What follows belongs to an exercise in optimizing a design on an open flow for small area and a short achievable clock period; a production flow would make more cautious choices. At most, simulation tests tie the RTL to the original design; equivalence was not proved. Not every run is shown, and edits may drop behaviour that the tests do not exercise. Only the layout flow was run in runs 4, 8 and 9; the RTL was not checked for function there.

==> flow/design.v <==
`timescale 1ns / 1ps
`default_nettype none
module cordic #(
    parameter integer C_S00_AXIS_TDATA_WIDTH = 32,
    parameter integer C_M00_AXIS_TDATA_WIDTH = 32,
    parameter integer C_NUM_CORDIC_ITERATIONS = 16,
    parameter integer C_CORDIC_FRAC_WIDTH = 16,
    parameter integer C_CORDIC_GAIN = 39796
)(
    input wire s00_axis_aclk,
    input wire s00_axis_aresetn,
    input wire s00_axis_tlast,
    input wire s00_axis_tvalid,
    input wire [C_S00_AXIS_TDATA_WIDTH-1:0] s00_axis_tdata,
    input wire [(C_S00_AXIS_TDATA_WIDTH/8)-1:0] s00_axis_tstrb,
    output logic s00_axis_tready,
    input wire m00_axis_tready,
    output logic m00_axis_tvalid,
    output logic m00_axis_tlast,
    output logic [C_M00_AXIS_TDATA_WIDTH-1:0] m00_axis_tdata,  
    output logic [(C_M00_AXIS_TDATA_WIDTH/8)-1:0] m00_axis_tstrb
);
    localparam integer C_CORDIC_LOG2_FRAC_WIDTH = $clog2(C_CORDIC_FRAC_WIDTH);
    localparam integer C_CORDIC_FIXED_WIDTH = (C_S00_AXIS_TDATA_WIDTH/2) + C_CORDIC_FRAC_WIDTH + 1;  
    function automatic logic [15:0] angles(input integer idx);
        case (idx)
            0: angles = 16'd8191;
            1: angles = 16'd4835;
            2: angles = 16'd2555;
            3: angles = 16'd1297;
            4: angles = 16'd651;
            5: angles = 16'd325;
            6: angles = 16'd162;
            7: angles = 16'd81;
            8: angles = 16'd40;
            9: angles = 16'd20;
            10: angles = 16'd10;
            11: angles = 16'd5;
            12: angles = 16'd2;
            13: angles = 16'd1;
            14: angles = 16'd0;
            default: angles = 16'd0;
        endcase
    endfunction
    function logic [C_CORDIC_FIXED_WIDTH-1:0] rnd2zerodiv(
        input logic signed [C_CORDIC_FIXED_WIDTH-1:0] x,
        input logic [C_CORDIC_LOG2_FRAC_WIDTH-1:0] i
    );
        logic sign;
        if ($signed(x) < 0) begin
            x = -x;
            sign = 1;
        end else begin
            sign = 0;
        end
        x = x >> i;
        if (sign) begin
            rnd2zerodiv = -x;
        end else begin
            rnd2zerodiv = x;
        end
    endfunction
    function logic [C_CORDIC_FIXED_WIDTH-1:0] abs_scale(
        input logic signed [C_S00_AXIS_TDATA_WIDTH/2-1:0] x
    );
        if ($signed(x) < 0) begin
            abs_scale = $signed(-x) * $signed(C_CORDIC_GAIN);
        end else begin
            abs_scale = x * C_CORDIC_GAIN;
        end
    endfunction
    logic signed [C_CORDIC_FIXED_WIDTH-1:0] x_i [0:C_NUM_CORDIC_ITERATIONS];
    logic signed [C_CORDIC_FIXED_WIDTH-1:0] y_i [0:C_NUM_CORDIC_ITERATIONS];
    logic signed [C_CORDIC_FIXED_WIDTH-1:0] z_i [0:C_NUM_CORDIC_ITERATIONS];
    logic  flips_i [0:C_NUM_CORDIC_ITERATIONS];
    logic tvalid_i [0:C_NUM_CORDIC_ITERATIONS];
    logic tlast_i [0:C_NUM_CORDIC_ITERATIONS];
    logic signed [C_S00_AXIS_TDATA_WIDTH/2-1:0] pre_x_i_0, pre_y_i_0;
    logic signed [C_S00_AXIS_TDATA_WIDTH/2-1:0] x_i_0, y_i_0, z_i_0;
    logic flips_i_0;
    assign pre_x_i_0 = s00_axis_tdata[(C_S00_AXIS_TDATA_WIDTH/2)-1:0];
    assign pre_y_i_0 = s00_axis_tdata[(C_S00_AXIS_TDATA_WIDTH-1):(C_S00_AXIS_TDATA_WIDTH/2)];
    assign x_i_0 = pre_x_i_0<0?-pre_x_i_0:pre_x_i_0;
    assign y_i_0 = pre_x_i_0<0?-pre_y_i_0:pre_y_i_0;
    assign z_i_0 = 0;
    assign flips_i_0 = pre_x_i_0<0;
    always_ff @(posedge s00_axis_aclk) begin
        if (m00_axis_tready) begin
            tvalid_i[0] <= s00_axis_tvalid;
            tlast_i[0] <= s00_axis_tlast;
            x_i[0] <= abs_scale(x_i_0);
            y_i[0] <= abs_scale(y_i_0);
            z_i[0] <= 0;
            flips_i[0] <= flips_i_0;
        end
    end
    genvar i;
    generate for (i = 0; i < C_NUM_CORDIC_ITERATIONS; i = i + 1) begin: cordic_iteration
        always_ff @(posedge s00_axis_aclk) begin
            if (m00_axis_tready) begin
                tvalid_i[i+1] <= tvalid_i[i];
                tlast_i[i+1] <= tlast_i[i];
                flips_i[i+1] <= flips_i[i];
                if ($signed(y_i[i]) < 0) begin
                    x_i[i+1] <= x_i[i] - rnd2zerodiv(y_i[i], i);
                    y_i[i+1] <= y_i[i] + rnd2zerodiv(x_i[i], i);
                    z_i[i+1] <= z_i[i] - angles(i);
                end else begin
                    x_i[i+1] <= x_i[i] + rnd2zerodiv(y_i[i], i);
                    y_i[i+1] <= y_i[i] - rnd2zerodiv(x_i[i], i);
                    z_i[i+1] <= z_i[i] + angles(i);
                end
            end
        end
    end endgenerate
    logic [15:0] mag;
    logic [15:0] rotate_angle, regular_angle;
    assign rotate_angle     = z_i[C_NUM_CORDIC_ITERATIONS]-32768;
    assign regular_angle    =  z_i[C_NUM_CORDIC_ITERATIONS];
    assign mag =  x_i[C_NUM_CORDIC_ITERATIONS][C_CORDIC_FIXED_WIDTH-2:C_CORDIC_FRAC_WIDTH];
    assign m00_axis_tvalid = tvalid_i[C_NUM_CORDIC_ITERATIONS];
    assign m00_axis_tlast = tlast_i[C_NUM_CORDIC_ITERATIONS];
    always_comb begin
        if (flips_i[C_NUM_CORDIC_ITERATIONS]) begin
            m00_axis_tdata = {rotate_angle, mag};
        end else begin
            m00_axis_tdata = {regular_angle, mag};
        end
    end
    assign s00_axis_tready = m00_axis_tready;
    assign m00_axis_tstrb = 4'hf;
endmodule
`default_nettype wire
==> flow/run.sh <==
#!/bin/bash
# synth_recipe.tcl (not shown) runs the flow's synth.tcl, then flattens the netlist and writes it again
# the make line also repeats each setting of config.mk as NAME=value (left out here)
make -C /OpenROAD-flow-scripts/flow DESIGN_CONFIG=/design/flow/config.mk WORK_HOME=/design/flow/orfs CLKGATE_MAP_FILE= SYNTH_SCRIPT=/design/flow/synth_recipe.tcl finish
==> flow/config.mk <==
export PLATFORM = sky130hd
export DESIGN_NAME = cordic
export DESIGN_NICKNAME = cordic
export VERILOG_FILES = /design/flow/design.v
export SDC_FILE = /design/flow/constraint.sdc
export NUM_CORES = 4
export LEC_CHECK = 0
export CAP_MARGIN = 20
export CORE_MARGIN = 2
export CORE_UTILIZATION = 40
export SLEW_MARGIN = 20
==> flow/constraint.sdc <==
create_clock -name core_clock -period 10.0 [get_ports {s00_axis_aclk}]
set_input_delay 2.0000 -clock core_clock [delete_from_list [all_inputs] [get_ports {s00_axis_aclk}]]
set_output_delay 2.0000 -clock core_clock [all_outputs]
set_load 0.01 [all_outputs]
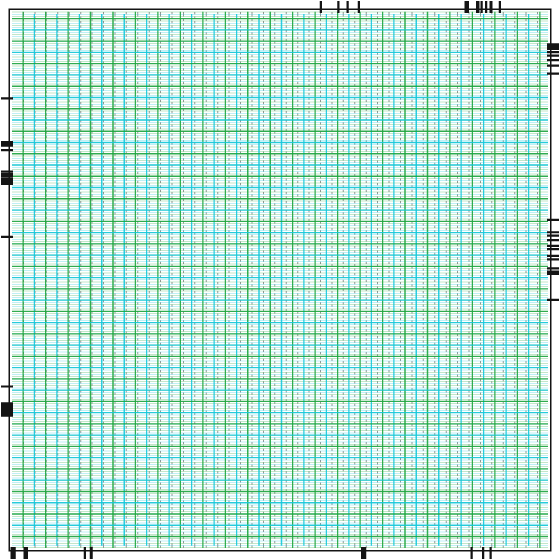
**Above:** run 1 (supply network).
Pins as bars on the die edge. Tap cells in gray.
| net | color |
|---|---|
| VSS | green |
| VDD | cyan |
met5 straps: 47
met1 rails: 239
tap cells: 5520
met4 straps: 47
rows: 238
Die Wd: 652 µm
die height: 652 µm

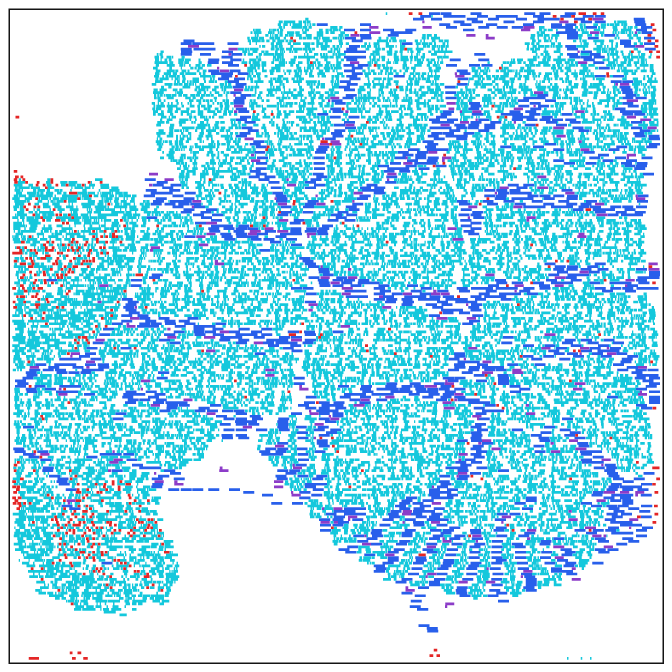
**Above:** run 1 (placed cells, one color a class).
(1 px per µm)
| class | color | cells | share of their area |
|---|---|---|---|
| other buffers and delay cells | red | 551 | 2.5% |
| clock drivers and dummy loads | purple | 303 | 3.3% |
| flip-flops | blue | 1334 | 23% |
| all other logic | cyan | 17865 | 71% |
CORE AREA: 419000 µm²
site row count: 238
fin area: 183000 µm²
sequential share of cell area: 21.9%
Finished Core Util: 43.6%

==> key figures, run 1 <==
Status
  • Status: no timing/DRC/antenna violations

Yosys
  • Simple-gate area share of the yosys netlist: 19.7%
  • Sequential-to-total area share from yosys stat: 23.8%
  • Async SR Flop Fraction: 0%
  • Mux contribution to synthesized area: ~1.6%
  • Synth Area in Adders: ~18%
  • Main combinational cell family by area after synthesis: simple AND/OR/NAND/NOR gates
  • Cells after synthesis: roughly 20000
  • Post-synthesis instance area: approximately 170000 µm²
  • Yosys warnings: 7
  • Compound-Gate Fraction of Synth Area: 19.4%
  • Synth Flop Type: edfxtp_1
  • Syn Area/Cell: 8.47 µm²
  • Netlist cell types: 108
  • Synthesized flop and latch total: between 1000 and 1500

CTS
  • CTS tree: yes
  • Sink Count: between 1000 and 1500
  • # Post-CTS Setup Buffers: 0
  • CTS buffer count: approximately 170
  • Worst-path clk slew: ~60 ps

Finish
  • Nets: approximately 22000
  • Area growth syn-to-layout: 8.68%
  • Layout cells sized above 1: under 10%

Global routing
  • Initial antenna violation count: 11
  • Vias in the first global route: 139000
  • GRT Util Overall: approximately 23%
  • First-pass GRT wire length: ~780 mm
  • Overflow after GRT: 0

Critical path
  • Crit path max-delay family: adder cells
  • Worst Path Max Fanout: 5
  • CP required: 10570 ps
  • Buf/Inv on CP: 6
  • CP startpoint kind: input pin
  • Critical-path top delay cell: fa_1
  • R2R cell count: 25
  • Crit end category: register
  • Critical R2R Launch: x_i[5][1]$_DFFE_PP_

Routing
  • DR pass1 iterations: 7
  • WL/cell: between 15 and 20 µm
  • DRC errors left: 0
  • Total vias in the final route: 148000
  • Vias per cell: between 5 and 6
  • DR iter-0 viols: between 10000 and 15000
  • Total length of routed wires: roughly 500 mm

Die
  • Die area: 426000 µm²
  • Num ports: 80
  • Initial Util: about two fifths

Flow run
  • Number of max-cap violations: 0

STA
  • Fin crit period: 9600 ps
  • Top achievable clock speed: roughly 0.10 GHz
  • Worst slew pin tran: approximately 1200 ps
  • Worst hold slack: 379 ps
  • Unrepaired setup endpoints after global routing: false
  • Final worst path period share: 96.0%
  • Final setup violation count: 0
  • Pins Over Slew Limit: 0
  • Rel. slew slack: between 10% and 20%
  • Final hold viol count: 0

Min path
  • Hold path endpoint: tvalid_i[9]$_DFFE_PP_
  • Hold_sp: tvalid_i[8]$_DFFE_PP_
  • Hold/Removal Path Class: register to register

Placed design
  • Gp weighted congestion: 0.918
  • IO Port Bufs: around 70
  • Post-DP HPWL: about 400 mm
  • Post-place instance area: around 180000 µm²
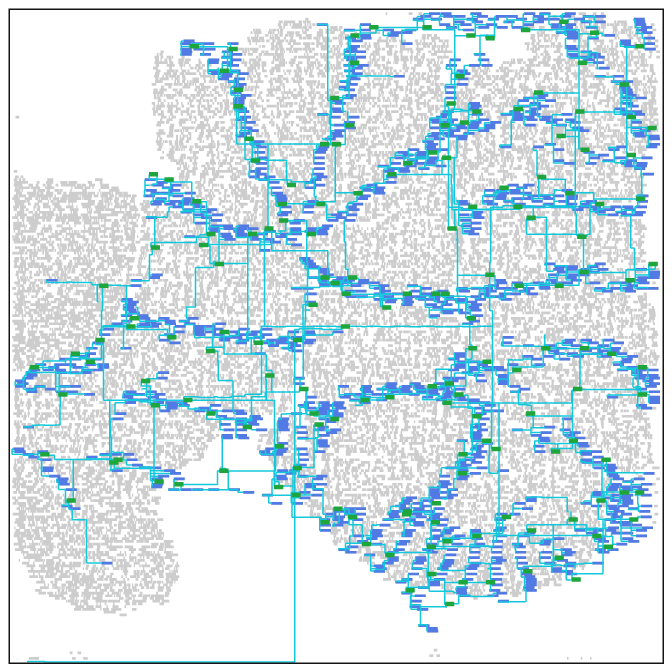
**Above:** run 1 (clock distribution).
(1 px per µm)
[flip-flops] blue | count: 1334
[cells driving clock nets] green | count: 169
[clock wires] cyan | length: 22.2 mm
flops lie: spread over the die
routed clock nets: 170
clk latency of the worst-skew pair: 940 ps
clock skew: 102 ps

==> run 1: stage by stage <==
step                      instances  setup slack [ps]  utilization (%)
final                         25600               401             43.6
after global routing          25600              1.52             43.6
after CTS                     25600               309             43.6
after detailed placement      25300              -582             42.2
after global placement        25300              -645             42.2
after floorplan               19900              16.7                -
==> run 1: area by class of cell <==
class                      count  area, µm²
fill                       41500     237000
antenna                        6       15.0
clock buffer                 192       4400
clock inverter               111       1360
tap                         5520       6910
multi-input combinational  16600     121000
sequential                  1334      40100
timing repair buffer         551       4380
inverter                    1281       4810
==> run 1: sequential cells by signal (all words and copies together), names as in the netlist <==
| register | count |
|---|---|
| flips_i | 17 |
| x_i | 536 |
| tvalid_i | 17 |
| z_i | 224 |
| y_i | 523 |
| tlast_i | 17 |
==> run 1: cells by family (layout without fill, tap and decap cells) <==
group           after synthesis  after routing
mux                         261            261
other cells                   1             11
buf+inv                    1951           2135
fa+ha+maj                  2102           2102
flops                      1334           1334
simple gates               6592           6592
xor+xnor                   2575           2575
compound gates             5049           5049
==> run 1: synthesized netlist by cell type (355+ instances only) <==
cell	n	area (µm²)
nand3_1	589	2950
nor2_1	1587	5960
a21oi_1	1375	6880
edfxtp_1	1334	40100
nand2_1	1381	5180
o21ai_0	1101	5510
ha_1	1664	20800
xnor2_1	1692	14800
clkbuf_1	565	2120
nor3_1	683	3420
inv_1	1270	4770
fa_1	438	8770
a21o_1	355	2670
xor2_1	879	7700
==> run 1: worst max-delay path by stage <==
stage                       startpoint                   end  slack (ps)  depth (start not counted)
CTS                  s00_axis_tdata[3]  x_i[0][32]$_DFFE_PP_         310                         34
global placement     s00_axis_tdata[3]  x_i[0][32]$_DFFE_PP_        -640                         34
floorplan           s00_axis_tdata[19]  y_i[0][31]$_DFFE_PP_          20                         27
global route         s00_axis_tdata[3]  x_i[0][29]$_DFFE_PP_           2                         33
detailed placement   s00_axis_tdata[3]  x_i[0][32]$_DFFE_PP_        -580                         34
finish              s00_axis_tdata[19]  y_i[0][30]$_DFFE_PP_         400                         34
==> run 1: repair_timing <==
| item | CTS | global route |
|---|---|---|
| resized for setup | 0 | 11 |
| setup endpoints to repair | 0 | 7 |
| hold buffers | 0 | 0 |
==> run 1: cell usage in the layout, fill, tap and decap left out, types with 80 or more instances in the layout <==
cell type / Yosys / final
and3_1: 268 / 268
nor3_1: 683 / 680
nand4_1: 221 / 221
ha_1: 1664 / 1664
xor2_1: 879 / 876
nand2_1: 1381 / 1381
o21ai_0: 1101 / 1101
edfxtp_1: 1334 / 1334
o21bai_1: 137 / 137
clkbuf_16: 0 / 173
nor2b_1: 182 / 182
fa_1: 438 / 438
o211ai_1: 132 / 132
o31ai_1: 174 / 173
mux2i_1: 186 / 186
nor2_1: 1587 / 1586
nand2b_1: 251 / 251
and4_1: 80 / 80
or3_1: 298 / 298
and2_1: 185 / 185
buf_4: 20 / 477
a31oi_1: 283 / 283
inv_1: 1270 / 1270
or2_2: 171 / 171
o22ai_1: 108 / 108
a21boi_0: 114 / 114
a21o_1: 355 / 355
a211oi_1: 145 / 145
o21a_1: 229 / 229
xnor2_1: 1692 / 1690
or4_1: 149 / 149
nand3_1: 589 / 589
nor4_1: 279 / 268
a21oi_1: 1375 / 1375
==> run 1: per-layer routing <==
metal | global-route usage [%] | wire length (µm)
met4 | 7.93 | 18500
met3 | 2.58 | 28200
met5 | 0 | 86
met1 | 29.7 | 218000
met2 | 37.9 | 231000
**Run 1: clock tree branches**

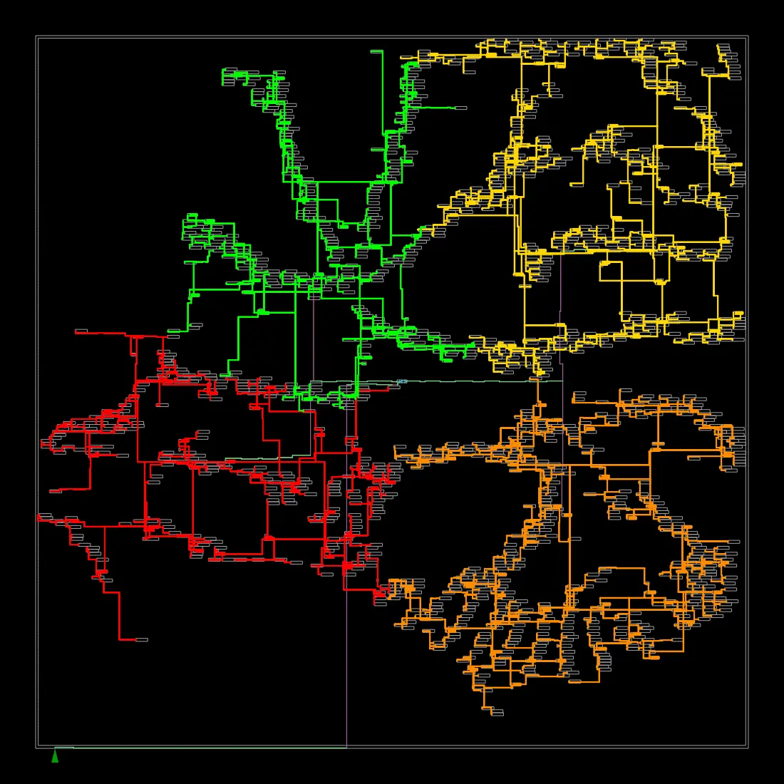

## Run 2: files that changed since run 1, shown whole
removed: flow/run.sh
==> flow/design.v <==
`timescale 1ns / 1ps
`default_nettype none
module cordic #(
    parameter integer C_S00_AXIS_TDATA_WIDTH = 32,
    parameter integer C_M00_AXIS_TDATA_WIDTH = 32,
    parameter integer C_NUM_CORDIC_ITERATIONS = 16,
    parameter integer C_CORDIC_FRAC_WIDTH = 16,
    parameter integer C_CORDIC_GAIN = 39796
)(
    input wire s00_axis_aclk,
    input wire s00_axis_aresetn,
    input wire s00_axis_tlast,
    input wire s00_axis_tvalid,
    input wire [C_S00_AXIS_TDATA_WIDTH-1:0] s00_axis_tdata,
    input wire [(C_S00_AXIS_TDATA_WIDTH/8)-1:0] s00_axis_tstrb,
    output logic s00_axis_tready,
    input wire m00_axis_tready,
    output logic m00_axis_tvalid,
    output logic m00_axis_tlast,
    output logic [C_M00_AXIS_TDATA_WIDTH-1:0] m00_axis_tdata,  
    output logic [(C_M00_AXIS_TDATA_WIDTH/8)-1:0] m00_axis_tstrb
);
    localparam integer HALF_GAIN = C_CORDIC_GAIN / 2;
    localparam logic [256-1:0] ZT0 = {16'hbe12, 16'hfe10, 16'he3d8, 16'h23d6, 16'hd208, 16'h1206, 16'hf7ce, 16'h37cc, 16'hc834, 16'h0832, 16'hedfa, 16'h2df8, 16'hdc2a, 16'h1c28, 16'h01f0, 16'h41ee};
    localparam logic [256-1:0] ZT1 = {16'hfb3d, 16'h0053, 16'hfdc7, 16'h02dd, 16'hfc81, 16'h0197, 16'hff0b, 16'h0421, 16'hfbdf, 16'h00f5, 16'hfe69, 16'h037f, 16'hfd23, 16'h0239, 16'hffad, 16'h04c3};
    localparam logic [1024-1:0] ZT2 = {16'hffb2, 16'h0002, 16'hffda, 16'h002a, 16'hffc6, 16'h0016, 16'hffee, 16'h003e, 16'hffbc, 16'h000c, 16'hffe4, 16'h0034, 16'hffd0, 16'h0020, 16'hfff8, 16'h0048, 16'hffb6, 16'h0006, 16'hffde, 16'h002e, 16'hffca, 16'h001a, 16'hfff2, 16'h0042, 16'hffc0, 16'h0010, 16'hffe8, 16'h0038, 16'hffd4, 16'h0024, 16'hfffc, 16'h004c, 16'hffb4, 16'h0004, 16'hffdc, 16'h002c, 16'hffc8, 16'h0018, 16'hfff0, 16'h0040, 16'hffbe, 16'h000e, 16'hffe6, 16'h0036, 16'hffd2, 16'h0022, 16'hfffa, 16'h004a, 16'hffb8, 16'h0008, 16'hffe0, 16'h0030, 16'hffcc, 16'h001c, 16'hfff4, 16'h0044, 16'hffc2, 16'h0012, 16'hffea, 16'h003a, 16'hffd6, 16'h0026, 16'hfffe, 16'h004e};
    wire en = m00_axis_tready;
    logic v_r [1:17];
    logic l_r [1:17];
    logic f_r [1:16];
    wire [15:0] in_i = s00_axis_tdata[15:0];
    wire [15:0] in_q = s00_axis_tdata[31:16];
    wire [15:0] a_in = in_i[15] ? 16'(-in_i) : in_i;
    wire [15:0] b_in = in_q[15] ? 16'(-in_q) : in_q;
    wire d0_in = b_in[15];
    wire d1_in = d0_in | ($signed({1'b0, b_in}) < $signed({a_in[15], a_in}));
    logic [15:0] a_r, b_r;
    logic d0_r, d1_r;
    always_ff @(posedge s00_axis_aclk) begin
        if (en) begin
            a_r    <= a_in;
            b_r    <= b_in;
            d0_r   <= d0_in;
            d1_r   <= d1_in;
            f_r[1] <= in_i[15];
            v_r[1] <= s00_axis_tvalid;
            l_r[1] <= s00_axis_tlast;
        end
    end
    wire signed [19:0] a_s = {{4{a_r[15]}}, a_r};
    wire signed [19:0] b_t = {4'd0, b_r};
    wire swp = d1_r & ~d0_r;
    wire signed [19:0] p = swp ? b_t : a_s;
    wire signed [19:0] q = swp ? a_s : b_t;
    wire signed [19:0] x2 = p + (q <<< 1) + q;
    wire signed [19:0] y2 = d1_r ? (p <<< 1) + p - q : q - (p <<< 1) - p;
    logic signed [19:0] x2_r, y2_r;
    logic [1:0] dec2_r;
    always_ff @(posedge s00_axis_aclk) begin
        if (en) begin
            x2_r   <= x2;
            y2_r   <= y2;
            dec2_r <= {d1_r, d0_r};
            f_r[2] <= f_r[1];
            v_r[2] <= v_r[1];
            l_r[2] <= l_r[1];
        end
    end
    wire s2 = y2_r[19];
    wire [22:0] wc = {x2_r, 3'b001} + {2'b00, y2_r ^ {20{s2}}, s2};
    wire [22:0] vc = {y2_r, 3'b001} + {{2{x2_r[19] ^ ~s2}}, x2_r ^ {20{~s2}}, ~s2};
    logic signed [21:0] w_r, v3_r;
    logic cy_r;
    logic [2:0] dec3_r;
    always_ff @(posedge s00_axis_aclk) begin
        if (en) begin
            w_r    <= wc[22:1];
            v3_r   <= vc[22:1];
            cy_r   <= x2_r[0] & (s2 == x2_r[19]);
            dec3_r <= {s2, dec2_r};
            f_r[3] <= f_r[2];
            v_r[3] <= v_r[2];
            l_r[3] <= l_r[2];
        end
    end
    logic [32:0] xw [3:15];
    logic [32:0] yw [3:15];
    logic [13:0] dw [4:16];    
    wire [32:0] x3, y3;
    mul9949 mx (.v(w_r), .cy(1'b0), .p(x3));
    mul9949 my (.v(v3_r), .cy(cy_r), .p(y3));
    logic [32:0] x4_r, y4_r;
    logic [2:0] dec4_r;
    always_ff @(posedge s00_axis_aclk) begin
        if (en) begin
            x4_r   <= x3;
            y4_r   <= y3;
            dec4_r <= dec3_r;
            f_r[4] <= f_r[3];
            v_r[4] <= v_r[3];
            l_r[4] <= l_r[3];
        end
    end
    assign xw[3] = x4_r;
    assign yw[3] = y4_r;
    assign dw[4] = {11'd0, dec4_r};
    genvar k;
    generate for (k = 3; k < 15; k = k + 1) begin : it
        localparam integer WI = (k < 4) ? 33 : 32;   
        localparam integer WO = (k < 3) ? 33 : 32;   
        wire [WI-1:0] x = xw[k][WI-1:0];
        wire [WI-1:0] y = yw[k][WI-1:0];
        wire s = y[WI-1];
        wire [WI-1:0] xs = (k < 4) ? WI'($signed(x) >>> k) : (x >> k);
        wire [WI-1:0] ys = WI'($signed(y) >>> k);
        wire ylo = |y[k-1:0];
        wire xlo = |x[k-1:0];
        wire xneg = (k < 4) ? x[WI-1] : 1'b0;
        wire cx = s & ~ylo;
        wire cy = s ? (xneg & xlo) : ~(xneg & xlo);
        wire [WO-1:0] xn, yn;
        wire [WO-1:0] yop = WO'(y[WI-2:k] ^ {(WI-1-k){s}});
        addc #(WO) ax (.a(x[WO-1:0]), .b(yop), .ci(cx), .s(xn));
        addc #(WO) ay (.a(y[WO-1:0]), .b(xs[WO-1:0] ^ {WO{~s}}), .ci(cy), .s(yn));
        logic [WO-1:0] x_r, y_r;
        logic [k:0] d_r;
        always_ff @(posedge s00_axis_aclk) begin
            if (en) begin
                x_r <= xn;
                y_r <= yn;
                d_r <= {s, dw[k+1][k-1:0]};
                f_r[k+2] <= f_r[k+1];
                v_r[k+2] <= v_r[k+1];
                l_r[k+2] <= l_r[k+1];
            end
        end
        assign xw[k+1] = 33'(x_r);
        assign yw[k+1] = 33'($signed(y_r));
        if (k < 13) begin : dfull
            assign dw[k+2] = 14'(d_r);
        end else begin : dtrim
            assign dw[k+2] = d_r[13:0];
        end
    end endgenerate
    wire [31:0] x15 = xw[15][31:0];
    wire [31:0] y15 = yw[15][31:0];
    wire s15 = y15[31];
    wire [31:0] ys15 = 32'($signed(y15) >>> 15);
    wire cx15 = s15 & ~|y15[14:0];
    wire [31:0] x16;
    addc #(32) a16 (.a(x15), .b(ys15 ^ {32{s15}}), .ci(cx15), .s(x16));
    wire [15:0] z = ZT0[16*dw[16][3:0] +: 16] + ZT1[16*dw[16][7:4] +: 16] + ZT2[16*dw[16][13:8] +: 16];
    logic [15:0] mag_r, ang_r;
    always_ff @(posedge s00_axis_aclk) begin
        if (en) begin
            mag_r   <= x16[31:16];
            ang_r   <= {z[15] ^ f_r[16], z[14:0]};
            v_r[17] <= v_r[16];
            l_r[17] <= l_r[16];
        end
    end
    assign m00_axis_tdata  = {ang_r, mag_r};
    assign m00_axis_tvalid = v_r[17];
    assign m00_axis_tlast  = l_r[17];
    assign s00_axis_tready = m00_axis_tready;
    assign m00_axis_tstrb  = 4'hf;
endmodule
module mul9949 (
    input  wire signed [21:0] v,
    input  wire cy,
    output wire [32:0] p
);
    wire [21:0] u = {~v[21], v[20:0]};
    wire [34:0] uz = {13'd0, u};
    wire [34:0] nz = {13'd0, ~u};
    wire [34:0] sum = (uz << 13) + (uz << 11) + (nz << 8) + (nz << 5) + (nz << 2) + uz
                      + 35'd12270436644 + {33'd0, cy, 1'b0};
    assign p = sum[33:1];
endmodule
module addc #(parameter integer N = 32) (
    input  wire [N-1:0] a,
    input  wire [N-1:0] b,
    input  wire ci,
    output wire [N-1:0] s
);
    localparam integer L = $clog2(N + 1);
    wire [N:0] g [0:2*L-1];
    wire [N:0] p [0:2*L-1];
    wire [N:0] p0 = {a ^ b, 1'b0};
    assign g[0] = {a & b, ci};
    assign p[0] = p0;
    genvar l, i;
    generate
        for (l = 0; l < L; l = l + 1) begin : up
            for (i = 0; i <= N; i = i + 1) begin : b
                if (((i + 1) % (2 << l)) == 0) begin : c
                    assign g[l+1][i] = g[l][i] | (p[l][i] & g[l][i - (1 << l)]);
                    assign p[l+1][i] = p[l][i] & p[l][i - (1 << l)];
                end else begin : n
                    assign g[l+1][i] = g[l][i];
                    assign p[l+1][i] = p[l][i];
                end
            end
        end
        for (l = L - 2; l >= 0; l = l - 1) begin : dn
            for (i = 0; i <= N; i = i + 1) begin : b
                if (((i + 1) % (2 << l)) == (1 << l) && i >= (2 << l)) begin : c
                    assign g[2*L-1-l][i] = g[2*L-2-l][i] | (p[2*L-2-l][i] & g[2*L-2-l][i - (1 << l)]);
                    assign p[2*L-1-l][i] = p[2*L-2-l][i] & p[2*L-2-l][i - (1 << l)];
                end else begin : n
                    assign g[2*L-1-l][i] = g[2*L-2-l][i];
                    assign p[2*L-1-l][i] = p[2*L-2-l][i];
                end
            end
        end
    endgenerate
    wire [N:0] c = g[2*L-1];
    assign s = p0[N:1] ^ c[N-1:0];
endmodule
`default_nettype wire
==> flow/flow/run.sh <==
#!/bin/bash
set -euo pipefail
export SETUP_SLACK_MARGIN=5.7
bash standard.sh > standard.log 2>&1
==> flow/standard.sh <==
#!/bin/bash
# synth_recipe.tcl (not shown) runs the flow's synth.tcl, then flattens the netlist and writes it again
# the make line also repeats each setting of config.mk as NAME=value (left out here)
make -C /OpenROAD-flow-scripts/flow DESIGN_CONFIG=/design/flow/config.mk WORK_HOME=/design/flow/orfs CLKGATE_MAP_FILE= SYNTH_SCRIPT=/design/flow/synth_recipe.tcl "${@:-finish}"
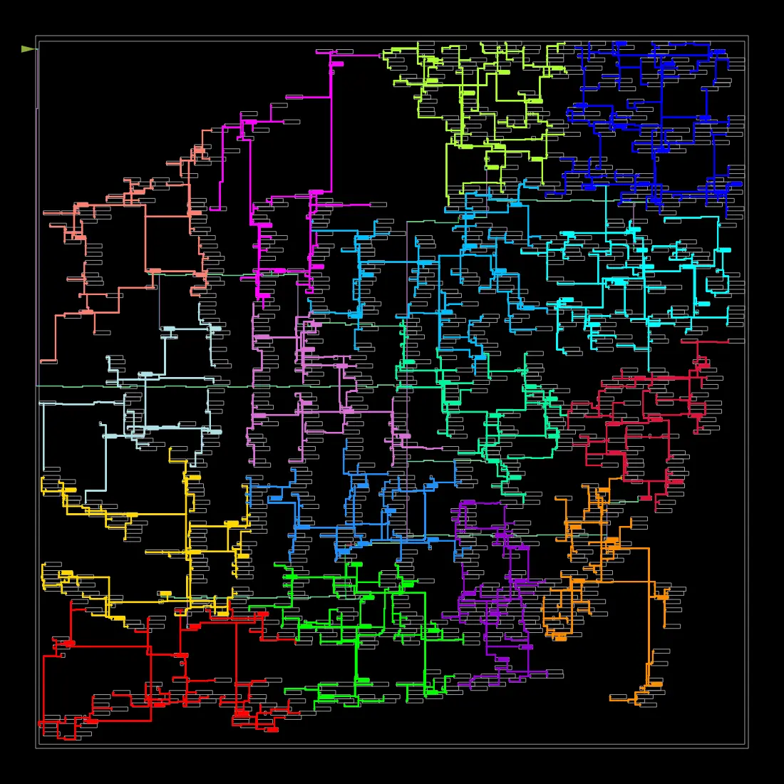
**Above:** run 2 (clock tree branches).
Sink Count: 1153
root buf cell: clkbuf_16
Seq Cell Count: 1153
htree depth: 4
CTS buffer count: 143

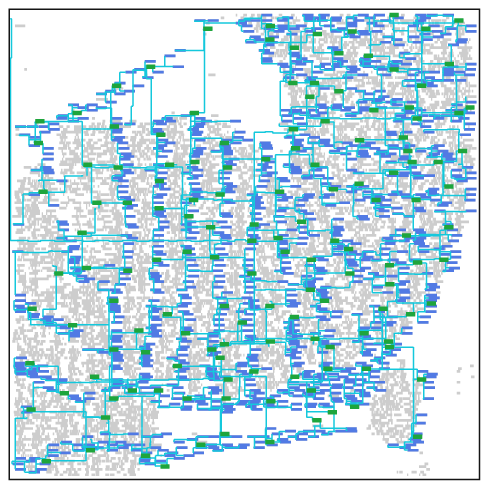
**Above:** run 2 (clock distribution).
(1 px per µm)
[clock wires] cyan | length: 17800 µm
[cells driving clock nets] green | count: 143
[flip-flops] blue | count: 1153
flops lie: spread over the die
clk latency of the worst-skew pair: 800 ps

==> key figures, run 2 <==
Placed design
  • IO Port Bufs: 69 (unchanged)
  • Gp weighted congestion: 0.869 (was 0.918)
  • Post-DP HPWL: 148 mm (was 398 mm)

STA
  • Top achievable clock speed: 0.194 GHz (was 0.104 GHz)
  • Clock skew: 50.6 ps (was 102 ps)
  • Worst slew pin tran: 1080 ps (was 1220 ps)
  • Final setup violation count: 0 (unchanged)
  • Final hold viol count: 0 (unchanged)
  • Fin crit period: 5150 ps (was 9600 ps)
  • Final worst path period share: 51.5% (was 96.0%)
  • Rel. slew slack: 27.7% (was 17.9%)
  • Final setup TNS: 0 ps (unchanged)
  • Pins Over Slew Limit: 0 (unchanged)
  • Unrepaired setup endpoints after global routing: true (was false)

Critical path
  • Reg-to-reg endpoint: y4_r[31]$_DFFE_PP_ (was y_i[6][32]$_DFFE_PP_)
  • Worst Path Max Fanout: 5 (unchanged)
  • Reg-to-reg slack, setup: 4850 ps (was 1300 ps)
  • Setup CP Type: register to register (was input pin to register)
  • Arrival time worst endpoint: 5690 ps (was 10170 ps)
  • CP required: 10540 ps (was 10570 ps)
  • CP startpoint kind: register (was input pin)
  • Critical R2R Launch: v3_r[7]$_DFFE_PP_ (was x_i[5][1]$_DFFE_PP_)
  • Crit end category: register (unchanged)
  • R2R cell count: 18 (was 25)

Yosys
  • Post-synth top area share: 40.1% (was 23.8%)
  • Sequential-to-total area share from yosys stat: 40.1% (was 23.8%)
  • Syn Area/Cell: 11.4 µm² (was 8.47 µm²)
  • EDFF count, synth: 1153 (was 1334)
  • Synth Flop Type: edfxtp_1 (unchanged)
  • Post-synthesis instance area: 86400 µm² (was 168000 µm²)
  • Commonest cells post-synth: inv_1, edfxtp_1, ha_1 (was xnor2_1, ha_1, nor2_1)
  • Most frequent cell after synthesis: inv_1 (was xnor2_1)
  • Area leader, netlist: edfxtp_1 (unchanged)
  • Synthesized flop and latch total: 1153 (was 1334)
  • Largest cells by area after synthesis: edfxtp_1, ha_1, fa_1 (was edfxtp_1, ha_1, xnor2_1)
  • Yosys warnings: 8 (was 7)
  • Netlist cell types: 92 (was 108)
  • Cells after synthesis: 7591 (was 19900)
  • Async SR Flop Fraction: 0% (unchanged)

Min path
  • Hold path endpoint: it[12].d_r[7]$_DFFE_PP_ (was tvalid_i[9]$_DFFE_PP_)
  • Hold_sp: it[11].d_r[7]$_DFFE_PP_ (was tvalid_i[8]$_DFFE_PP_)
  • Hold/Removal Path Class: register to register (unchanged)
  • Min-Delay Path Depth: 0 (unchanged)

Die
  • Site row count: 170 (was 238)
  • CORE AREA: 215000 µm² (was 419000 µm²)
  • Die Wd: 469 µm (was 652 µm)
  • Initial Util: 40.3% (was 40.1%)
  • Die area: 220000 µm² (was 426000 µm²)
  • Die height: 469 µm (was 652 µm)
  • Num ports: 80 (unchanged)

Routing
  • DR iter-0 viols: 2830 (was 12400)
  • DRC errors left: 0 (unchanged)
  • DRT antenna net count: 0 (unchanged)
  • Total vias in the final route: 54200 (was 148000)
  • WL/cell: 17.8 µm (was 19.4 µm)
  • DR pass1 iterations: 5 (was 7)
  • Total length of routed wires: 194 mm (was 496 mm)
  • Vias per cell: 4.97 (was 5.80)

Finish
  • Commonest non-fill, non-tap cell in the layout: inv_1 (was xnor2_1)
  • Most frequent cells in the layout: inv_1, edfxtp_1, ha_1 (was xnor2_1, ha_1, nor2_1)
  • Finished Core Util: 46.5% (was 43.6%)
  • Largest registers: it.x_r: 384 flops, it.y_r: 384 flops, it.d_r: 113 flops (was x_i: 536 flops, y_i: 523 flops, z_i: 224 flops)
  • Layout cells sized above 1: 10.8% (was 5.59%)
  • Area growth syn-to-layout: 15.6% (was 8.68%)
  • Nets: 9546 (was 22100)

CTS
  • CTS tree: yes (unchanged)
  • Maximum clock path buffer count: 3 (was 4)
  • Hold-fix buffers at CTS: 0 (unchanged)
  • Worst-path clk slew: 60 ps (about the same)

Global routing
  • Largest net degree at the start of global routing: 174 (was 173)
  • First-pass GRT wire length: 306 mm (was 778 mm)
  • Met3 usage: 2.52% (was 2.58%)
  • Most Used Layer, Global Route: met2 (unchanged)
  • Vias in the first global route: 56600 (was 139000)
  • GR Layer Usage met2: 32.1% (was 37.9%)
  • GRT Util Overall: 17.7% (was 22.5%)
  • Initial antenna violation count: 1 (was 11)
  • Met1 Use GR: 21.4% (was 29.7%)
  • Overflow after GRT: 0 (unchanged)

Status
  • Status: no timing/DRC/antenna violations (unchanged)

Flow run
  • Number of max-cap violations: 0 (unchanged)
==> run 2: stage by stage <==
stage               cell area (µm²)  setup slack, ps  cells  hold slack [ps]
finish                        99900             4850  10900              404
global route                  99900             4640  10900              410
CTS                           98000             4970  10800              400
detailed placement            90900             4430  10400              405
global placement              90900             4490  10400              400
floorplan                     86800             5170   7595              400
==> run 2: critical path: stages (launching register included) <==
cell and delay, ps:
edfxtp_1 440, inv_4 100, fa_1 520, inv_1 50, fa_1 540, inv_1 70
fa_1 530, inv_1 40, ha_1 320, ha_4 190, nor3_1 480, a21o_1 240
a31oi_4 50, o21a_1 220, o21a_2 220, o41ai_4 350, o21ai_2 130, a221oi_2 270
xnor2_1 120
==> run 2: final cells by class <==
type,instances,area (µm²)
fillers,19300,115000
well taps,2838,3550
diodes,2,5.00
flip-flops and latches,1153,34600
clock buffers,172,3730
inverters,1372,5220
multi-input cells,4978,48500
repair buffers,312,3130
clock inverters,89,1150
==> run 2: metal layers <==
layer / vias to the layer above / part of all wire (%)
li1: 26600 / -
met1: 26600 / 42
met2: 724 / 51
met3: 318 / 3.3
met4: 0 / 3.5
met5: - / 0
==> run 2: kinds of logic (layout without fill, tap and decap cells) <==
| family | Yosys count | count (layout) | synth area share [%] |
|---|---|---|---|
| muxes | 14 | 14 | 0.185 |
| buffers and inverters | 1466 | 1945 | 6.40 |
| AOI/OAI and AO/OA | 1199 | 1199 | 9.02 |
| other | 1 | 7 | 0.00434 |
| DFF | 1153 | 1153 | 40.1 |
| xor gates and xnor gates | 1089 | 1089 | 11.0 |
| and+or+nand+nor | 1123 | 1125 | 6.37 |
| adders and majority gates | 1546 | 1546 | 26.9 |
==> run 2: worst max path at each step <==
stage | end | cells past startpoint | from | slack, ps
floorplan | y4_r[31]$_DFFE_PP_ | 19 | v3_r[4]$_DFFE_PP_ | 5170
global placement | it[7].y_r[16]$_DFFE_PP_ | 4 | m00_axis_tready | 4490
detailed placement | it[7].y_r[16]$_DFFE_PP_ | 4 | m00_axis_tready | 4430
CTS | x4_r[30]$_DFFE_PP_ | 20 | w_r[1]$_DFFE_PP_ | 4970
global route | y4_r[31]$_DFFE_PP_ | 18 | v3_r[7]$_DFFE_PP_ | 4640
finish | y4_r[31]$_DFFE_PP_ | 18 | v3_r[7]$_DFFE_PP_ | 4850
==> run 2: timing repair <==
item,in CTS,in global routing
setup endpoints to repair,392,268
pin swaps,91,135
gates cloned,8,5
setup buffers,101,100
resized for setup,262,233
**Run 2: placed cells, one color a class**

(1 px per µm)
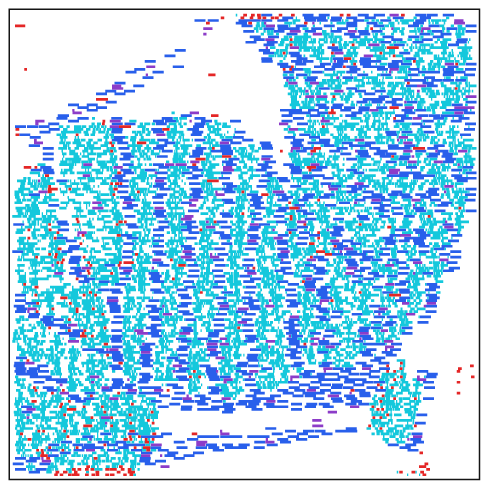

==> run 2 -> run 3 <==
==> flow/run.sh (new file) <==
#!/bin/bash
# synth_recipe.tcl (not shown) runs the flow's synth.tcl, then flattens the netlist and writes it again
# the make line also repeats each setting of config.mk as NAME=value (left out here)
make -C /OpenROAD-flow-scripts/flow DESIGN_CONFIG=/design/flow/config.mk WORK_HOME=/design/flow/orfs CLKGATE_MAP_FILE= SYNTH_SCRIPT=/design/flow/synth_recipe.tcl finish
--- a/flow/config.mk
+++ b/flow/config.mk
@@ -9,3 +9,4 @@
 export CORE_MARGIN = 2
 export CORE_UTILIZATION = 40
+export SETUP_SLACK_MARGIN = 5
 export SLEW_MARGIN = 20
removed: flow/flow/run.sh
removed: flow/standard.sh
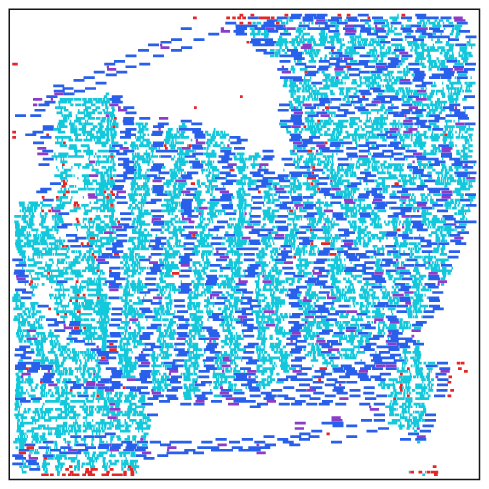
**Above:** run 3 (placed cells, one color a class).
(1 px per µm)
| class | color | cells | share of their area |
|---|---|---|---|
| other buffers and delay cells | red | 178 | 1.8% |
| all other logic | cyan | 6348 | 56% |
| flip-flops | blue | 1153 | 37% |
| clock drivers and dummy loads | purple | 264 | 5.1% |
site row count: 170
fin area: 96800 µm²

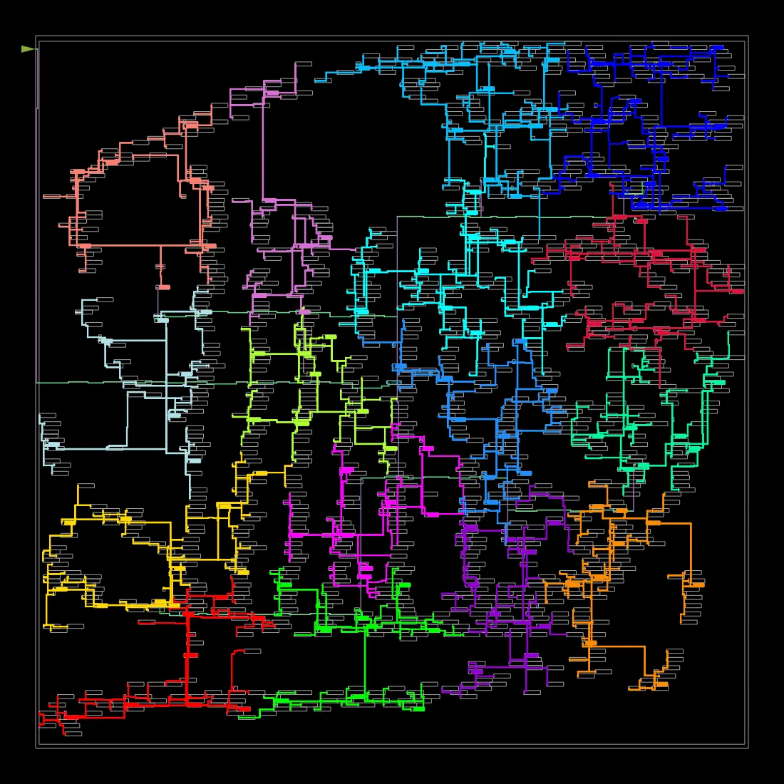
**Above:** run 3 (clock tree branches).

==> key figures, run 3 <==
Status
  • Status: no timing/DRC/antenna violations (unchanged)

Global routing
  • Initial antenna violation count: 3 (was 1)
  • First-pass GRT wire length: 304 mm (was 306 mm)
  • Largest net degree at the start of global routing: 155 (was 174)
  • Overflow after GRT: 0 (unchanged)
  • Vias in the first global route: 56300 (was 56600)
  • GRT Util Overall: 17.6% (was 17.7%)

Finish
  • Area growth syn-to-layout: 12.0% (was 15.6%)
  • Fillcell total: 19700 (was 19300)
  • Finished Core Util: 45.1% (was 46.5%)
  • Commonest non-fill, non-tap cell in the layout: inv_1 (unchanged)
  • Nets: 9410 (was 9546)
  • Largest registers: it.x_r: 384 flops, it.y_r: 384 flops, it.d_r: 113 flops (unchanged)
  • Layout cells sized above 1: 6.43% (was 10.8%)
  • Most frequent cells in the layout: inv_1, edfxtp_1, ha_1 (unchanged)

Critical path
  • Setup CP Type: register to register (unchanged)
  • Crit path max-delay family: adder cells (unchanged)
  • Arrival time worst endpoint: 5660 ps (was 5690 ps)
  • Crit-path cells: buf_6, fa_1, inv_1, fa_2, inv_1, fa_1, ha_4, ha_4, and3_4, nand3_2, o21ai_4, o41ai_4, a31oi_2, o21a_1, o21a_1, o41ai_4, o21ai_2, a221oi_2, xnor2_2 (was inv_4, fa_1, inv_1, fa_1, inv_1, fa_1, inv_1, ha_1, ha_4, nor3_1, a21o_1, a31oi_4, o21a_1, o21a_2, o41ai_4, o21ai_2, a221oi_2, xnor2_1)
  • Critical-path top delay cell: fa_1 (unchanged)
  • Buf/Inv on CP: 3 (was 4)
  • Crit path largest cell delay: 520 ps (was 540 ps)
  • Worst Path Max Fanout: 3 (was 5)
  • CP required: 10490 ps (was 10540 ps)
  • CP startpoint kind: register (unchanged)
  • Crit end category: register (unchanged)
  • Reg-to-reg slack, setup: 4830 ps (was 4850 ps)

Die
  • Initial Util: 40.3% (unchanged)
  • CORE AREA: 215000 µm² (unchanged)
  • Die Wd: 469 µm (unchanged)
  • Die height: 469 µm (unchanged)
  • Die area: 220000 µm² (unchanged)
  • Num ports: 80 (unchanged)

Yosys
  • Most frequent cell after synthesis: inv_1 (unchanged)
  • Sequential-to-total area share from yosys stat: 40.1% (unchanged)
  • Post-synthesis instance area: 86400 µm² (unchanged)
  • Area leader, netlist: edfxtp_1 (unchanged)
  • Synth Flop Type: edfxtp_1 (unchanged)
  • Synthesized flop and latch total: 1153 (unchanged)
  • Syn Area/Cell: 11.4 µm² (unchanged)
  • Yosys warnings: 8 (unchanged)
  • Commonest cells post-synth: inv_1, edfxtp_1, ha_1 (unchanged)
  • Cells after synthesis: 7591 (unchanged)
  • Async SR Flop Fraction: 0% (unchanged)
  • Netlist cell types: 92 (unchanged)
  • Post-synth top area share: 40.1% (unchanged)
  • EDFF count, synth: 1153 (unchanged)
  • Largest cells by area after synthesis: edfxtp_1, ha_1, fa_1 (unchanged)

CTS
  • CTS tree: yes (unchanged)
  • Maximum clock path buffer count: 3 (unchanged)
  • Root buf cell: clkbuf_16 (unchanged)
  • Hold-fix buffers at CTS: 0 (unchanged)
  • Clk latency of the worst-skew pair: 800 ps (about the same)
  • Sink Count: 1153 (unchanged)
  • Worst-path clk slew: 50 ps (was 60 ps)
  • CTS buffer count: 143 (unchanged)
  • Htree depth: 4 (unchanged)

STA
  • Final setup violation count: 0 (unchanged)
  • Fin crit period: 5170 ps (was 5150 ps)
  • Final hold viol count: 0 (unchanged)
  • Top achievable clock speed: 0.194 GHz (about the same)
  • Rel. slew slack: 29.5% (was 27.7%)
  • Unrepaired setup endpoints after global routing: true (unchanged)
  • Worst slew pin tran: 1060 ps (was 1080 ps)
  • Pins Over Slew Limit: 0 (unchanged)
  • Final worst path period share: 51.7% (was 51.5%)
  • Final setup TNS: 0 ps (unchanged)
  • Clock skew: 34.7 ps (was 50.6 ps)

Placed design
  • Post-DP HPWL: 149 mm (was 148 mm)
  • Gp weighted congestion: 0.859 (was 0.869)
  • IO Port Bufs: 69 (unchanged)

Routing
  • DRC errors left: 0 (unchanged)
  • Total length of routed wires: 190 mm (was 194 mm)
  • WL/cell: 17.7 µm (was 17.8 µm)
  • DRT antenna net count: 0 (unchanged)
  • DR iter-0 viols: 2876 (was 2830)
  • DR pass1 iterations: 7 (was 5)
  • Total vias in the final route: 53500 (was 54200)
  • Vias per cell: 4.96 (was 4.97)

Flow run
  • Number of max-cap violations: 0 (unchanged)

Min path
  • Hold/Removal Path Class: register to register (unchanged)
run 3: cell counts after synthesis:
No cell type changed its count.
run 3: stage by stage:
stage,hold WS [ps],instance area (µm²),instances,worst slack (ps)
2_1_floorplan,400,86400,7595,5000
3_3_place_gp,402,90600,10400,4070
3_5_place_dp,405,90600,10400,4070
4_1_cts,412,96200,10700,4620
5_1_grt,418,96800,10800,4630
6_report,411,96800,10800,4830
run 3: cells by family after synthesis:
kind of cell / count (synthesis) / share of synthesized area [%]
multiplexers: 14 / 0.185
other: 1 / 0.00434
buffers and inverters: 1466 / 6.40
flip-flops: 1153 / 40.1
AO/OA/AOI/OAI: 1199 / 9.02
adder cells (fa/ha/maj): 1546 / 26.9
AND/OR/NAND/NOR: 1123 / 6.37
XOR/XNOR: 1089 / 11.0
run 3: path summary, 6_finish.rpt:
kind | startpoint | endpoint | cells past startpoint
worst max-delay path | v3_r[0]$_DFFE_PP_ | y4_r[31]$_DFFE_PP_ | 19
worst min-delay path | it[5].d_r[2]$_DFFE_PP_ | it[6].d_r[2]$_DFFE_PP_ | 0
worst max register to register | v3_r[0]$_DFFE_PP_ | y4_r[31]$_DFFE_PP_ | 19
worst min register to register | it[5].d_r[2]$_DFFE_PP_ | it[6].d_r[2]$_DFFE_PP_ | 0
run 3: per-layer routing:
layer,GRT usage (%),vias to the layer above,share of wire [%],wire length [µm]
met5,0,-,0,0
met1,21.4,26200,43,81700
met2,31.5,712,50,95600
li1,-,26300,-,-
met4,6.38,0,3.7,7000
met3,2.42,317,3.2,6080
run 3: cell type report:
cell class                 count  area, µm²  share of cell area (%)
timing repair buffer         178       1690                    1.75
tap                         2838       3550                    3.67
antenna                        1       2.50                 0.00258
inverter                    1372       5190                    5.36
sequential                  1153      34600                    35.8
clock buffer                 170       3720                    3.84
clock inverter                94       1040                    1.07
multi-input combinational   4976      47000                    48.5
run 3: repair_timing:
item                       CTS  global route
hold endpoints to repair     0             0
gates resized for setup    105            95
buffers inserted            43            30
pin swaps                   41            38
gates cloned                 0             2
setup endpoints to repair  107            90
**Run 3: wiring by layer**

(1 px per µm)
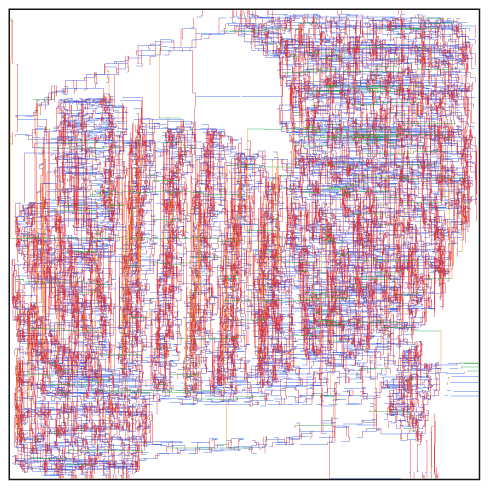

==> run 3 -> run 4 <==
--- a/flow/design.v
+++ b/flow/design.v
@@ -70,12 +70,18 @@
     wire [22:0] wc = {x2_r, 3'b001} + {2'b00, y2_r ^ {20{s2}}, s2};
     wire [22:0] vc = {y2_r, 3'b001} + {{2{x2_r[19] ^ ~s2}}, x2_r ^ {20{~s2}}, ~s2};
-    logic signed [21:0] w_r, v3_r;
-    logic cy_r;
+    wire signed [21:0] w = wc[22:1];
+    wire signed [21:0] v = vc[22:1];
+    wire cy = x2_r[0] & (s2 == x2_r[19]);
+    wire [33:0] xs_c, xc_c, ys_c, yc_c;
+    csa9949 cmx (.v(w), .cy(1'b0), .s(xs_c), .c(xc_c));
+    csa9949 cmy (.v(v), .cy(cy), .s(ys_c), .c(yc_c));
+    logic [33:0] xs_r, xc_r, ys_r, yc_r;
     logic [2:0] dec3_r;
     always_ff @(posedge s00_axis_aclk) begin
         if (en) begin
-            w_r    <= wc[22:1];
-            v3_r   <= vc[22:1];
-            cy_r   <= x2_r[0] & (s2 == x2_r[19]);
+            xs_r   <= xs_c;
+            xc_r   <= xc_c;
+            ys_r   <= ys_c;
+            yc_r   <= yc_c;
             dec3_r <= {s2, dec2_r};
             f_r[3] <= f_r[2];
@@ -87,13 +93,13 @@
     logic [32:0] yw [3:15];
     logic [13:0] dw [4:16];    
-    wire [32:0] x3, y3;
-    mul9949 mx (.v(w_r), .cy(1'b0), .p(x3));
-    mul9949 my (.v(v3_r), .cy(cy_r), .p(y3));
+    wire [33:0] x3, y3;
+    cpa9949 fx (.s(xs_r), .c(xc_r), .p(x3));
+    cpa9949 fy (.s(ys_r), .c(yc_r), .p(y3));
     logic [32:0] x4_r, y4_r;
     logic [2:0] dec4_r;
     always_ff @(posedge s00_axis_aclk) begin
         if (en) begin
-            x4_r   <= x3;
-            y4_r   <= y3;
+            x4_r   <= x3[33:1];
+            y4_r   <= y3[33:1];
             dec4_r <= dec3_r;
             f_r[4] <= f_r[3];
@@ -166,15 +172,37 @@
     assign m00_axis_tstrb  = 4'hf;
 endmodule
-module mul9949 (
+module csa9949 (
     input  wire signed [21:0] v,
     input  wire cy,
-    output wire [32:0] p
+    output wire [33:0] s,
+    output wire [33:0] c
 );
     wire [21:0] u = {~v[21], v[20:0]};
-    wire [34:0] uz = {13'd0, u};
-    wire [34:0] nz = {13'd0, ~u};
-    wire [34:0] sum = (uz << 13) + (uz << 11) + (nz << 8) + (nz << 5) + (nz << 2) + uz
-                      + 35'd12270436644 + {33'd0, cy, 1'b0};
-    assign p = sum[33:1];
+    wire [33:0] uz = {12'd0, u};
+    wire [33:0] nz = {12'd0, ~u};
+    wire [33:0] ta = (uz << 13) | {32'd0, cy, 1'b0};
+    wire [33:0] tb = uz << 11;
+    wire [33:0] tc = nz << 8;
+    wire [33:0] td = nz << 5;
+    wire [33:0] te = nz << 2;
+    wire [33:0] tf = uz;
+    wire [33:0] s1 = ta ^ tb ^ tc;
+    wire [33:0] c1 = ((ta & tb) | (ta & tc) | (tb & tc)) << 1;
+    wire [33:0] s2 = td ^ te ^ tf;
+    wire [33:0] c2 = ((td & te) | (td & tf) | (te & tf)) << 1;
+    wire [33:0] s3 = s1 ^ c1 ^ s2;
+    wire [33:0] c3 = ((s1 & c1) | (s1 & s2) | (c1 & s2)) << 1;
+    assign s = s3 ^ c3 ^ c2;
+    assign c = ((s3 & c3) | (s3 & c2) | (c3 & c2)) << 1;
+endmodule
+module cpa9949 (
+    input  wire [33:0] s,
+    input  wire [33:0] c,
+    output wire [33:0] p
+);
+    localparam logic [33:0] K = 34'd12270436644;
+    wire [33:0] hs = s ^ c ^ K;
+    wire [33:0] hc = ((s & c) | (s & K) | (c & K)) << 1;
+    addc #(34) fin (.a(hs), .b(hc), .ci(1'b0), .s(p));
 endmodule
 module addc #(parameter integer N = 32) (
==> flow/flow/run.sh (new file) <==
#!/bin/bash
set -euo pipefail
export SETUP_SLACK_MARGIN=5.7
bash standard.sh > standard.log 2>&1
==> flow/standard.sh (new file) <==
#!/bin/bash
# synth_recipe.tcl (not shown) runs the flow's synth.tcl, then flattens the netlist and writes it again
# the make line also repeats each setting of config.mk as NAME=value (left out here)
make -C /OpenROAD-flow-scripts/flow DESIGN_CONFIG=/design/flow/config.mk WORK_HOME=/design/flow/orfs CLKGATE_MAP_FILE= SYNTH_SCRIPT=/design/flow/synth_recipe.tcl "${@:-finish}"
--- a/flow/config.mk
+++ b/flow/config.mk
@@ -9,4 +9,3 @@
 export CORE_MARGIN = 2
 export CORE_UTILIZATION = 40
-export SETUP_SLACK_MARGIN = 5
 export SLEW_MARGIN = 20
removed: flow/run.sh
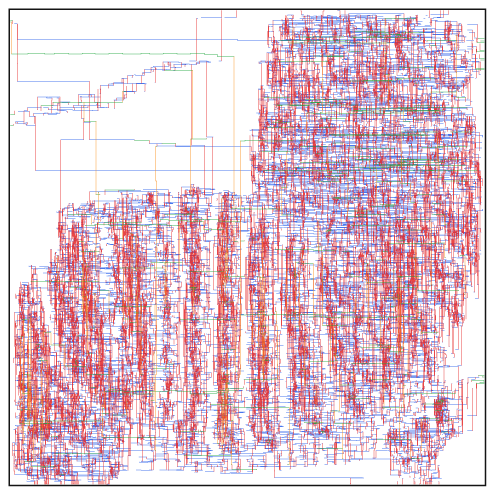
**Above:** run 4 (wiring by layer).
(1 px per µm)
| layer | color | wire length |
|---|---|---|
| met2 | red | 97.2 mm |
| met1 | blue | 85.3 mm |
| met4 | orange | 6270 µm |
| met3 | green | 6770 µm |
GRT Util Overall: 17.4%
total vias in the final route: 54700
WL/cell: 17.6 µm

==> key figures, run 4 <==
Status
  • Status: no timing/DRC/antenna violations (unchanged)

Routing
  • DRT antenna net count: 0 (unchanged)
  • DR iter-0 viols: 2774 (was 2876)
  • Total length of routed wires: 196 mm (was 190 mm)
  • DR pass1 iterations: 7 (unchanged)
  • DRC errors left: 0 (unchanged)
  • Vias per cell: 4.92 (was 4.96)

Die
  • Die Wd: 475 µm (was 469 µm)
  • CORE AREA: 220000 µm² (was 215000 µm²)
  • Initial Util: 40.3% (about the same)
  • Site row count: 172 (was 170)
  • Num ports: 80 (unchanged)
  • Die height: 475 µm (was 469 µm)
  • Die area: 225000 µm² (was 220000 µm²)

Finish
  • Largest registers: it.x_r: 384 flops, it.y_r: 384 flops, it.d_r: 113 flops (unchanged)
  • Commonest non-fill, non-tap cell in the layout: inv_1 (unchanged)
  • Area growth syn-to-layout: 17.7% (was 12.0%)
  • Register area: 37100 µm² (was 34600 µm²)
  • Finished Core Util: 47.4% (was 45.1%)
  • Nets: 9645 (was 9410)
  • Multi-input logic area: 49200 µm² (was 47000 µm²)
  • Fillcell total: 19600 (was 19700)
  • Layout cells sized above 1: 13.0% (was 6.43%)
  • Most frequent cells in the layout: inv_1, edfxtp_1, ha_1 (unchanged)

Critical path
  • R2R cell count: 18 (was 19)
  • Worst Path Max Fanout: 7 (was 3)
  • Setup CP Type: register to register (unchanged)
  • CP required: 10520 ps (was 10490 ps)
  • Arrival time worst endpoint: 5400 ps (was 5660 ps)
  • CP startpoint kind: register (unchanged)
  • Crit end category: register (unchanged)

STA
  • Final worst path period share: 48.9% (was 51.7%)
  • Fin crit period: 4890 ps (was 5170 ps)
  • Rel. slew slack: 28.2% (was 29.5%)
  • Unrepaired setup endpoints after global routing: true (unchanged)
  • Final setup violation count: 0 (unchanged)
  • Final hold viol count: 0 (unchanged)
  • Pins Over Slew Limit: 0 (unchanged)
  • Final setup TNS: 0 ps (unchanged)
  • Top achievable clock speed: 0.205 GHz (was 0.194 GHz)
  • Worst slew pin tran: 1080 ps (was 1060 ps)
  • Clock skew: 33.6 ps (was 34.7 ps)

Yosys
  • Cells after synthesis: 7545 (was 7591)
  • Syn Area/Cell: 11.7 µm² (was 11.4 µm²)
  • Post-synth top area share: 41.8% (was 40.1%)
  • Yosys warnings: 9 (was 8)
  • Synth Flop Type: edfxtp_1 (unchanged)
  • Netlist cell types: 88 (was 92)
  • EDFF count, synth: 1235 (was 1153)
  • Post-synthesis instance area: 88600 µm² (was 86400 µm²)
  • Async SR Flop Fraction: 0% (unchanged)
  • Largest cells by area after synthesis: edfxtp_1, ha_1, fa_1 (unchanged)
  • Sequential-to-total area share from yosys stat: 41.8% (was 40.1%)
  • Commonest cells post-synth: inv_1, edfxtp_1, ha_1 (unchanged)
  • Area leader, netlist: edfxtp_1 (unchanged)
  • Most frequent cell after synthesis: inv_1 (unchanged)
  • Synthesized flop and latch total: 1235 (was 1153)

Global routing
  • First-pass GRT wire length: 309 mm (was 304 mm)
  • Met1 Use GR: 21.9% (was 21.4%)
  • GR Layer Usage met2: 30.4% (was 31.5%)
  • Largest net degree at the start of global routing: 171 (was 155)
  • Overflow after GRT: 0 (unchanged)
  • Most Used Layer, Global Route: met2 (unchanged)
  • Met3 usage: 2.40% (was 2.42%)
  • Vias in the first global route: 57500 (was 56300)
  • Initial antenna violation count: 2 (was 3)

CTS
  • Sink Count: 1235 (was 1153)
  • Hold-fix buffers at CTS: 0 (unchanged)
  • Root buf cell: clkbuf_16 (unchanged)
  • Worst-path clk slew: 70 ps (was 50 ps)
  • Maximum clock path buffer count: 3 (unchanged)
  • Htree depth: 4 (unchanged)
  • Clk latency of the worst-skew pair: 790 ps (was 800 ps)
  • CTS buffer count: 148 (was 143)
  • CTS tree: yes (unchanged)

Placed design
  • Post-DP HPWL: 146 mm (was 149 mm)
  • IO Port Bufs: 69 (unchanged)
  • Gp weighted congestion: 0.877 (was 0.859)

Flow run
  • Number of max-cap violations: 0 (unchanged)

Min path
  • Hold/Removal Path Class: register to register (unchanged)
  • Min-Delay Path Depth: 0 (unchanged)
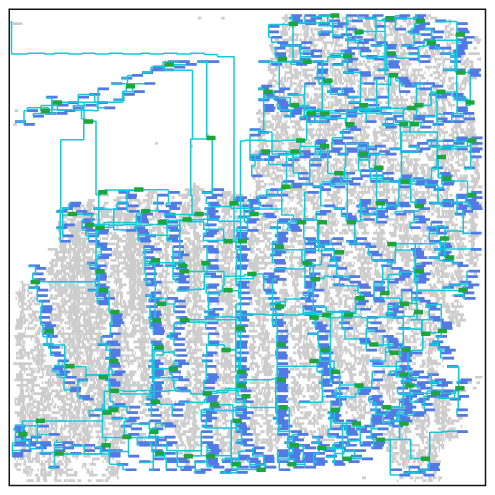
**Above:** run 4 (clock distribution).
(1 px per µm)
[clock wires] cyan | length: 17900 µm
[cells driving clock nets] green | count: 148
[flip-flops] blue | count: 1235
flops lie: spread over the die
routed clock nets: 149

run 4: changes by cell type in the layout (fill, tap and decap cells not counted), moves of 31 or more:
| cell | previous run | this run |
|---|---|---|
| buf_4 | 85 | 254 |
| o21ai_0 | 168 | 137 |
| inv_1 | 1335 | 1254 |
| buf_6 | 13 | 57 |
| a21oi_1 | 378 | 306 |
| fa_2 | 5 | 58 |
| xnor2_1 | 723 | 638 |
| nand2_1 | 308 | 265 |
| edfxtp_1 | 1153 | 1235 |
run 4: final cells by class:
| class | count | area share (%) |
|---|---|---|
| Multi-Input combinational cell | 4913 | 47.1 |
| Clock inverter | 103 | 1.22 |
| Sequential cell | 1235 | 35.6 |
| Inverter | 1311 | 4.77 |
| Clock buffer | 172 | 3.64 |
| Antenna cell | 1 | 0.00240 |
| Timing Repair Buffer | 422 | 4.12 |
| Tap cell | 2958 | 3.55 |
run 4: path summary, 6_finish.rpt:
kind,from,endpoint,slack [ps]
worst min register to register,l_r[6]$_DFFE_PP_,l_r[7]$_DFFE_PP_,400
worst max register to register,y2_r[19]$_DFFE_PP_,xs_r[20]$_DFFE_PP_,5110
worst min-delay path,l_r[6]$_DFFE_PP_,l_r[7]$_DFFE_PP_,400
worst max-delay path,y2_r[19]$_DFFE_PP_,xs_r[20]$_DFFE_PP_,5110
run 4: kinds of logic (layout without fill, tap and decap cells):
family,Yosys count,in the layout,synth area share (%)
other,1,6,0.00423
muxes,13,13,0.171
buffers and inverters,1402,2008,5.98
xor gates and xnor gates,1073,1073,10.6
DFF,1235,1235,41.8
and+or+nand+nor,1089,1090,6.08
adders and majority gates,1574,1574,26.9
AOI/OAI and AO/OA,1158,1158,8.45
run 4: timing repair:
action	CTS	global route
cloned	14	6
pin swaps	154	195
resized for setup	393	266
setup endpoints to repair	509	392
setup buffers	156	138
run 4: layer usage:
metal	vias up	part of all wire [%]	wire, µm
met5	-	0	0
met4	0	3.2	6270
met3	325	3.5	6770
met2	795	50	97200
met1	26900	44	85300
li1	26700	-	-
run 4: per-stage QoR:
step / cell area [µm²] / setup slack, ps / hold WS, ps / cells
after floorplan: 88900 / 5130 / 400 / 7549
after global placement: 93300 / 4330 / 401 / 10500
after detailed placement: 93300 / 4270 / 405 / 10500
after CTS: 102000 / 5160 / 394 / 11000
after global routing: 104000 / 4970 / 405 / 11100
final: 104000 / 5110 / 400 / 11100
run 4: critical path, stage by stage, from the launching register on:
cell and delay [ps]:
edfxtp_1 450, buf_12 190, xor2_2 150, ha_1 300, a21o_1 240, buf_6 140
a2bb2oi_4 140, a21o_1 190, a21oi_4 90, a221oi_4 280, a211oi_2 130, a2111oi_4 240
nor2b_1 110, o21ai_2 240, xor2_4 150, fa_1 560, inv_2 50, fa_1 530
fa_2 430
**Run 4: placed cells, one color a class**

(1 px per µm)
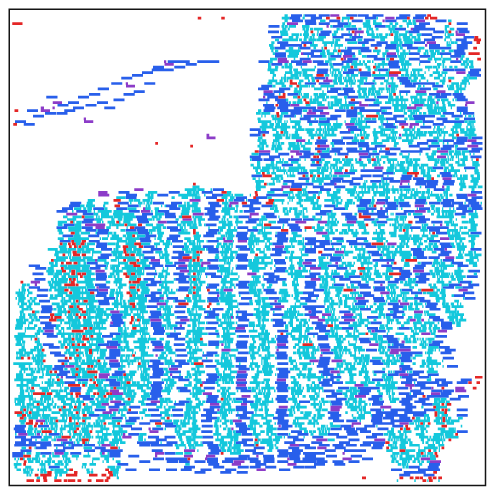

==> run 4 -> run 5 <==
--- a/flow/design.v
+++ b/flow/design.v
@@ -68,13 +68,15 @@
     end
     wire s2 = y2_r[19];
-    wire [22:0] wc = {x2_r, 3'b001} + {2'b00, y2_r ^ {20{s2}}, s2};
-    wire [22:0] vc = {y2_r, 3'b001} + {{2{x2_r[19] ^ ~s2}}, x2_r ^ {20{~s2}}, ~s2};
-    wire signed [21:0] w = wc[22:1];
-    wire signed [21:0] v = vc[22:1];
+    wire [19:0] u1 = {~x2_r[19], x2_r[18:0]};
+    wire [18:0] t1 = y2_r[18:0] ^ {19{s2}};
+    wire [19:0] u2 = {~y2_r[19], y2_r[18:0]};
+    wire [19:0] t2n = x2_r ^ {20{~s2}};
+    wire [19:0] t2 = {~t2n[19], t2n[18:0]};
     wire cy = x2_r[0] & (s2 == x2_r[19]);
     wire [33:0] xs_c, xc_c, ys_c, yc_c;
-    csa9949 cmx (.v(w), .cy(1'b0), .s(xs_c), .c(xc_c));
-    csa9949 cmy (.v(v), .cy(cy), .s(ys_c), .c(yc_c));
+    csa9949 #(.WB(19)) cmx (.a(u1), .b(t1), .s(xs_c), .c(xc_c));
+    csa9949 #(.WB(20)) cmy (.a(u2), .b(t2), .s(ys_c), .c(yc_c));
     logic [33:0] xs_r, xc_r, ys_r, yc_r;
+    logic cy_r;
     logic [2:0] dec3_r;
     always_ff @(posedge s00_axis_aclk) begin
@@ -84,4 +86,5 @@
             ys_r   <= ys_c;
             yc_r   <= yc_c;
+            cy_r   <= cy;
             dec3_r <= {s2, dec2_r};
             f_r[3] <= f_r[2];
@@ -91,9 +94,13 @@
     end
     logic [32:0] xw [3:15];
-    logic [32:0] yw [3:15];
+    logic [32:0] yw [3:14];
+    logic [17:0] y15c;         
     logic [13:0] dw [4:16];    
     wire [33:0] x3, y3;
-    cpa9949 fx (.s(xs_r), .c(xc_r), .p(x3));
-    cpa9949 fy (.s(ys_r), .c(yc_r), .p(y3));
+    wire [33:0] kx = dec3_r[2] ? 34'd12117355665 : 34'd12117345716;
+    wire [33:0] ky = dec3_r[2] ? (cy_r ? 34'd6748112310 : 34'd6748112308)
+                               : (cy_r ? 34'd6748122259 : 34'd6748122257);
+    cpa3 fx (.s(xs_r), .c(xc_r), .k(kx), .p(x3));
+    cpa3 fy (.s(ys_r), .c(yc_r), .k(ky), .p(y3));
     logic [32:0] x4_r, y4_r;
     logic [2:0] dec4_r;
@@ -129,10 +136,9 @@
         addc #(WO) ax (.a(x[WO-1:0]), .b(yop), .ci(cx), .s(xn));
         addc #(WO) ay (.a(y[WO-1:0]), .b(xs[WO-1:0] ^ {WO{~s}}), .ci(cy), .s(yn));
-        logic [WO-1:0] x_r, y_r;
+        logic [WO-1:0] x_r;
         logic [k:0] d_r;
         always_ff @(posedge s00_axis_aclk) begin
             if (en) begin
                 x_r <= xn;
-                y_r <= yn;
                 d_r <= {s, dw[k+1][k-1:0]};
                 f_r[k+2] <= f_r[k+1];
@@ -142,5 +148,17 @@
         end
         assign xw[k+1] = 33'(x_r);
-        assign yw[k+1] = 33'($signed(y_r));
+        if (k < 14) begin : yfull
+            logic [WO-1:0] y_r;
+            always_ff @(posedge s00_axis_aclk) begin
+                if (en) y_r <= yn;
+            end
+            assign yw[k+1] = 33'($signed(y_r));
+        end else begin : ylast
+            logic [17:0] y_r;
+            always_ff @(posedge s00_axis_aclk) begin
+                if (en) y_r <= {yn[31:15], |yn[14:0]};
+            end
+            assign y15c = y_r;
+        end
         if (k < 13) begin : dfull
             assign dw[k+2] = 14'(d_r);
@@ -150,8 +168,7 @@
     end endgenerate
     wire [31:0] x15 = xw[15][31:0];
-    wire [31:0] y15 = yw[15][31:0];
-    wire s15 = y15[31];
-    wire [31:0] ys15 = 32'($signed(y15) >>> 15);
-    wire cx15 = s15 & ~|y15[14:0];
+    wire s15 = y15c[17];
+    wire [31:0] ys15 = {{15{y15c[17]}}, y15c[17:1]};
+    wire cx15 = s15 & ~y15c[0];
     wire [31:0] x16;
     addc #(32) a16 (.a(x15), .b(ys15 ^ {32{s15}}), .ci(cx15), .s(x16));
@@ -172,36 +189,68 @@
     assign m00_axis_tstrb  = 4'hf;
 endmodule
-module csa9949 (
-    input  wire signed [21:0] v,
-    input  wire cy,
+module csa9949 #(parameter integer WB = 20) (
+    input  wire [19:0] a,
+    input  wire [WB-1:0] b,
     output wire [33:0] s,
     output wire [33:0] c
 );
-    wire [21:0] u = {~v[21], v[20:0]};
-    wire [33:0] uz = {12'd0, u};
-    wire [33:0] nz = {12'd0, ~u};
-    wire [33:0] ta = (uz << 13) | {32'd0, cy, 1'b0};
-    wire [33:0] tb = uz << 11;
-    wire [33:0] tc = nz << 8;
-    wire [33:0] td = nz << 5;
-    wire [33:0] te = nz << 2;
-    wire [33:0] tf = uz;
-    wire [33:0] s1 = ta ^ tb ^ tc;
-    wire [33:0] c1 = ((ta & tb) | (ta & tc) | (tb & tc)) << 1;
-    wire [33:0] s2 = td ^ te ^ tf;
-    wire [33:0] c2 = ((td & te) | (td & tf) | (te & tf)) << 1;
-    wire [33:0] s3 = s1 ^ c1 ^ s2;
-    wire [33:0] c3 = ((s1 & c1) | (s1 & s2) | (c1 & s2)) << 1;
-    assign s = s3 ^ c3 ^ c2;
-    assign c = ((s3 & c3) | (s3 & c2) | (c3 & c2)) << 1;
-endmodule
-module cpa9949 (
+    wire [19:0] ai = ~a;
+    wire [WB-1:0] bi = ~b;
+    wire [33:0] az = {14'd0, a};
+    wire [33:0] an = {14'd0, ai};
+    wire [33:0] bz = {{(34-WB){1'b0}}, b};
+    wire [33:0] bn = {{(34-WB){1'b0}}, bi};
+    wire [33:0] r [0:11];
+    assign r[0]  = az << 15;
+    assign r[1]  = az << 13;
+    assign r[2]  = an << 10;
+    assign r[3]  = an << 7;
+    assign r[4]  = an << 4;
+    assign r[5]  = az << 2;
+    assign r[6]  = bz << 13;
+    assign r[7]  = bz << 11;
+    assign r[8]  = bn << 8;
+    assign r[9]  = bn << 5;
+    assign r[10] = bn << 2;
+    assign r[11] = bz;
+    wire [33:0] l1 [0:7];
+    wire [33:0] l2 [0:5];
+    wire [33:0] l3 [0:3];
+    wire [33:0] l4 [0:2];
+    genvar g;
+    generate
+        for (g = 0; g < 4; g = g + 1) begin : lv1
+            csa3 m (.x(r[3*g]), .y(r[3*g+1]), .z(r[3*g+2]), .s(l1[2*g]), .c(l1[2*g+1]));
+        end
+        for (g = 0; g < 2; g = g + 1) begin : lv2
+            csa3 m (.x(l1[3*g]), .y(l1[3*g+1]), .z(l1[3*g+2]), .s(l2[2*g]), .c(l2[2*g+1]));
+        end
+    endgenerate
+    assign l2[4] = l1[6];
+    assign l2[5] = l1[7];
+    csa3 m3a (.x(l2[0]), .y(l2[1]), .z(l2[2]), .s(l3[0]), .c(l3[1]));
+    csa3 m3b (.x(l2[3]), .y(l2[4]), .z(l2[5]), .s(l3[2]), .c(l3[3]));
+    csa3 m4 (.x(l3[0]), .y(l3[1]), .z(l3[2]), .s(l4[0]), .c(l4[1]));
+    assign l4[2] = l3[3];
+    csa3 m5 (.x(l4[0]), .y(l4[1]), .z(l4[2]), .s(s), .c(c));
+endmodule
+module csa3 (
+    input  wire [33:0] x,
+    input  wire [33:0] y,
+    input  wire [33:0] z,
+    output wire [33:0] s,
+    output wire [33:0] c
+);
+    assign s = x ^ y ^ z;
+    assign c = ((x & y) | (x & z) | (y & z)) << 1;
+endmodule
+module cpa3 (
     input  wire [33:0] s,
     input  wire [33:0] c,
+    input  wire [33:0] k,
     output wire [33:0] p
 );
-    localparam logic [33:0] K = 34'd12270436644;
-    wire [33:0] hs = s ^ c ^ K;
-    wire [33:0] hc = ((s & c) | (s & K) | (c & K)) << 1;
+    wire [33:0] hs, hc;
+    csa3 m (.x(s), .y(c), .z(k), .s(hs), .c(hc));
     addc #(34) fin (.a(hs), .b(hc), .ci(1'b0), .s(p));
 endmodule
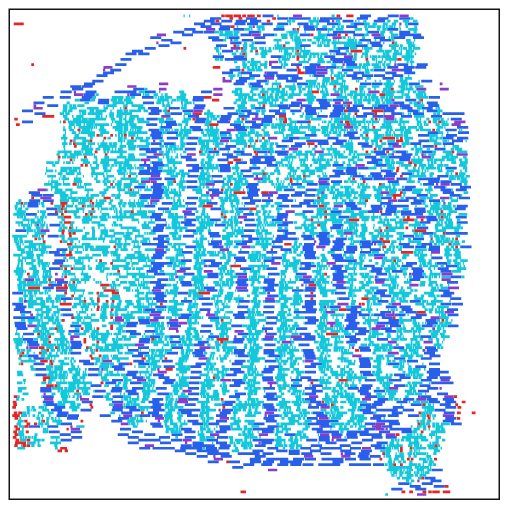
**Above:** run 5 (placed cells, one color a class).
(1 px per µm)
| class | color | cells | share of their area |
|---|---|---|---|
| flip-flops | blue | 1223 | 35% |
| all other logic | cyan | 6710 | 56% |
| clock drivers and dummy loads | purple | 268 | 4.6% |
| other buffers and delay cells | red | 383 | 3.8% |
Finished Core Util: 46.5%
sequential share of cell area: 33.9%
CORE AREA: 233000 µm²
site row count: 177

==> key figures, run 5 <==
Global routing
  • First-pass GRT wire length: 347 mm (was 309 mm)
  • Overflow after GRT: 0 (unchanged)
  • GRT Util Overall: 18.9% (was 17.4%)
  • Largest net degree at the start of global routing: 189 (was 171)

Critical path
  • Setup CP Type: register to register (unchanged)
  • Reg-to-reg slack, setup: 5470 ps (was 5110 ps)
  • Crit path largest cell delay: 520 ps (was 560 ps)
  • Critical-path top delay cell: fa_2 (was fa_1)
  • Critical R2R Launch: it[11].yfull.y_r[11]$_DFFE_PP_ (was y2_r[19]$_DFFE_PP_)
  • Arrival time worst endpoint: 5070 ps (was 5400 ps)
  • CP required: 10530 ps (was 10520 ps)
  • Reg-to-reg endpoint: it[12].x_r[30]$_DFFE_PP_ (was xs_r[20]$_DFFE_PP_)
  • R2R cell count: 17 (was 18)
  • Crit end category: register (unchanged)

STA
  • Final setup violation count: 0 (unchanged)
  • Rel. slew slack: 25.4% (was 28.2%)
  • Worst slew pin tran: 1120 ps (was 1080 ps)
  • Unrepaired setup endpoints after global routing: true (unchanged)
  • Pins Over Slew Limit: 0 (unchanged)
  • Clock skew: 32.7 ps (was 33.6 ps)
  • Fin crit period: 4530 ps (was 4890 ps)
  • Top achievable clock speed: 0.221 GHz (was 0.205 GHz)
  • Final setup TNS: 0 ps (unchanged)
  • Final worst path period share: 45.3% (was 48.9%)

Yosys
  • Cells after synthesis: 8049 (was 7545)
  • Syn Area/Cell: 11.7 µm² (about the same)
  • Area leader, netlist: edfxtp_1 (unchanged)
  • Post-synthesis instance area: 93900 µm² (was 88600 µm²)
  • Commonest cells post-synth: inv_1, edfxtp_1, ha_1 (unchanged)
  • Netlist cell types: 84 (was 88)
  • Yosys warnings: 11 (was 9)
  • Synth Flop Type: edfxtp_1 (unchanged)
  • Largest cells by area after synthesis: edfxtp_1, fa_1, ha_1 (was edfxtp_1, ha_1, fa_1)
  • Synthesized flop and latch total: 1223 (was 1235)

Finish
  • Commonest non-fill, non-tap cell in the layout: inv_1 (unchanged)
  • Most frequent cells in the layout: inv_1, edfxtp_1, ha_1 (unchanged)
  • Largest register FFs: 384
  • Fillcell total: 21200 (was 19600)
  • Layout cells sized above 1: 10.8% (was 13.0%)
  • Nets: 10300 (was 9645)
  • Fin area: 108000 µm² (was 104000 µm²)
  • Top reg by flops: it.x_r
  • Register area: 36700 µm² (was 37100 µm²)
  • Largest registers: it.x_r: 384 flops, it.yfull.y_r: 352 flops, it.d_r: 113 flops (was it.x_r: 384 flops, it.y_r: 384 flops, it.d_r: 113 flops)
  • Multi-input logic area: 53400 µm² (was 49200 µm²)
  • Area growth syn-to-layout: 15.4% (was 17.7%)

Min path
  • Hold_sp: v_r[14]$_DFFE_PP_ (was l_r[6]$_DFFE_PP_)

Status
  • Status: no timing/DRC/antenna violations (unchanged)

CTS
  • CTS tree: yes (unchanged)
  • Hold-fix buffers at CTS: 0 (unchanged)
  • Maximum clock path buffer count: 3 (unchanged)
  • Sink Count: 1223 (was 1235)
  • Clk latency of the worst-skew pair: 820 ps (was 790 ps)
  • Root buf cell: clkbuf_16 (unchanged)

Placed design
  • Post-DP HPWL: 168 mm (was 146 mm)
  • Gp weighted congestion: 0.878 (was 0.877)
  • Post-place instance area: 98500 µm² (was 93300 µm²)
  • IO Port Bufs: 69 (unchanged)

Routing
  • Vias per cell: 4.98 (was 4.92)
  • DR pass1 iterations: 5 (was 7)
  • Met2 WL: 113 mm (was 97.2 mm)
  • Total length of routed wires: 224 mm (was 196 mm)
  • Total vias in the final route: 58400 (was 54700)
  • DR iter-0 viols: 3046 (was 2774)
  • DR top layer: met4 (unchanged)
  • Met1 Wirelength: 93.2 mm (was 85.3 mm)

Die
  • Die Wd: 489 µm (was 475 µm)
  • Die height: 489 µm (was 475 µm)
  • Die area: 239000 µm² (was 225000 µm²)
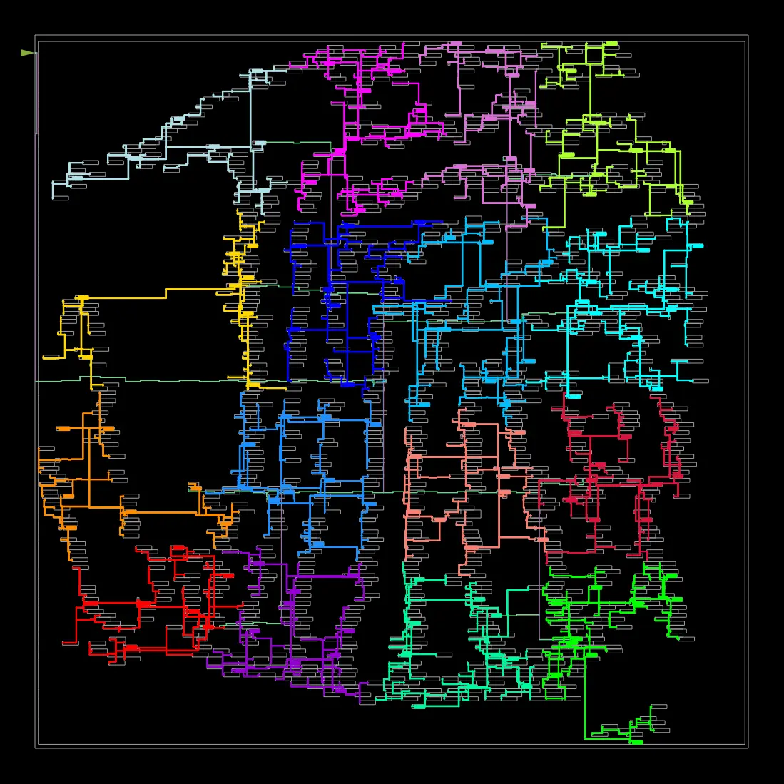
**Above:** run 5 (clock tree branches).
Seq Cell Count: 1223
CTS buffer count: 147

run 5: cell count changes after synthesis, moves of 28 or more:
cell	before	now
a21o_1	233	196
clkbuf_1	38	66
fa_1	547	705
ha_1	1026	1085
inv_1	1310	1463
o21ai_0	167	208
o21ai_1	37	8
xnor2_1	674	734
run 5: worst max-delay path, delay by kind of cell (launching register included):
family	cells	cell delay, ps
and+or+nand+nor	6	1630
AOI/OAI and AO/OA	7	1200
adders and majority gates	2	640
DFF	1	510
buffers and inverters	1	180
xor gates and xnor gates	1	60
run 5: worst max-delay path by stage:
| stage | to | slack (ps) | cells after the start |
|---|---|---|---|
| floorplan | d1_r$_DFFE_PP_ | 5420 | 15 |
| global placement | xs_r[23]$_DFFE_PP_ | 4260 | 13 |
| detailed placement | xs_r[23]$_DFFE_PP_ | 4190 | 13 |
| CTS | it[12].x_r[30]$_DFFE_PP_ | 5480 | 17 |
| global route | it[12].x_r[30]$_DFFE_PP_ | 5310 | 17 |
| finish | it[12].x_r[30]$_DFFE_PP_ | 5470 | 17 |
run 5: what timing repair did:
action / in CTS / in global routing
gates cloned: 16 / 5
resized for setup: 288 / 253
pin swaps: 68 / 131
buffers inserted: 125 / 128
endpoints found under the hold margin: 0 / 0
endpoints found under the setup margin: 410 / 270
run 5: cells by family (layout without fill, tap and decap cells):
kind of cell / Yosys count / in the layout / synth area share (%)
adders and majority gates: 1810 / 1810 / 29.7
buffers and inverters: 1585 / 2116 / 6.37
DFF: 1223 / 1223 / 39.1
AOI/OAI and AO/OA: 1194 / 1194 / 8.25
xor gates and xnor gates: 1138 / 1138 / 10.6
and+or+nand+nor: 1063 / 1063 / 5.55
muxes: 35 / 35 / 0.416
other: 1 / 7 / 0.00399
run 5: routing by layer:
layer / up-vias / global-route usage (%)
li1: 28000 / -
met1: 28900 / 23.0
met2: 1042 / 33.9
met3: 418 / 2.49
met4: 0 / 6.82
met5: - / 0
run 5: final cells by class:
class / instances / area share [%]
multi-input combinational: 5245 / 49.3
clock inverter: 90 / 0.794
tap: 3132 / 3.61
inverter: 1465 / 5.18
timing repair buffer: 383 / 3.65
antenna: 2 / 0.00462
sequential: 1223 / 33.9
clock buffer: 178 / 3.62
run 5: per-stage QoR:
| step | cells | utilization, % | setup WS (ps) |
|---|---|---|---|
| global placement | 11200 | 42.3 | 4260 |
| floorplan | 8053 | - | 5420 |
| CTS | 11600 | 45.5 | 5480 |
| global route | 11700 | 46.5 | 5310 |
| finish | 11700 | 46.5 | 5470 |
| detailed placement | 11200 | 42.3 | 4190 |
**Run 5: wiring by layer**

(1 px per µm)
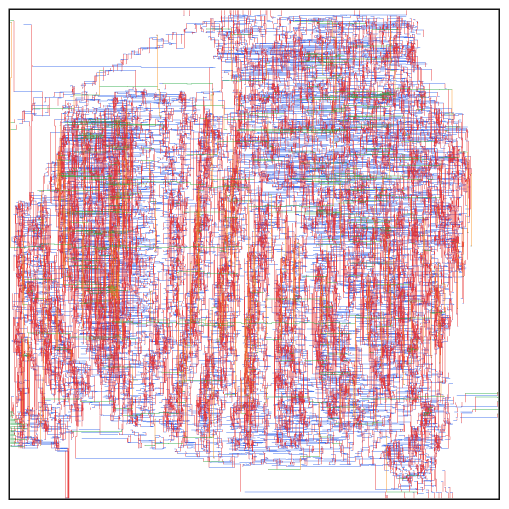

==> run 5 -> run 6 <==
--- a/flow/config.mk
+++ b/flow/config.mk
@@ -8,4 +8,5 @@
 export CAP_MARGIN = 20
 export CORE_MARGIN = 2
-export CORE_UTILIZATION = 40
+export CORE_UTILIZATION = 72
+export PLACE_DENSITY = 0.84
 export SLEW_MARGIN = 20
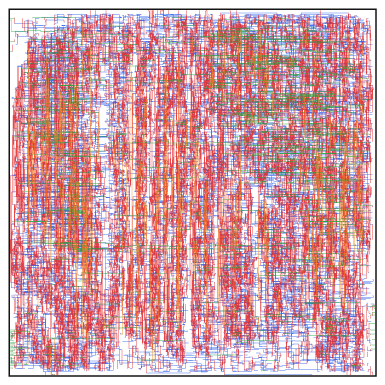
**Above:** run 6 (wiring by layer).
(1 px per µm)
| layer | color | wire length |
|---|---|---|
| met2 | red | 116 mm |
| met3 | green | 14900 µm |
| met4 | orange | 16400 µm |
| met1 | blue | 81.9 mm |
WL/cell: 22.3 µm
total vias in the final route: 61600

==> key figures, run 6 <==
Yosys
  • EDFF count, synth: 1223 (unchanged)
  • Synthesized flop and latch total: 1223 (unchanged)
  • Yosys warnings: 11 (unchanged)
  • Commonest cells post-synth: inv_1, edfxtp_1, ha_1 (unchanged)
  • Area leader, netlist: edfxtp_1 (unchanged)
  • Most frequent cell after synthesis: inv_1 (unchanged)
  • Sequential-to-total area share from yosys stat: 39.1% (unchanged)
  • Post-synth top area share: 39.1% (unchanged)
  • Cells after synthesis: 8049 (unchanged)
  • Post-synthesis instance area: 93900 µm² (unchanged)
  • Syn Area/Cell: 11.7 µm² (unchanged)
  • Async SR Flop Fraction: 0% (unchanged)
  • Largest cells by area after synthesis: edfxtp_1, fa_1, ha_1 (unchanged)
  • Netlist cell types: 84 (unchanged)
  • Synth Flop Type: edfxtp_1 (unchanged)

STA
  • Fin crit period: 4460 ps (was 4530 ps)
  • Worst slew pin tran: 1140 ps (was 1120 ps)
  • Final setup TNS: 0 ps (unchanged)
  • Pins Over Slew Limit: 0 (unchanged)
  • Rel. slew slack: 23.0% (was 25.4%)
  • Final worst path period share: 44.6% (was 45.3%)
  • Final hold viol count: 0 (unchanged)
  • Final setup violation count: 0 (unchanged)
  • Top achievable clock speed: 0.224 GHz (was 0.221 GHz)
  • Unrepaired setup endpoints after global routing: true (unchanged)

CTS
  • Sink Count: 1223 (unchanged)
  • Root buf cell: clkbuf_16 (unchanged)
  • CTS buffer count: 137 (was 147)
  • Worst-path clk slew: 60 ps (about the same)
  • Clk latency of the worst-skew pair: 790 ps (was 820 ps)
  • Htree depth: 4 (unchanged)
  • CTS tree: yes (unchanged)
  • Maximum clock path buffer count: 3 (unchanged)

Critical path
  • Arrival time worst endpoint: 4970 ps (was 5070 ps)
  • Setup CP Type: register to register (unchanged)
  • CP required: 10510 ps (was 10530 ps)
  • CP startpoint kind: register (unchanged)
  • R2R cell count: 19 (was 17)
  • Worst Path Max Fanout: 4 (was 3)
  • Crit end category: register (unchanged)

Die
  • CORE AREA: 129000 µm² (was 233000 µm²)
  • Die area: 133000 µm² (was 239000 µm²)
  • Die height: 365 µm (was 489 µm)
  • Num ports: 80 (unchanged)
  • Initial Util: 72.5% (was 40.3%)
  • Site row count: 132 (was 177)
  • Die Wd: 365 µm (was 489 µm)

Min path
  • Min-Delay Path Depth: 0 (unchanged)
  • Hold/Removal Path Class: register to register (unchanged)

Status
  • Status: no timing/DRC/antenna violations (unchanged)

Flow run
  • Number of max-cap violations: 0 (unchanged)

Finish
  • Commonest non-fill, non-tap cell in the layout: inv_1 (unchanged)
  • Top reg by flops: it.x_r (unchanged)
  • N_diodes: 0 (was 2)
  • Nets: 10300 (about the same)
  • Largest registers: it.x_r: 384 flops, it.yfull.y_r: 352 flops, it.d_r: 113 flops (unchanged)
  • Largest register FFs: 384 (unchanged)
  • Area growth syn-to-layout: 12.7% (was 15.4%)
  • Layout cells sized above 1: 10.1% (was 10.8%)
  • Finished Core Util: 81.7% (was 46.5%)
  • Fillcell total: 7309 (was 21200)
  • Most frequent cells in the layout: inv_1, edfxtp_1, ha_1 (unchanged)
  • Layout Cells excl Fill: 10300 (was 11700)

Placed design
  • Placed Cells: 9794 (was 11200)
  • Post-DP HPWL: 163 mm (was 168 mm)
  • IO Port Bufs: 69 (unchanged)
  • Gp weighted congestion: 0.975 (was 0.878)

Routing
  • Total length of routed wires: 230 mm (was 224 mm)
  • Vias per cell: 5.99 (was 4.98)
  • DR pass1 iterations: 6 (was 5)
  • DR iter-0 viols: 4993 (was 3046)
  • DRT antenna net count: 0 (unchanged)
  • DRC errors left: 0 (unchanged)

Global routing
  • GRT Util Overall: 34.1% (was 18.9%)
  • First-pass GRT wire length: 347 mm (about the same)
  • Largest net degree at the start of global routing: 170 (was 189)
  • Overflow after GRT: 0 (unchanged)
  • Vias in the first global route: 64500 (was 61500)
  • Initial antenna violation count: 0 (was 2)
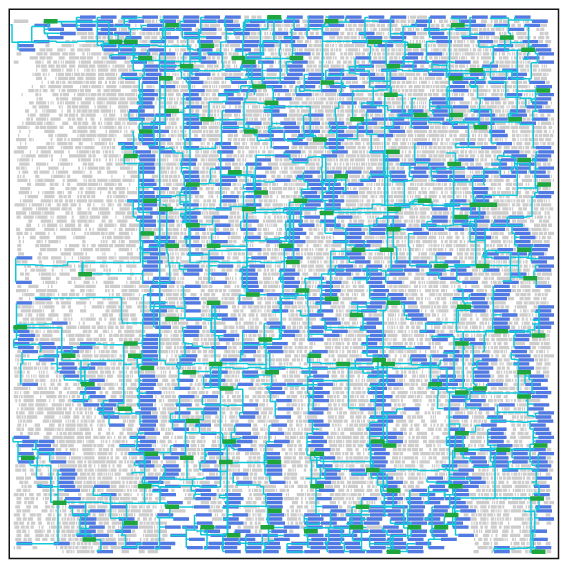
**Above:** run 6 (clock distribution).
(1.5 px per µm)
[clock wires] cyan | length: 15700 µm
[flip-flops] blue | count: 1223
[cells driving clock nets] green | count: 137
flops lie: spread over the die
routed clock nets: 138
clock skew: 25.5 ps

-- run 6: metrics by stage --
stage | hold WS (ps) | area, µm² | setup slack [ps]
floorplan | 400 | 94000 | 5420
global placement | 400 | 96800 | 4610
detailed placement | 405 | 96800 | 4540
CTS | 418 | 104000 | 5620
global route | 419 | 106000 | 5480
finish | 415 | 106000 | 5540
-- run 6: kinds of logic (layout without fill, tap and decap cells) --
logic type	count (synthesis)	count (layout)	synth area share (%)
fa+ha+maj	1810	1810	29.7
flops	1223	1223	39.1
xor+xnor	1138	1138	10.6
compound gates	1194	1194	8.25
simple gates	1063	1063	5.55
buf+inv	1585	2084	6.37
mux	35	35	0.416
other cells	1	5	0.00399
-- run 6: timing repair --
item | 4_1_cts | 5_1_grt
resized for setup | 231 | 245
hold buffers | 0 | 0
gates cloned | 10 | 8
buffers inserted | 126 | 111
setup endpoints to repair | 403 | 194
pin swaps | 53 | 106
-- run 6: worst paths after layout --
path,start,end,slack (ps)
max reg2reg,it[12].yfull.y_r[31]$_DFFE_PP_,it[13].x_r[31]$_DFFE_PP_,5540
min reg2reg,it[7].d_r[0]$_DFFE_PP_,it[8].d_r[0]$_DFFE_PP_,420
min,it[7].d_r[0]$_DFFE_PP_,it[8].d_r[0]$_DFFE_PP_,420
max,it[12].yfull.y_r[31]$_DFFE_PP_,it[13].x_r[31]$_DFFE_PP_,5540
-- run 6: area by class of cell --
type	instances	area, µm²	area share, %
Multi-Input combinational cell	5245	53000	50.1
Clock buffer	169	3680	3.47
Timing Repair Buffer	374	3770	3.56
Sequential cell	1223	36700	34.7
Clock inverter	76	895	0.845
Inverter	1465	5580	5.28
Tap cell	1742	2180	2.06
-- run 6: metal layers --
| metal | up-vias | track usage, % | routed length [µm] | share of wire (%) |
|---|---|---|---|---|
| met5 | - | 0 | 0 | 0 |
| met4 | 0 | 19.8 | 16400 | 7.1 |
| met1 | 30400 | 39.4 | 81900 | 36 |
| li1 | 28000 | - | - | - |
| met2 | 2456 | 60.3 | 116000 | 51 |
| met3 | 848 | 5.20 | 14900 | 6.5 |
-- run 6: worst max-delay path, cell delays in order (launching register included) --
cell,delay (ps)
edfxtp_1,410
buf_12,140
buf_4,160
buf_12,110
clkinvlp_4,50
buf_4,170
nor4_4,150
nand4_1,300
fa_2,510
nor2b_2,160
o21a_1,210
o21ai_2,90
a21oi_2,250
a31oi_4,180
o211ai_1,210
buf_4,160
nand3_2,80
a31o_4,310
nor4_1,420
xor2_1,130
**Run 6: clock tree branches**

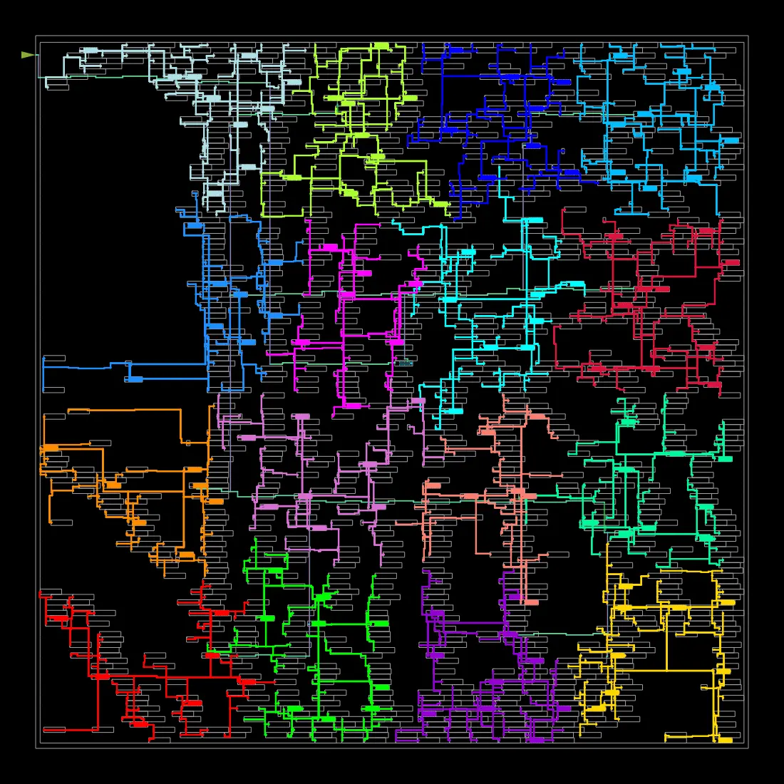

==> run 6 -> run 7 <==
--- a/flow/config.mk
+++ b/flow/config.mk
@@ -8,5 +8,5 @@
 export CAP_MARGIN = 20
 export CORE_MARGIN = 2
-export CORE_UTILIZATION = 72
-export PLACE_DENSITY = 0.84
+export CORE_UTILIZATION = 60
+export PLACE_DENSITY = 0.72
 export SLEW_MARGIN = 20
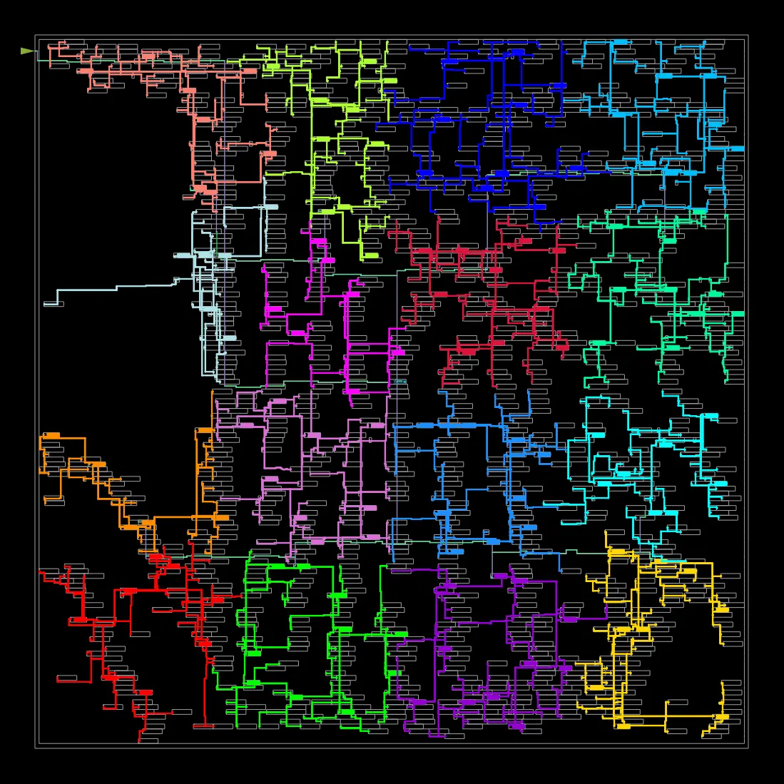
**Above:** run 7 (clock tree branches).
CTS buffer count: 141
Sink Count: 1223

==> key figures, run 7 <==
Status
  • Status: no timing/DRC/antenna violations (unchanged)

Critical path
  • Crit end category: register (unchanged)
  • Crit-path cells: buf_16, xnor2_4, inv_1, ha_1, a211oi_1, fa_1, fa_1, inv_1, fa_1 (was buf_12, buf_4, buf_12, clkinvlp_4, buf_4, nor4_4, nand4_1, fa_2, nor2b_2, o21a_1, o21ai_2, a21oi_2, a31oi_4, o211ai_1, buf_4, nand3_2, a31o_4, nor4_1, xor2_1)
  • CP required: 10450 ps (was 10510 ps)
  • Setup CP Type: register to register (unchanged)
  • Crit path max-delay family: adder cells (was compound AO/OA/AOI/OAI gates)
  • Arrival time worst endpoint: 4790 ps (was 4970 ps)
  • Worst Path Max Fanout: 89 (was 4)
  • Crit path largest cell delay: 560 ps (was 510 ps)
  • Crit-path most repeated cell: fa_1 (was buf_4)
  • CP startpoint kind: register (unchanged)
  • Critical-path top delay cell: fa_1 (was fa_2)

Die
  • Die area: 160000 µm² (was 133000 µm²)
  • Die height: 400 µm (was 365 µm)
  • Num ports: 80 (unchanged)
  • Initial Util: 60.3% (was 72.5%)

Flow run
  • Number of max-cap violations: 0 (unchanged)

Yosys
  • Syn Area/Cell: 11.7 µm² (unchanged)
  • Sequential-to-total area share from yosys stat: 39.1% (unchanged)
  • Post-synth top area share: 39.1% (unchanged)
  • Async SR Flop Fraction: 0% (unchanged)
  • Commonest cells post-synth: inv_1, edfxtp_1, ha_1 (unchanged)
  • Netlist cell types: 84 (unchanged)
  • Synth Flop Type: edfxtp_1 (unchanged)

STA
  • Final worst path period share: 43.4% (was 44.6%)
  • Top achievable clock speed: 0.230 GHz (was 0.224 GHz)
  • Pins Over Slew Limit: 0 (unchanged)
  • Unrepaired setup endpoints after global routing: true (unchanged)
  • Final setup violation count: 0 (unchanged)

Placed design
  • Gp weighted congestion: 0.949 (was 0.975)
  • Post-DP HPWL: 165 mm (was 163 mm)
  • Post-place instance area: 97200 µm² (was 96800 µm²)

Finish
  • Largest register FFs: 384 (unchanged)
  • Fin area: 106000 µm² (about the same)
  • Largest registers: it.x_r: 384 flops, it.yfull.y_r: 352 flops, it.d_r: 113 flops (unchanged)
  • Layout cells sized above 1: 9.88% (was 10.1%)
  • Area growth syn-to-layout: 13.0% (was 12.7%)
  • Fillcell total: 11300 (was 7309)
  • Most frequent cells in the layout: inv_1, edfxtp_1, ha_1 (unchanged)
  • Nets: 10300 (about the same)

Routing
  • WL/cell: 20.6 µm (was 22.3 µm)
  • DR pass1 iterations: 5 (was 6)
  • DRC errors left: 0 (unchanged)
  • DR iter-0 viols: 3711 (was 4993)
  • DRT antenna net count: 0 (unchanged)
  • Vias per cell: 5.58 (was 5.99)

Global routing
  • First-pass GRT wire length: 337 mm (was 347 mm)
  • Largest net degree at the start of global routing: 179 (was 170)
  • Initial antenna violation count: 2 (was 0)

CTS
  • Worst-path clk slew: 70 ps (was 60 ps)
  • Maximum clock path buffer count: 3 (unchanged)
  • Clk latency of the worst-skew pair: 760 ps (was 790 ps)
  • Hold-fix buffers at CTS: 0 (unchanged)
  • Root buf cell: clkbuf_16 (unchanged)

Min path
  • Hold/Removal Path Class: register to register (unchanged)
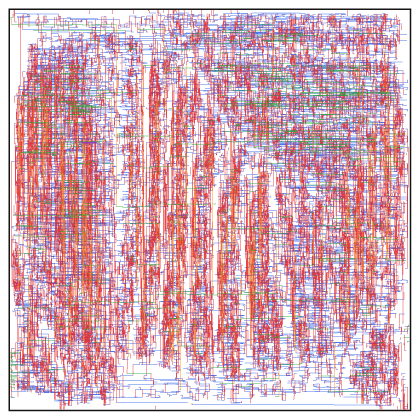
**Above:** run 7 (wiring by layer).
(1 px per µm)
| layer | color | wire length |
|---|---|---|
| met5 | purple | 13.8 µm |
| met1 | blue | 85.6 mm |
| met4 | orange | 11800 µm |
| met2 | red | 111 mm |
| met3 | green | 9710 µm |
total vias in the final route: 59200
total length of routed wires: 218 mm
GRT Util Overall: 27.5%

==> run 7: path summary, 6_finish.rpt <==
path                           start                 endpoint  slack (ps)  cells past startpoint
max reg2reg       y2_r[19]$_DFFE_PP_       ys_r[20]$_DFFE_PP_        5660                      9
min          it[13].d_r[5]$_DFFE_PP_  it[14].d_r[5]$_DFFE_PP_         410                      0
max               y2_r[19]$_DFFE_PP_       ys_r[20]$_DFFE_PP_        5660                      9
min reg2reg  it[13].d_r[5]$_DFFE_PP_  it[14].d_r[5]$_DFFE_PP_         410                      0
==> run 7: logic make-up (layout without fill, tap and decap cells) <==
kind of cell	count (synthesis)	after routing	synth area share, %
XOR/XNOR	1138	1138	10.6
other	1	5	0.00399
AND/OR/NAND/NOR	1063	1063	5.55
multiplexers	35	35	0.416
AO/OA/AOI/OAI	1194	1194	8.25
adder cells (fa/ha/maj)	1810	1810	29.7
flip-flops	1223	1223	39.1
buffers and inverters	1585	2078	6.37
==> run 7: timing repair <==
| action | 4_1_cts | 5_1_grt |
|---|---|---|
| gates cloned | 13 | 6 |
| setup buffers | 108 | 115 |
| gates resized for setup | 228 | 255 |
| pin swaps | 50 | 118 |
| setup endpoints to repair | 617 | 224 |
==> run 7: area by class of cell <==
class	instances	area, µm²	area share, %
sequential	1223	36700	34.6
multi-input combinational	5245	52800	49.8
timing repair buffer	364	3780	3.56
inverter	1465	5600	5.28
tap	2058	2570	2.43
clock buffer	165	3720	3.51
clock inverter	84	901	0.849
==> run 7: through the flow <==
stage	hold slack, ps	instances	setup WS (ps)	utilization [%]
2_1_floorplan	400	8053	5420	-
3_3_place_gp	400	10100	4500	62.4
3_5_place_dp	405	10100	4430	62.4
4_1_cts	404	10500	5540	66.7
5_1_grt	417	10600	5510	68.1
6_report	408	10600	5660	68.1
==> run 7: metal layers <==
| layer | GRT usage (%) | up-vias | wire length, µm |
|---|---|---|---|
| li1 | - | 27900 | - |
| met1 | 33.0 | 29300 | 85600 |
| met2 | 49.1 | 1454 | 111000 |
| met3 | 3.48 | 531 | 9710 |
| met4 | 12.8 | 2 | 11800 |
| met5 | 0 | - | 13 |
**Run 7: supply network**

(1 px per µm) Pins as bars on the die edge. Tap cells in gray.
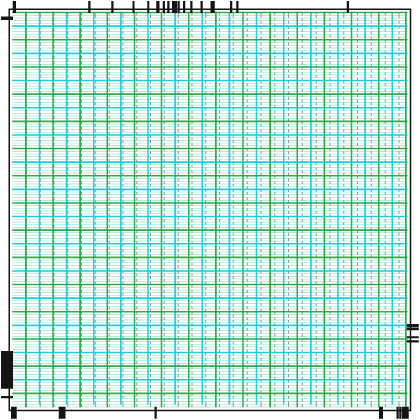

==> run 7 -> run 8 <==
--- a/flow/design.v
+++ b/flow/design.v
@@ -36,5 +36,5 @@
     wire d1_in = d0_in | ($signed({1'b0, b_in}) < $signed({a_in[15], a_in}));
     logic [15:0] a_r, b_r;
-    logic d0_r, d1_r;
+    logic d0_r, d1_r, swp_r;
     always_ff @(posedge s00_axis_aclk) begin
         if (en) begin
@@ -43,4 +43,5 @@
             d0_r   <= d0_in;
             d1_r   <= d1_in;
+            swp_r  <= d1_in & ~d0_in;
             f_r[1] <= in_i[15];
             v_r[1] <= s00_axis_tvalid;
@@ -50,9 +51,17 @@
     wire signed [19:0] a_s = {{4{a_r[15]}}, a_r};
     wire signed [19:0] b_t = {4'd0, b_r};
-    wire swp = d1_r & ~d0_r;
+    wire swp = swp_r;
     wire signed [19:0] p = swp ? b_t : a_s;
     wire signed [19:0] q = swp ? a_s : b_t;
-    wire signed [19:0] x2 = p + (q <<< 1) + q;
-    wire signed [19:0] y2 = d1_r ? (p <<< 1) + p - q : q - (p <<< 1) - p;
+    wire [19:0] nd = {20{~d1_r}};
+    wire [19:0] xa = p, xb = q << 1, xc = q;
+    wire [19:0] ya = (p << 1) ^ nd, yb = p ^ nd, yc = q ^ ~nd;
+    wire [19:0] xs2 = xa ^ xb ^ xc;
+    wire [19:0] xc2 = {(xa[18:0] & xb[18:0]) | (xa[18:0] & xc[18:0]) | (xb[18:0] & xc[18:0]), 1'b0};
+    wire [19:0] ys2 = ya ^ yb ^ yc;
+    wire [19:0] yc2 = {(ya[18:0] & yb[18:0]) | (ya[18:0] & yc[18:0]) | (yb[18:0] & yc[18:0]), 1'b1};
+    wire signed [19:0] x2, y2;
+    addc #(20) ax2 (.a(xs2), .b(xc2), .ci(1'b0), .s(x2));
+    addc #(20) ay2 (.a(ys2), .b(yc2), .ci(~d1_r), .s(y2));
     logic signed [19:0] x2_r, y2_r;
     logic [1:0] dec2_r;
@@ -96,4 +105,5 @@
     logic [32:0] yw [3:14];
     logic [17:0] y15c;         
+    logic ylo_w [3:14];        
     logic [13:0] dw [4:16];    
     wire [33:0] x3, y3;
@@ -105,8 +115,11 @@
     logic [32:0] x4_r, y4_r;
     logic [2:0] dec4_r;
+    logic xlo3_r;
     always_ff @(posedge s00_axis_aclk) begin
         if (en) begin
             x4_r   <= x3[33:1];
             y4_r   <= y3[33:1];
+            xlo3_r <= |x3[3:1];
+            ylo_w[3] <= |y3[3:1];
             dec4_r <= dec3_r;
             f_r[4] <= f_r[3];
@@ -127,6 +140,6 @@
         wire [WI-1:0] xs = (k < 4) ? WI'($signed(x) >>> k) : (x >> k);
         wire [WI-1:0] ys = WI'($signed(y) >>> k);
-        wire ylo = |y[k-1:0];
-        wire xlo = |x[k-1:0];
+        wire ylo = ylo_w[k];
+        wire xlo = (k == 3) ? xlo3_r : 1'b0;   
         wire xneg = (k < 4) ? x[WI-1] : 1'b0;
         wire cx = s & ~ylo;
@@ -151,5 +164,8 @@
             logic [WO-1:0] y_r;
             always_ff @(posedge s00_axis_aclk) begin
-                if (en) y_r <= yn;
+                if (en) begin
+                    y_r <= yn;
+                    ylo_w[k+1] <= |yn[k:0];
+                end
             end
             assign yw[k+1] = 33'($signed(y_r));
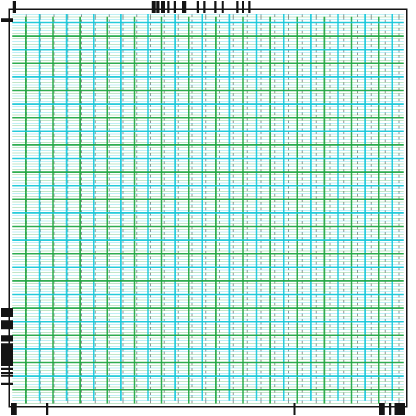
**Above:** run 8 (supply network).
(1 px per µm) Pins as bars on the die edge. Tap cells in gray.
| net | color |
|---|---|
| VDD | cyan |
| VSS | green |
met5 straps: 28
tap cells: 2030
die height: 396 µm
CORE AREA: 152000 µm²

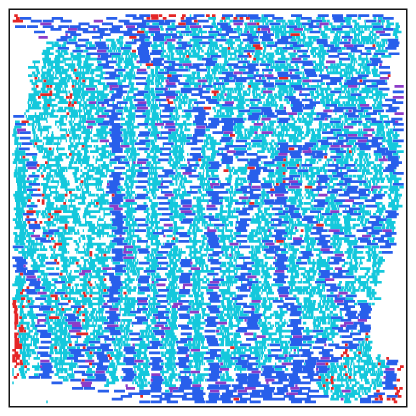
**Above:** run 8 (placed cells, one color a class).
(1 px per µm)
| class | color | cells | share of their area |
|---|---|---|---|
| clock drivers and dummy loads | purple | 250 | 4.6% |
| flip-flops | blue | 1238 | 37% |
| other buffers and delay cells | red | 246 | 2.4% |
| all other logic | cyan | 6214 | 56% |
sequential share of cell area: 36.4%
site row count: 143
fin area: 102000 µm²
Finished Core Util: 67.0%

==> key figures, run 8 <==
STA
  • Final setup violation count: 0 (unchanged)
  • Fin crit period: 4360 ps (was 4340 ps)
  • Final worst path period share: 43.6% (was 43.4%)
  • Final worst-path setup slack: 5640 ps (was 5660 ps)
  • Top achievable clock speed: 0.229 GHz (was 0.230 GHz)
  • Final hold viol count: 0 (unchanged)
  • Clock skew: 30.3 ps (was 24.3 ps)
  • Rel. slew slack: 24.1% (was 6.85%)
  • Worst hold slack: 414 ps (was 408 ps)
  • Pins Over Slew Limit: 0 (unchanged)
  • Final setup TNS: 0 ps (unchanged)
  • Unrepaired setup endpoints after global routing: true (unchanged)
  • Worst slew pin tran: 1140 ps (was 1380 ps)

Flow run
  • Number of max-cap violations: 0 (unchanged)

Min path
  • Hold/Removal Path Class: register to register (unchanged)

Critical path
  • CP required: 10640 ps (was 10450 ps)
  • Crit path from: s00_axis_tdata[4] (was y2_r[19]$_DFFE_PP_)
  • CP startpoint kind: input pin (was register)
  • Crit end category: register (unchanged)
  • Arrival time worst endpoint: 5000 ps (was 4790 ps)
  • Worst Path Max Fanout: 2 (was 89)
  • Reg-to-reg endpoint: x2_r[18]$_DFFE_PP_ (was ys_r[20]$_DFFE_PP_)
  • Critical R2R Launch: swp_r$_DFFE_PP_ (was y2_r[19]$_DFFE_PP_)
  • Reg-to-reg slack, setup: 5710 ps (was 5660 ps)
  • Worst Setup EP: d1_r$_DFFE_PP_ (was ys_r[20]$_DFFE_PP_)
  • R2R cell count: 16 (was 9)

Routing
  • DR pass1 iterations: 7 (was 5)
  • Total length of routed wires: 206 mm (was 218 mm)
  • DRT antenna net count: 0 (unchanged)
  • Vias per cell: 5.58 (about the same)
  • WL/cell: 20.6 µm (about the same)
  • DRC errors left: 0 (unchanged)
  • Total vias in the final route: 55700 (was 59200)
  • DR iter-0 viols: 3331 (was 3711)

Yosys
  • Most frequent cell after synthesis: edfxtp_1 (was inv_1)
  • EDFF count, synth: 1238 (was 1223)
  • Synthesized flop and latch total: 1238 (was 1223)
  • Netlist cell types: 81 (was 84)
  • Area leader, netlist: edfxtp_1 (unchanged)
  • Largest cells by area after synthesis: edfxtp_1, fa_1, ha_1 (unchanged)
  • Post-synthesis instance area: 92200 µm² (was 93900 µm²)
  • Cells after synthesis: 7560 (was 8049)
  • Yosys warnings: 13 (was 11)
  • Post-synth top area share: 40.3% (was 39.1%)
  • Commonest cells post-synth: edfxtp_1, inv_1, ha_1 (was inv_1, edfxtp_1, ha_1)
  • Syn Area/Cell: 12.2 µm² (was 11.7 µm²)
  • Async SR Flop Fraction: 0% (unchanged)

Placed design
  • Placed Cells: 9592 (was 10100)
  • Post-place instance area: 95400 µm² (was 97200 µm²)
  • Post-DP HPWL: 160 mm (was 165 mm)
  • IO Port Bufs: 69 (unchanged)
  • Pre-CTS setup slack: 4300 ps (was 4430 ps)
  • Gp weighted congestion: 0.959 (was 0.949)

CTS
  • Worst-path clk slew: 60 ps (was 70 ps)
  • Maximum clock path buffer count: 3 (unchanged)
  • CTS buffer count: 140 (was 141)
  • Clk latency of the worst-skew pair: 800 ps (was 760 ps)
  • Htree depth: 4 (unchanged)
  • CTS tree: yes (unchanged)
  • Sink Count: 1238 (was 1223)
  • Root buf cell: clkbuf_16 (unchanged)

Finish
  • Area growth syn-to-layout: 10.6% (was 13.0%)
  • Largest register FFs: 384 (unchanged)
  • Commonest non-fill, non-tap cell in the layout: edfxtp_1 (was inv_1)
  • Layout Cells excl Fill: 9980 (was 10600)
  • Nets: 9655 (was 10300)
  • Top reg by flops: it.x_r (unchanged)
  • Layout cells sized above 1: 7.40% (was 9.88%)
  • Largest registers: it.x_r: 384 flops, it.yfull.y_r: 352 flops, it.d_r: 113 flops (unchanged)

Die
  • Initial Util: 60.6% (was 60.3%)
  • Die Wd: 396 µm (was 400 µm)
  • Num ports: 80 (unchanged)
  • Die area: 157000 µm² (was 160000 µm²)

Global routing
  • Overflow after GRT: 0 (unchanged)
  • First-pass GRT wire length: 323 mm (was 337 mm)
  • GRT Util Overall: 26.7% (was 27.5%)
  • Initial antenna violation count: 4 (was 2)
  • Largest net degree at the start of global routing: 174 (was 179)
  • Vias in the first global route: 59300 (was 61800)

Status
  • Status: no timing/DRC/antenna violations (unchanged)
==> run 8: timing repair <==
| item | CTS | global route |
|---|---|---|
| resized for setup | 133 | 110 |
| gates cloned | 2 | 3 |
| hold buffers | 0 | 0 |
| buffers inserted | 64 | 67 |
| endpoints found under the setup margin | 398 | 395 |
| pin swaps | 23 | 50 |
| endpoints found under the hold margin | 0 | 0 |
==> run 8: worst min path at each step <==
stage | from | to | slack, ps | depth (start not counted)
floorplan | dec2_r[0]$_DFFE_PP_ | dec3_r[0]$_DFFE_PP_ | 400 | 0
detailed placement | it[9].d_r[4]$_DFFE_PP_ | it[10].d_r[4]$_DFFE_PP_ | 400 | 0
global placement | l_r[8]$_DFFE_PP_ | l_r[9]$_DFFE_PP_ | 400 | 0
finish | dec2_r[0]$_DFFE_PP_ | dec3_r[0]$_DFFE_PP_ | 410 | 0
CTS | it[6].d_r[4]$_DFFE_PP_ | it[7].d_r[4]$_DFFE_PP_ | 410 | 0
global route | it[6].d_r[4]$_DFFE_PP_ | it[7].d_r[4]$_DFFE_PP_ | 410 | 0
==> run 8: area by class of cell <==
| cell class | instances | area (µm²) |
|---|---|---|
| multi-input cells | 5039 | 50800 |
| fillers | 11200 | 50300 |
| flip-flops and latches | 1238 | 37200 |
| inverters | 1175 | 4480 |
| clock buffers | 169 | 3630 |
| well taps | 2030 | 2540 |
| repair buffers | 246 | 2420 |
| clock inverters | 81 | 898 |
| diodes | 2 | 5.00 |
==> run 8: cells by family after synthesis <==
logic type               Yosys count  share of synthesized area, %
AND/OR/NAND/NOR                  933                          5.17
adder cells (fa/ha/maj)         1790                          29.9
buffers and inverters           1287                          5.27
flip-flops                      1238                          40.3
AO/OA/AOI/OAI                   1110                          7.77
XOR/XNOR                        1164                          11.1
other                              1                       0.00407
multiplexers                      37                         0.467
==> run 8: layer usage <==
metal,track usage (%),share of wire (%)
met4,13.0,5.4
met3,3.47,4.6
met5,0,0.0063
met1,31.6,39
met2,47.9,51
==> run 8: critical path: stages <==
cell and delay (ps):
buf_8 90, or4_4 530, or3_4 350, or3_4 370
o31ai_4 280, xnor2_2 160, inv_2 70, ha_4 220
nand2_4 70, nor2_4 40, a221o_1 280, nor3_1 170
o21ai_1 90, nor2_1 150, or2_4 130
**Run 8: clock tree branches**

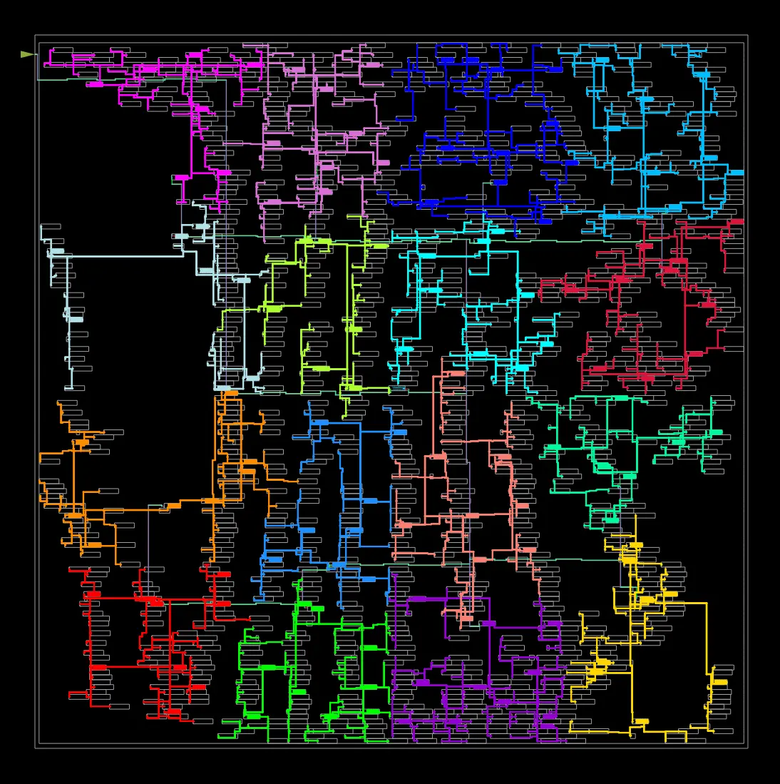

==> run 8 -> run 9 <==
--- a/flow/config.mk
+++ b/flow/config.mk
@@ -9,4 +9,5 @@
 export CORE_MARGIN = 2
 export CORE_UTILIZATION = 60
+export CTS_BUF_LIST = sky130_fd_sc_hd__clkbuf_8
 export PLACE_DENSITY = 0.72
 export SLEW_MARGIN = 20
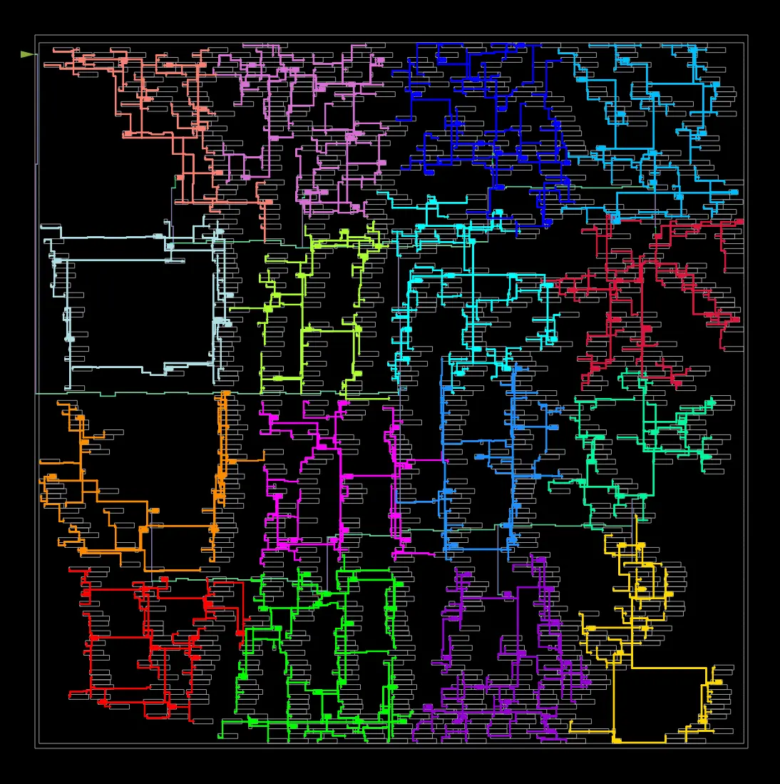
**Above:** run 9 (clock tree branches).
Seq Cell Count: 1238
Sink Count: 1238

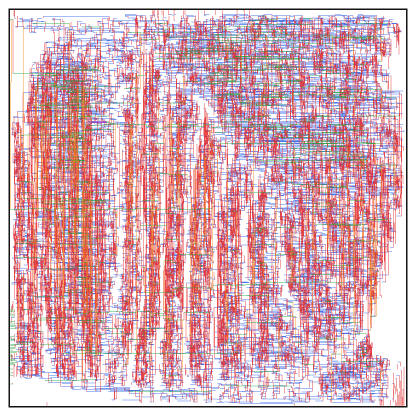
**Above:** run 9 (wiring by layer).
(1 px per µm)
| layer | color | wire length |
|---|---|---|
| met2 | red | 105 mm |
| met4 | orange | 11600 µm |
| met1 | blue | 80.0 mm |
| met3 | green | 9880 µm |
| met5 | purple | 13.8 µm |
WL/cell: 20.4 µm
total length of routed wires: 207 mm

==> key figures, run 9 <==
Status
  • Status: no timing/DRC/antenna violations (unchanged)

STA
  • Fin crit period: 4370 ps (was 4360 ps)
  • Worst slew pin tran: 1100 ps (was 1140 ps)
  • Final worst path period share: 43.7% (was 43.6%)
  • Final setup TNS: 0 ps (unchanged)
  • Final hold viol count: 0 (unchanged)

Yosys
  • Synth Flop Type: edfxtp_1 (unchanged)
  • Netlist cell types: 81 (unchanged)
  • Sequential-to-total area share from yosys stat: 40.3% (unchanged)
  • Post-synth top area share: 40.3% (unchanged)
  • Largest cells by area after synthesis: edfxtp_1, fa_1, ha_1 (unchanged)
  • EDFF count, synth: 1238 (unchanged)
  • Cells after synthesis: 7560 (unchanged)
  • Async SR Flop Fraction: 0% (unchanged)

Critical path
  • Buf/Inv on CP: 3 (was 2)
  • CP required: 10670 ps (was 10640 ps)
  • Critical R2R Launch: swp_r$_DFFE_PP_ (unchanged)
  • Reg-to-reg slack, setup: 5630 ps (was 5710 ps)
  • Crit end category: register (unchanged)
  • Crit-path cells: buf_6, clkbuf_16, mux2_4, xor2_2, fa_1, inv_2, ha_4, o21ai_2, nand2b_1, a21oi_2, a211oi_4, a211oi_2, nor3_2, nor2_1, a21oi_2, fa_1 (was buf_8, or4_4, or3_4, or3_4, o31ai_4, xnor2_2, inv_2, ha_4, nand2_4, nor2_4, a221o_1, nor3_1, o21ai_1, nor2_1, or2_4)
  • Arrival time worst endpoint: 5040 ps (was 5000 ps)

CTS
  • CTS tree: yes (unchanged)
  • CTS buffer count: 209 (was 140)
  • Root buf cell: clkbuf_8 (was clkbuf_16)

Min path
  • Hold_sp: v_r[14]$_DFFE_PP_ (was dec2_r[0]$_DFFE_PP_)

Finish
  • Largest register FFs: 384 (unchanged)
  • Largest registers: it.x_r: 384 flops, it.yfull.y_r: 352 flops, it.d_r: 113 flops (unchanged)
  • Commonest non-fill, non-tap cell in the layout: edfxtp_1 (unchanged)
  • Layout cells sized above 1: 8.23% (was 7.40%)
  • Most frequent cells in the layout: edfxtp_1, inv_1, ha_1 (unchanged)
  • Fillcell total: 11300 (was 11200)

Placed design
  • IO Port Bufs: 69 (unchanged)
  • Gp weighted congestion: 0.959 (unchanged)

Die
  • Num ports: 80 (unchanged)
  • Site row count: 143 (unchanged)
  • CORE AREA: 152000 µm² (unchanged)

Flow run
  • Number of max-cap violations: 0 (unchanged)

Global routing
  • Overflow after GRT: 0 (unchanged)

Routing
  • DRC errors left: 0 (unchanged)
  • Total vias in the final route: 56100 (was 55700)
  • DR pass1 iterations: 7 (unchanged)
## run 9: cell counts after synthesis
No cell type changed its count.
## run 9: routing by layer
layer / up-vias / part of all wire [%] / track usage, %
li1: 26600 / - / -
met1: 27600 / 39 / 31.5
met2: 1391 / 51 / 47.7
met3: 552 / 4.8 / 3.77
met4: 2 / 5.6 / 13.4
met5: - / 0.0063 / 0
## run 9: cell families (layout without fill, tap and decap cells)
logic type                 count (synthesis)  after routing  share of synthesized area, %
DFF                                     1238           1238                          40.3
and+or+nand+nor                          933            933                          5.17
other                                      1              8                       0.00407
xor gates and xnor gates                1164           1164                          11.1
buffers and inverters                   1287           1803                          5.27
adders and majority gates               1790           1790                          29.9
muxes                                     37             37                         0.467
AOI/OAI and AO/OA                       1110           1110                          7.77
## run 9: per-stage QoR
step / utilization, % / hold WS (ps) / cell area, µm² / cells
CTS: 65.9 / 392 / 100000 / 10000
finish: 66.7 / 405 / 102000 / 10100
detailed placement: 62.6 / 405 / 95400 / 9592
floorplan: - / 400 / 92300 / 7564
global route: 66.7 / 405 / 102000 / 10100
global placement: 62.6 / 401 / 95400 / 9592
## run 9: layout make-up
type	instances	area, µm²	area share (%)
tap	2030	2540	2.50
clock inverter	166	1080	1.06
clock buffer	210	2890	2.85
inverter	1175	4490	4.42
sequential	1238	37200	36.6
multi-input combinational	5039	50900	50.1
timing repair buffer	252	2470	2.44
antenna	3	7.51	0.00739
## run 9: timing repair
action                                 4_1_cts  5_1_grt
resized for setup                          111      131
pin swaps                                   19       50
endpoints found under the hold margin        0        0
setup buffers                               62       74
gates cloned                                 2        4
setup endpoints to repair                  233      340
## run 9: worst max path at each step
stage,from,endpoint,slack (ps),cells after the start
detailed placement,s00_axis_tdata[4],d1_r$_DFFE_PP_,4300,15
CTS,swp_r$_DFFE_PP_,x2_r[18]$_DFFE_PP_,5480,16
floorplan,s00_axis_tdata[4],d1_r$_DFFE_PP_,5150,14
global placement,s00_axis_tdata[4],d1_r$_DFFE_PP_,4250,15
finish,swp_r$_DFFE_PP_,y2_r[17]$_DFFE_PP_,5630,16
global route,swp_r$_DFFE_PP_,y2_r[17]$_DFFE_PP_,5480,16

## re-timing with driven ports
How much do the figures lean on ideal ports? The routed layouts below were timed once more, with nothing changed but the port constraints.
Step 1 (the two cells are an assumption about what drives the block):
set clk [get_ports {s00_axis_aclk}]
set_driving_cell -lib_cell sky130_fd_sc_hd__clkbuf_16 $clk
set_driving_cell -lib_cell sky130_fd_sc_hd__buf_2 [delete_from_list [all_inputs] $clk]
Step 2 moves the port delays by t, midway between the first and last clock arrival at a register: inputs arrive t later, outputs are due t later. That takes back most of the time a late clock gives input paths.
Three values: ideal ports, drivers, drivers and shift; two values: the first two.
run | t, ns | setup WS [ns] | worst register clock-pin slew, ns | worst slew at a driven data input, ns | pins driven straight from the clock port
run 1 | 0.992 | 0.401 / 0.479 / -0.513 | 0.07 / 0.07 | 0.10 | 1
run 2 | 0.865 | 4.848 / 4.848 / 4.848 | 0.07 / 0.07 | 0.21 | 1
run 3 | 0.863 | 4.833 / 4.833 / 4.702 | 0.06 / 0.06 | 0.07 | 1
run 4 | 0.863 | 5.113 / 5.113 / 4.827 | 0.07 / 0.07 | 0.52 | 1
run 5 | 0.889 | 5.468 / 5.468 / 4.839 | 0.06 / 0.06 | 0.15 | 1
run 6 | 0.860 | 5.542 / 5.335 / 4.722 | 0.07 / 0.07 | 0.41 | 1
run 7 | 0.830 | 5.657 / 5.512 / 4.994 | 0.08 / 0.08 | 0.17 | 1
run 8 | 0.859 | 5.640 / 5.341 / 4.748 | 0.06 / 0.06 | 0.38 | 1
run 9 | 1.009 | 5.626 / 5.405 / 4.626 | 0.08 / 0.08 | 0.35 | 1
With both steps, setup timing fails in run 1, where it was met with ideal ports. For run 9, which loses most, drivers alone change the setup slack by -0.221 ns; drivers and shift together by -1.000 ns.
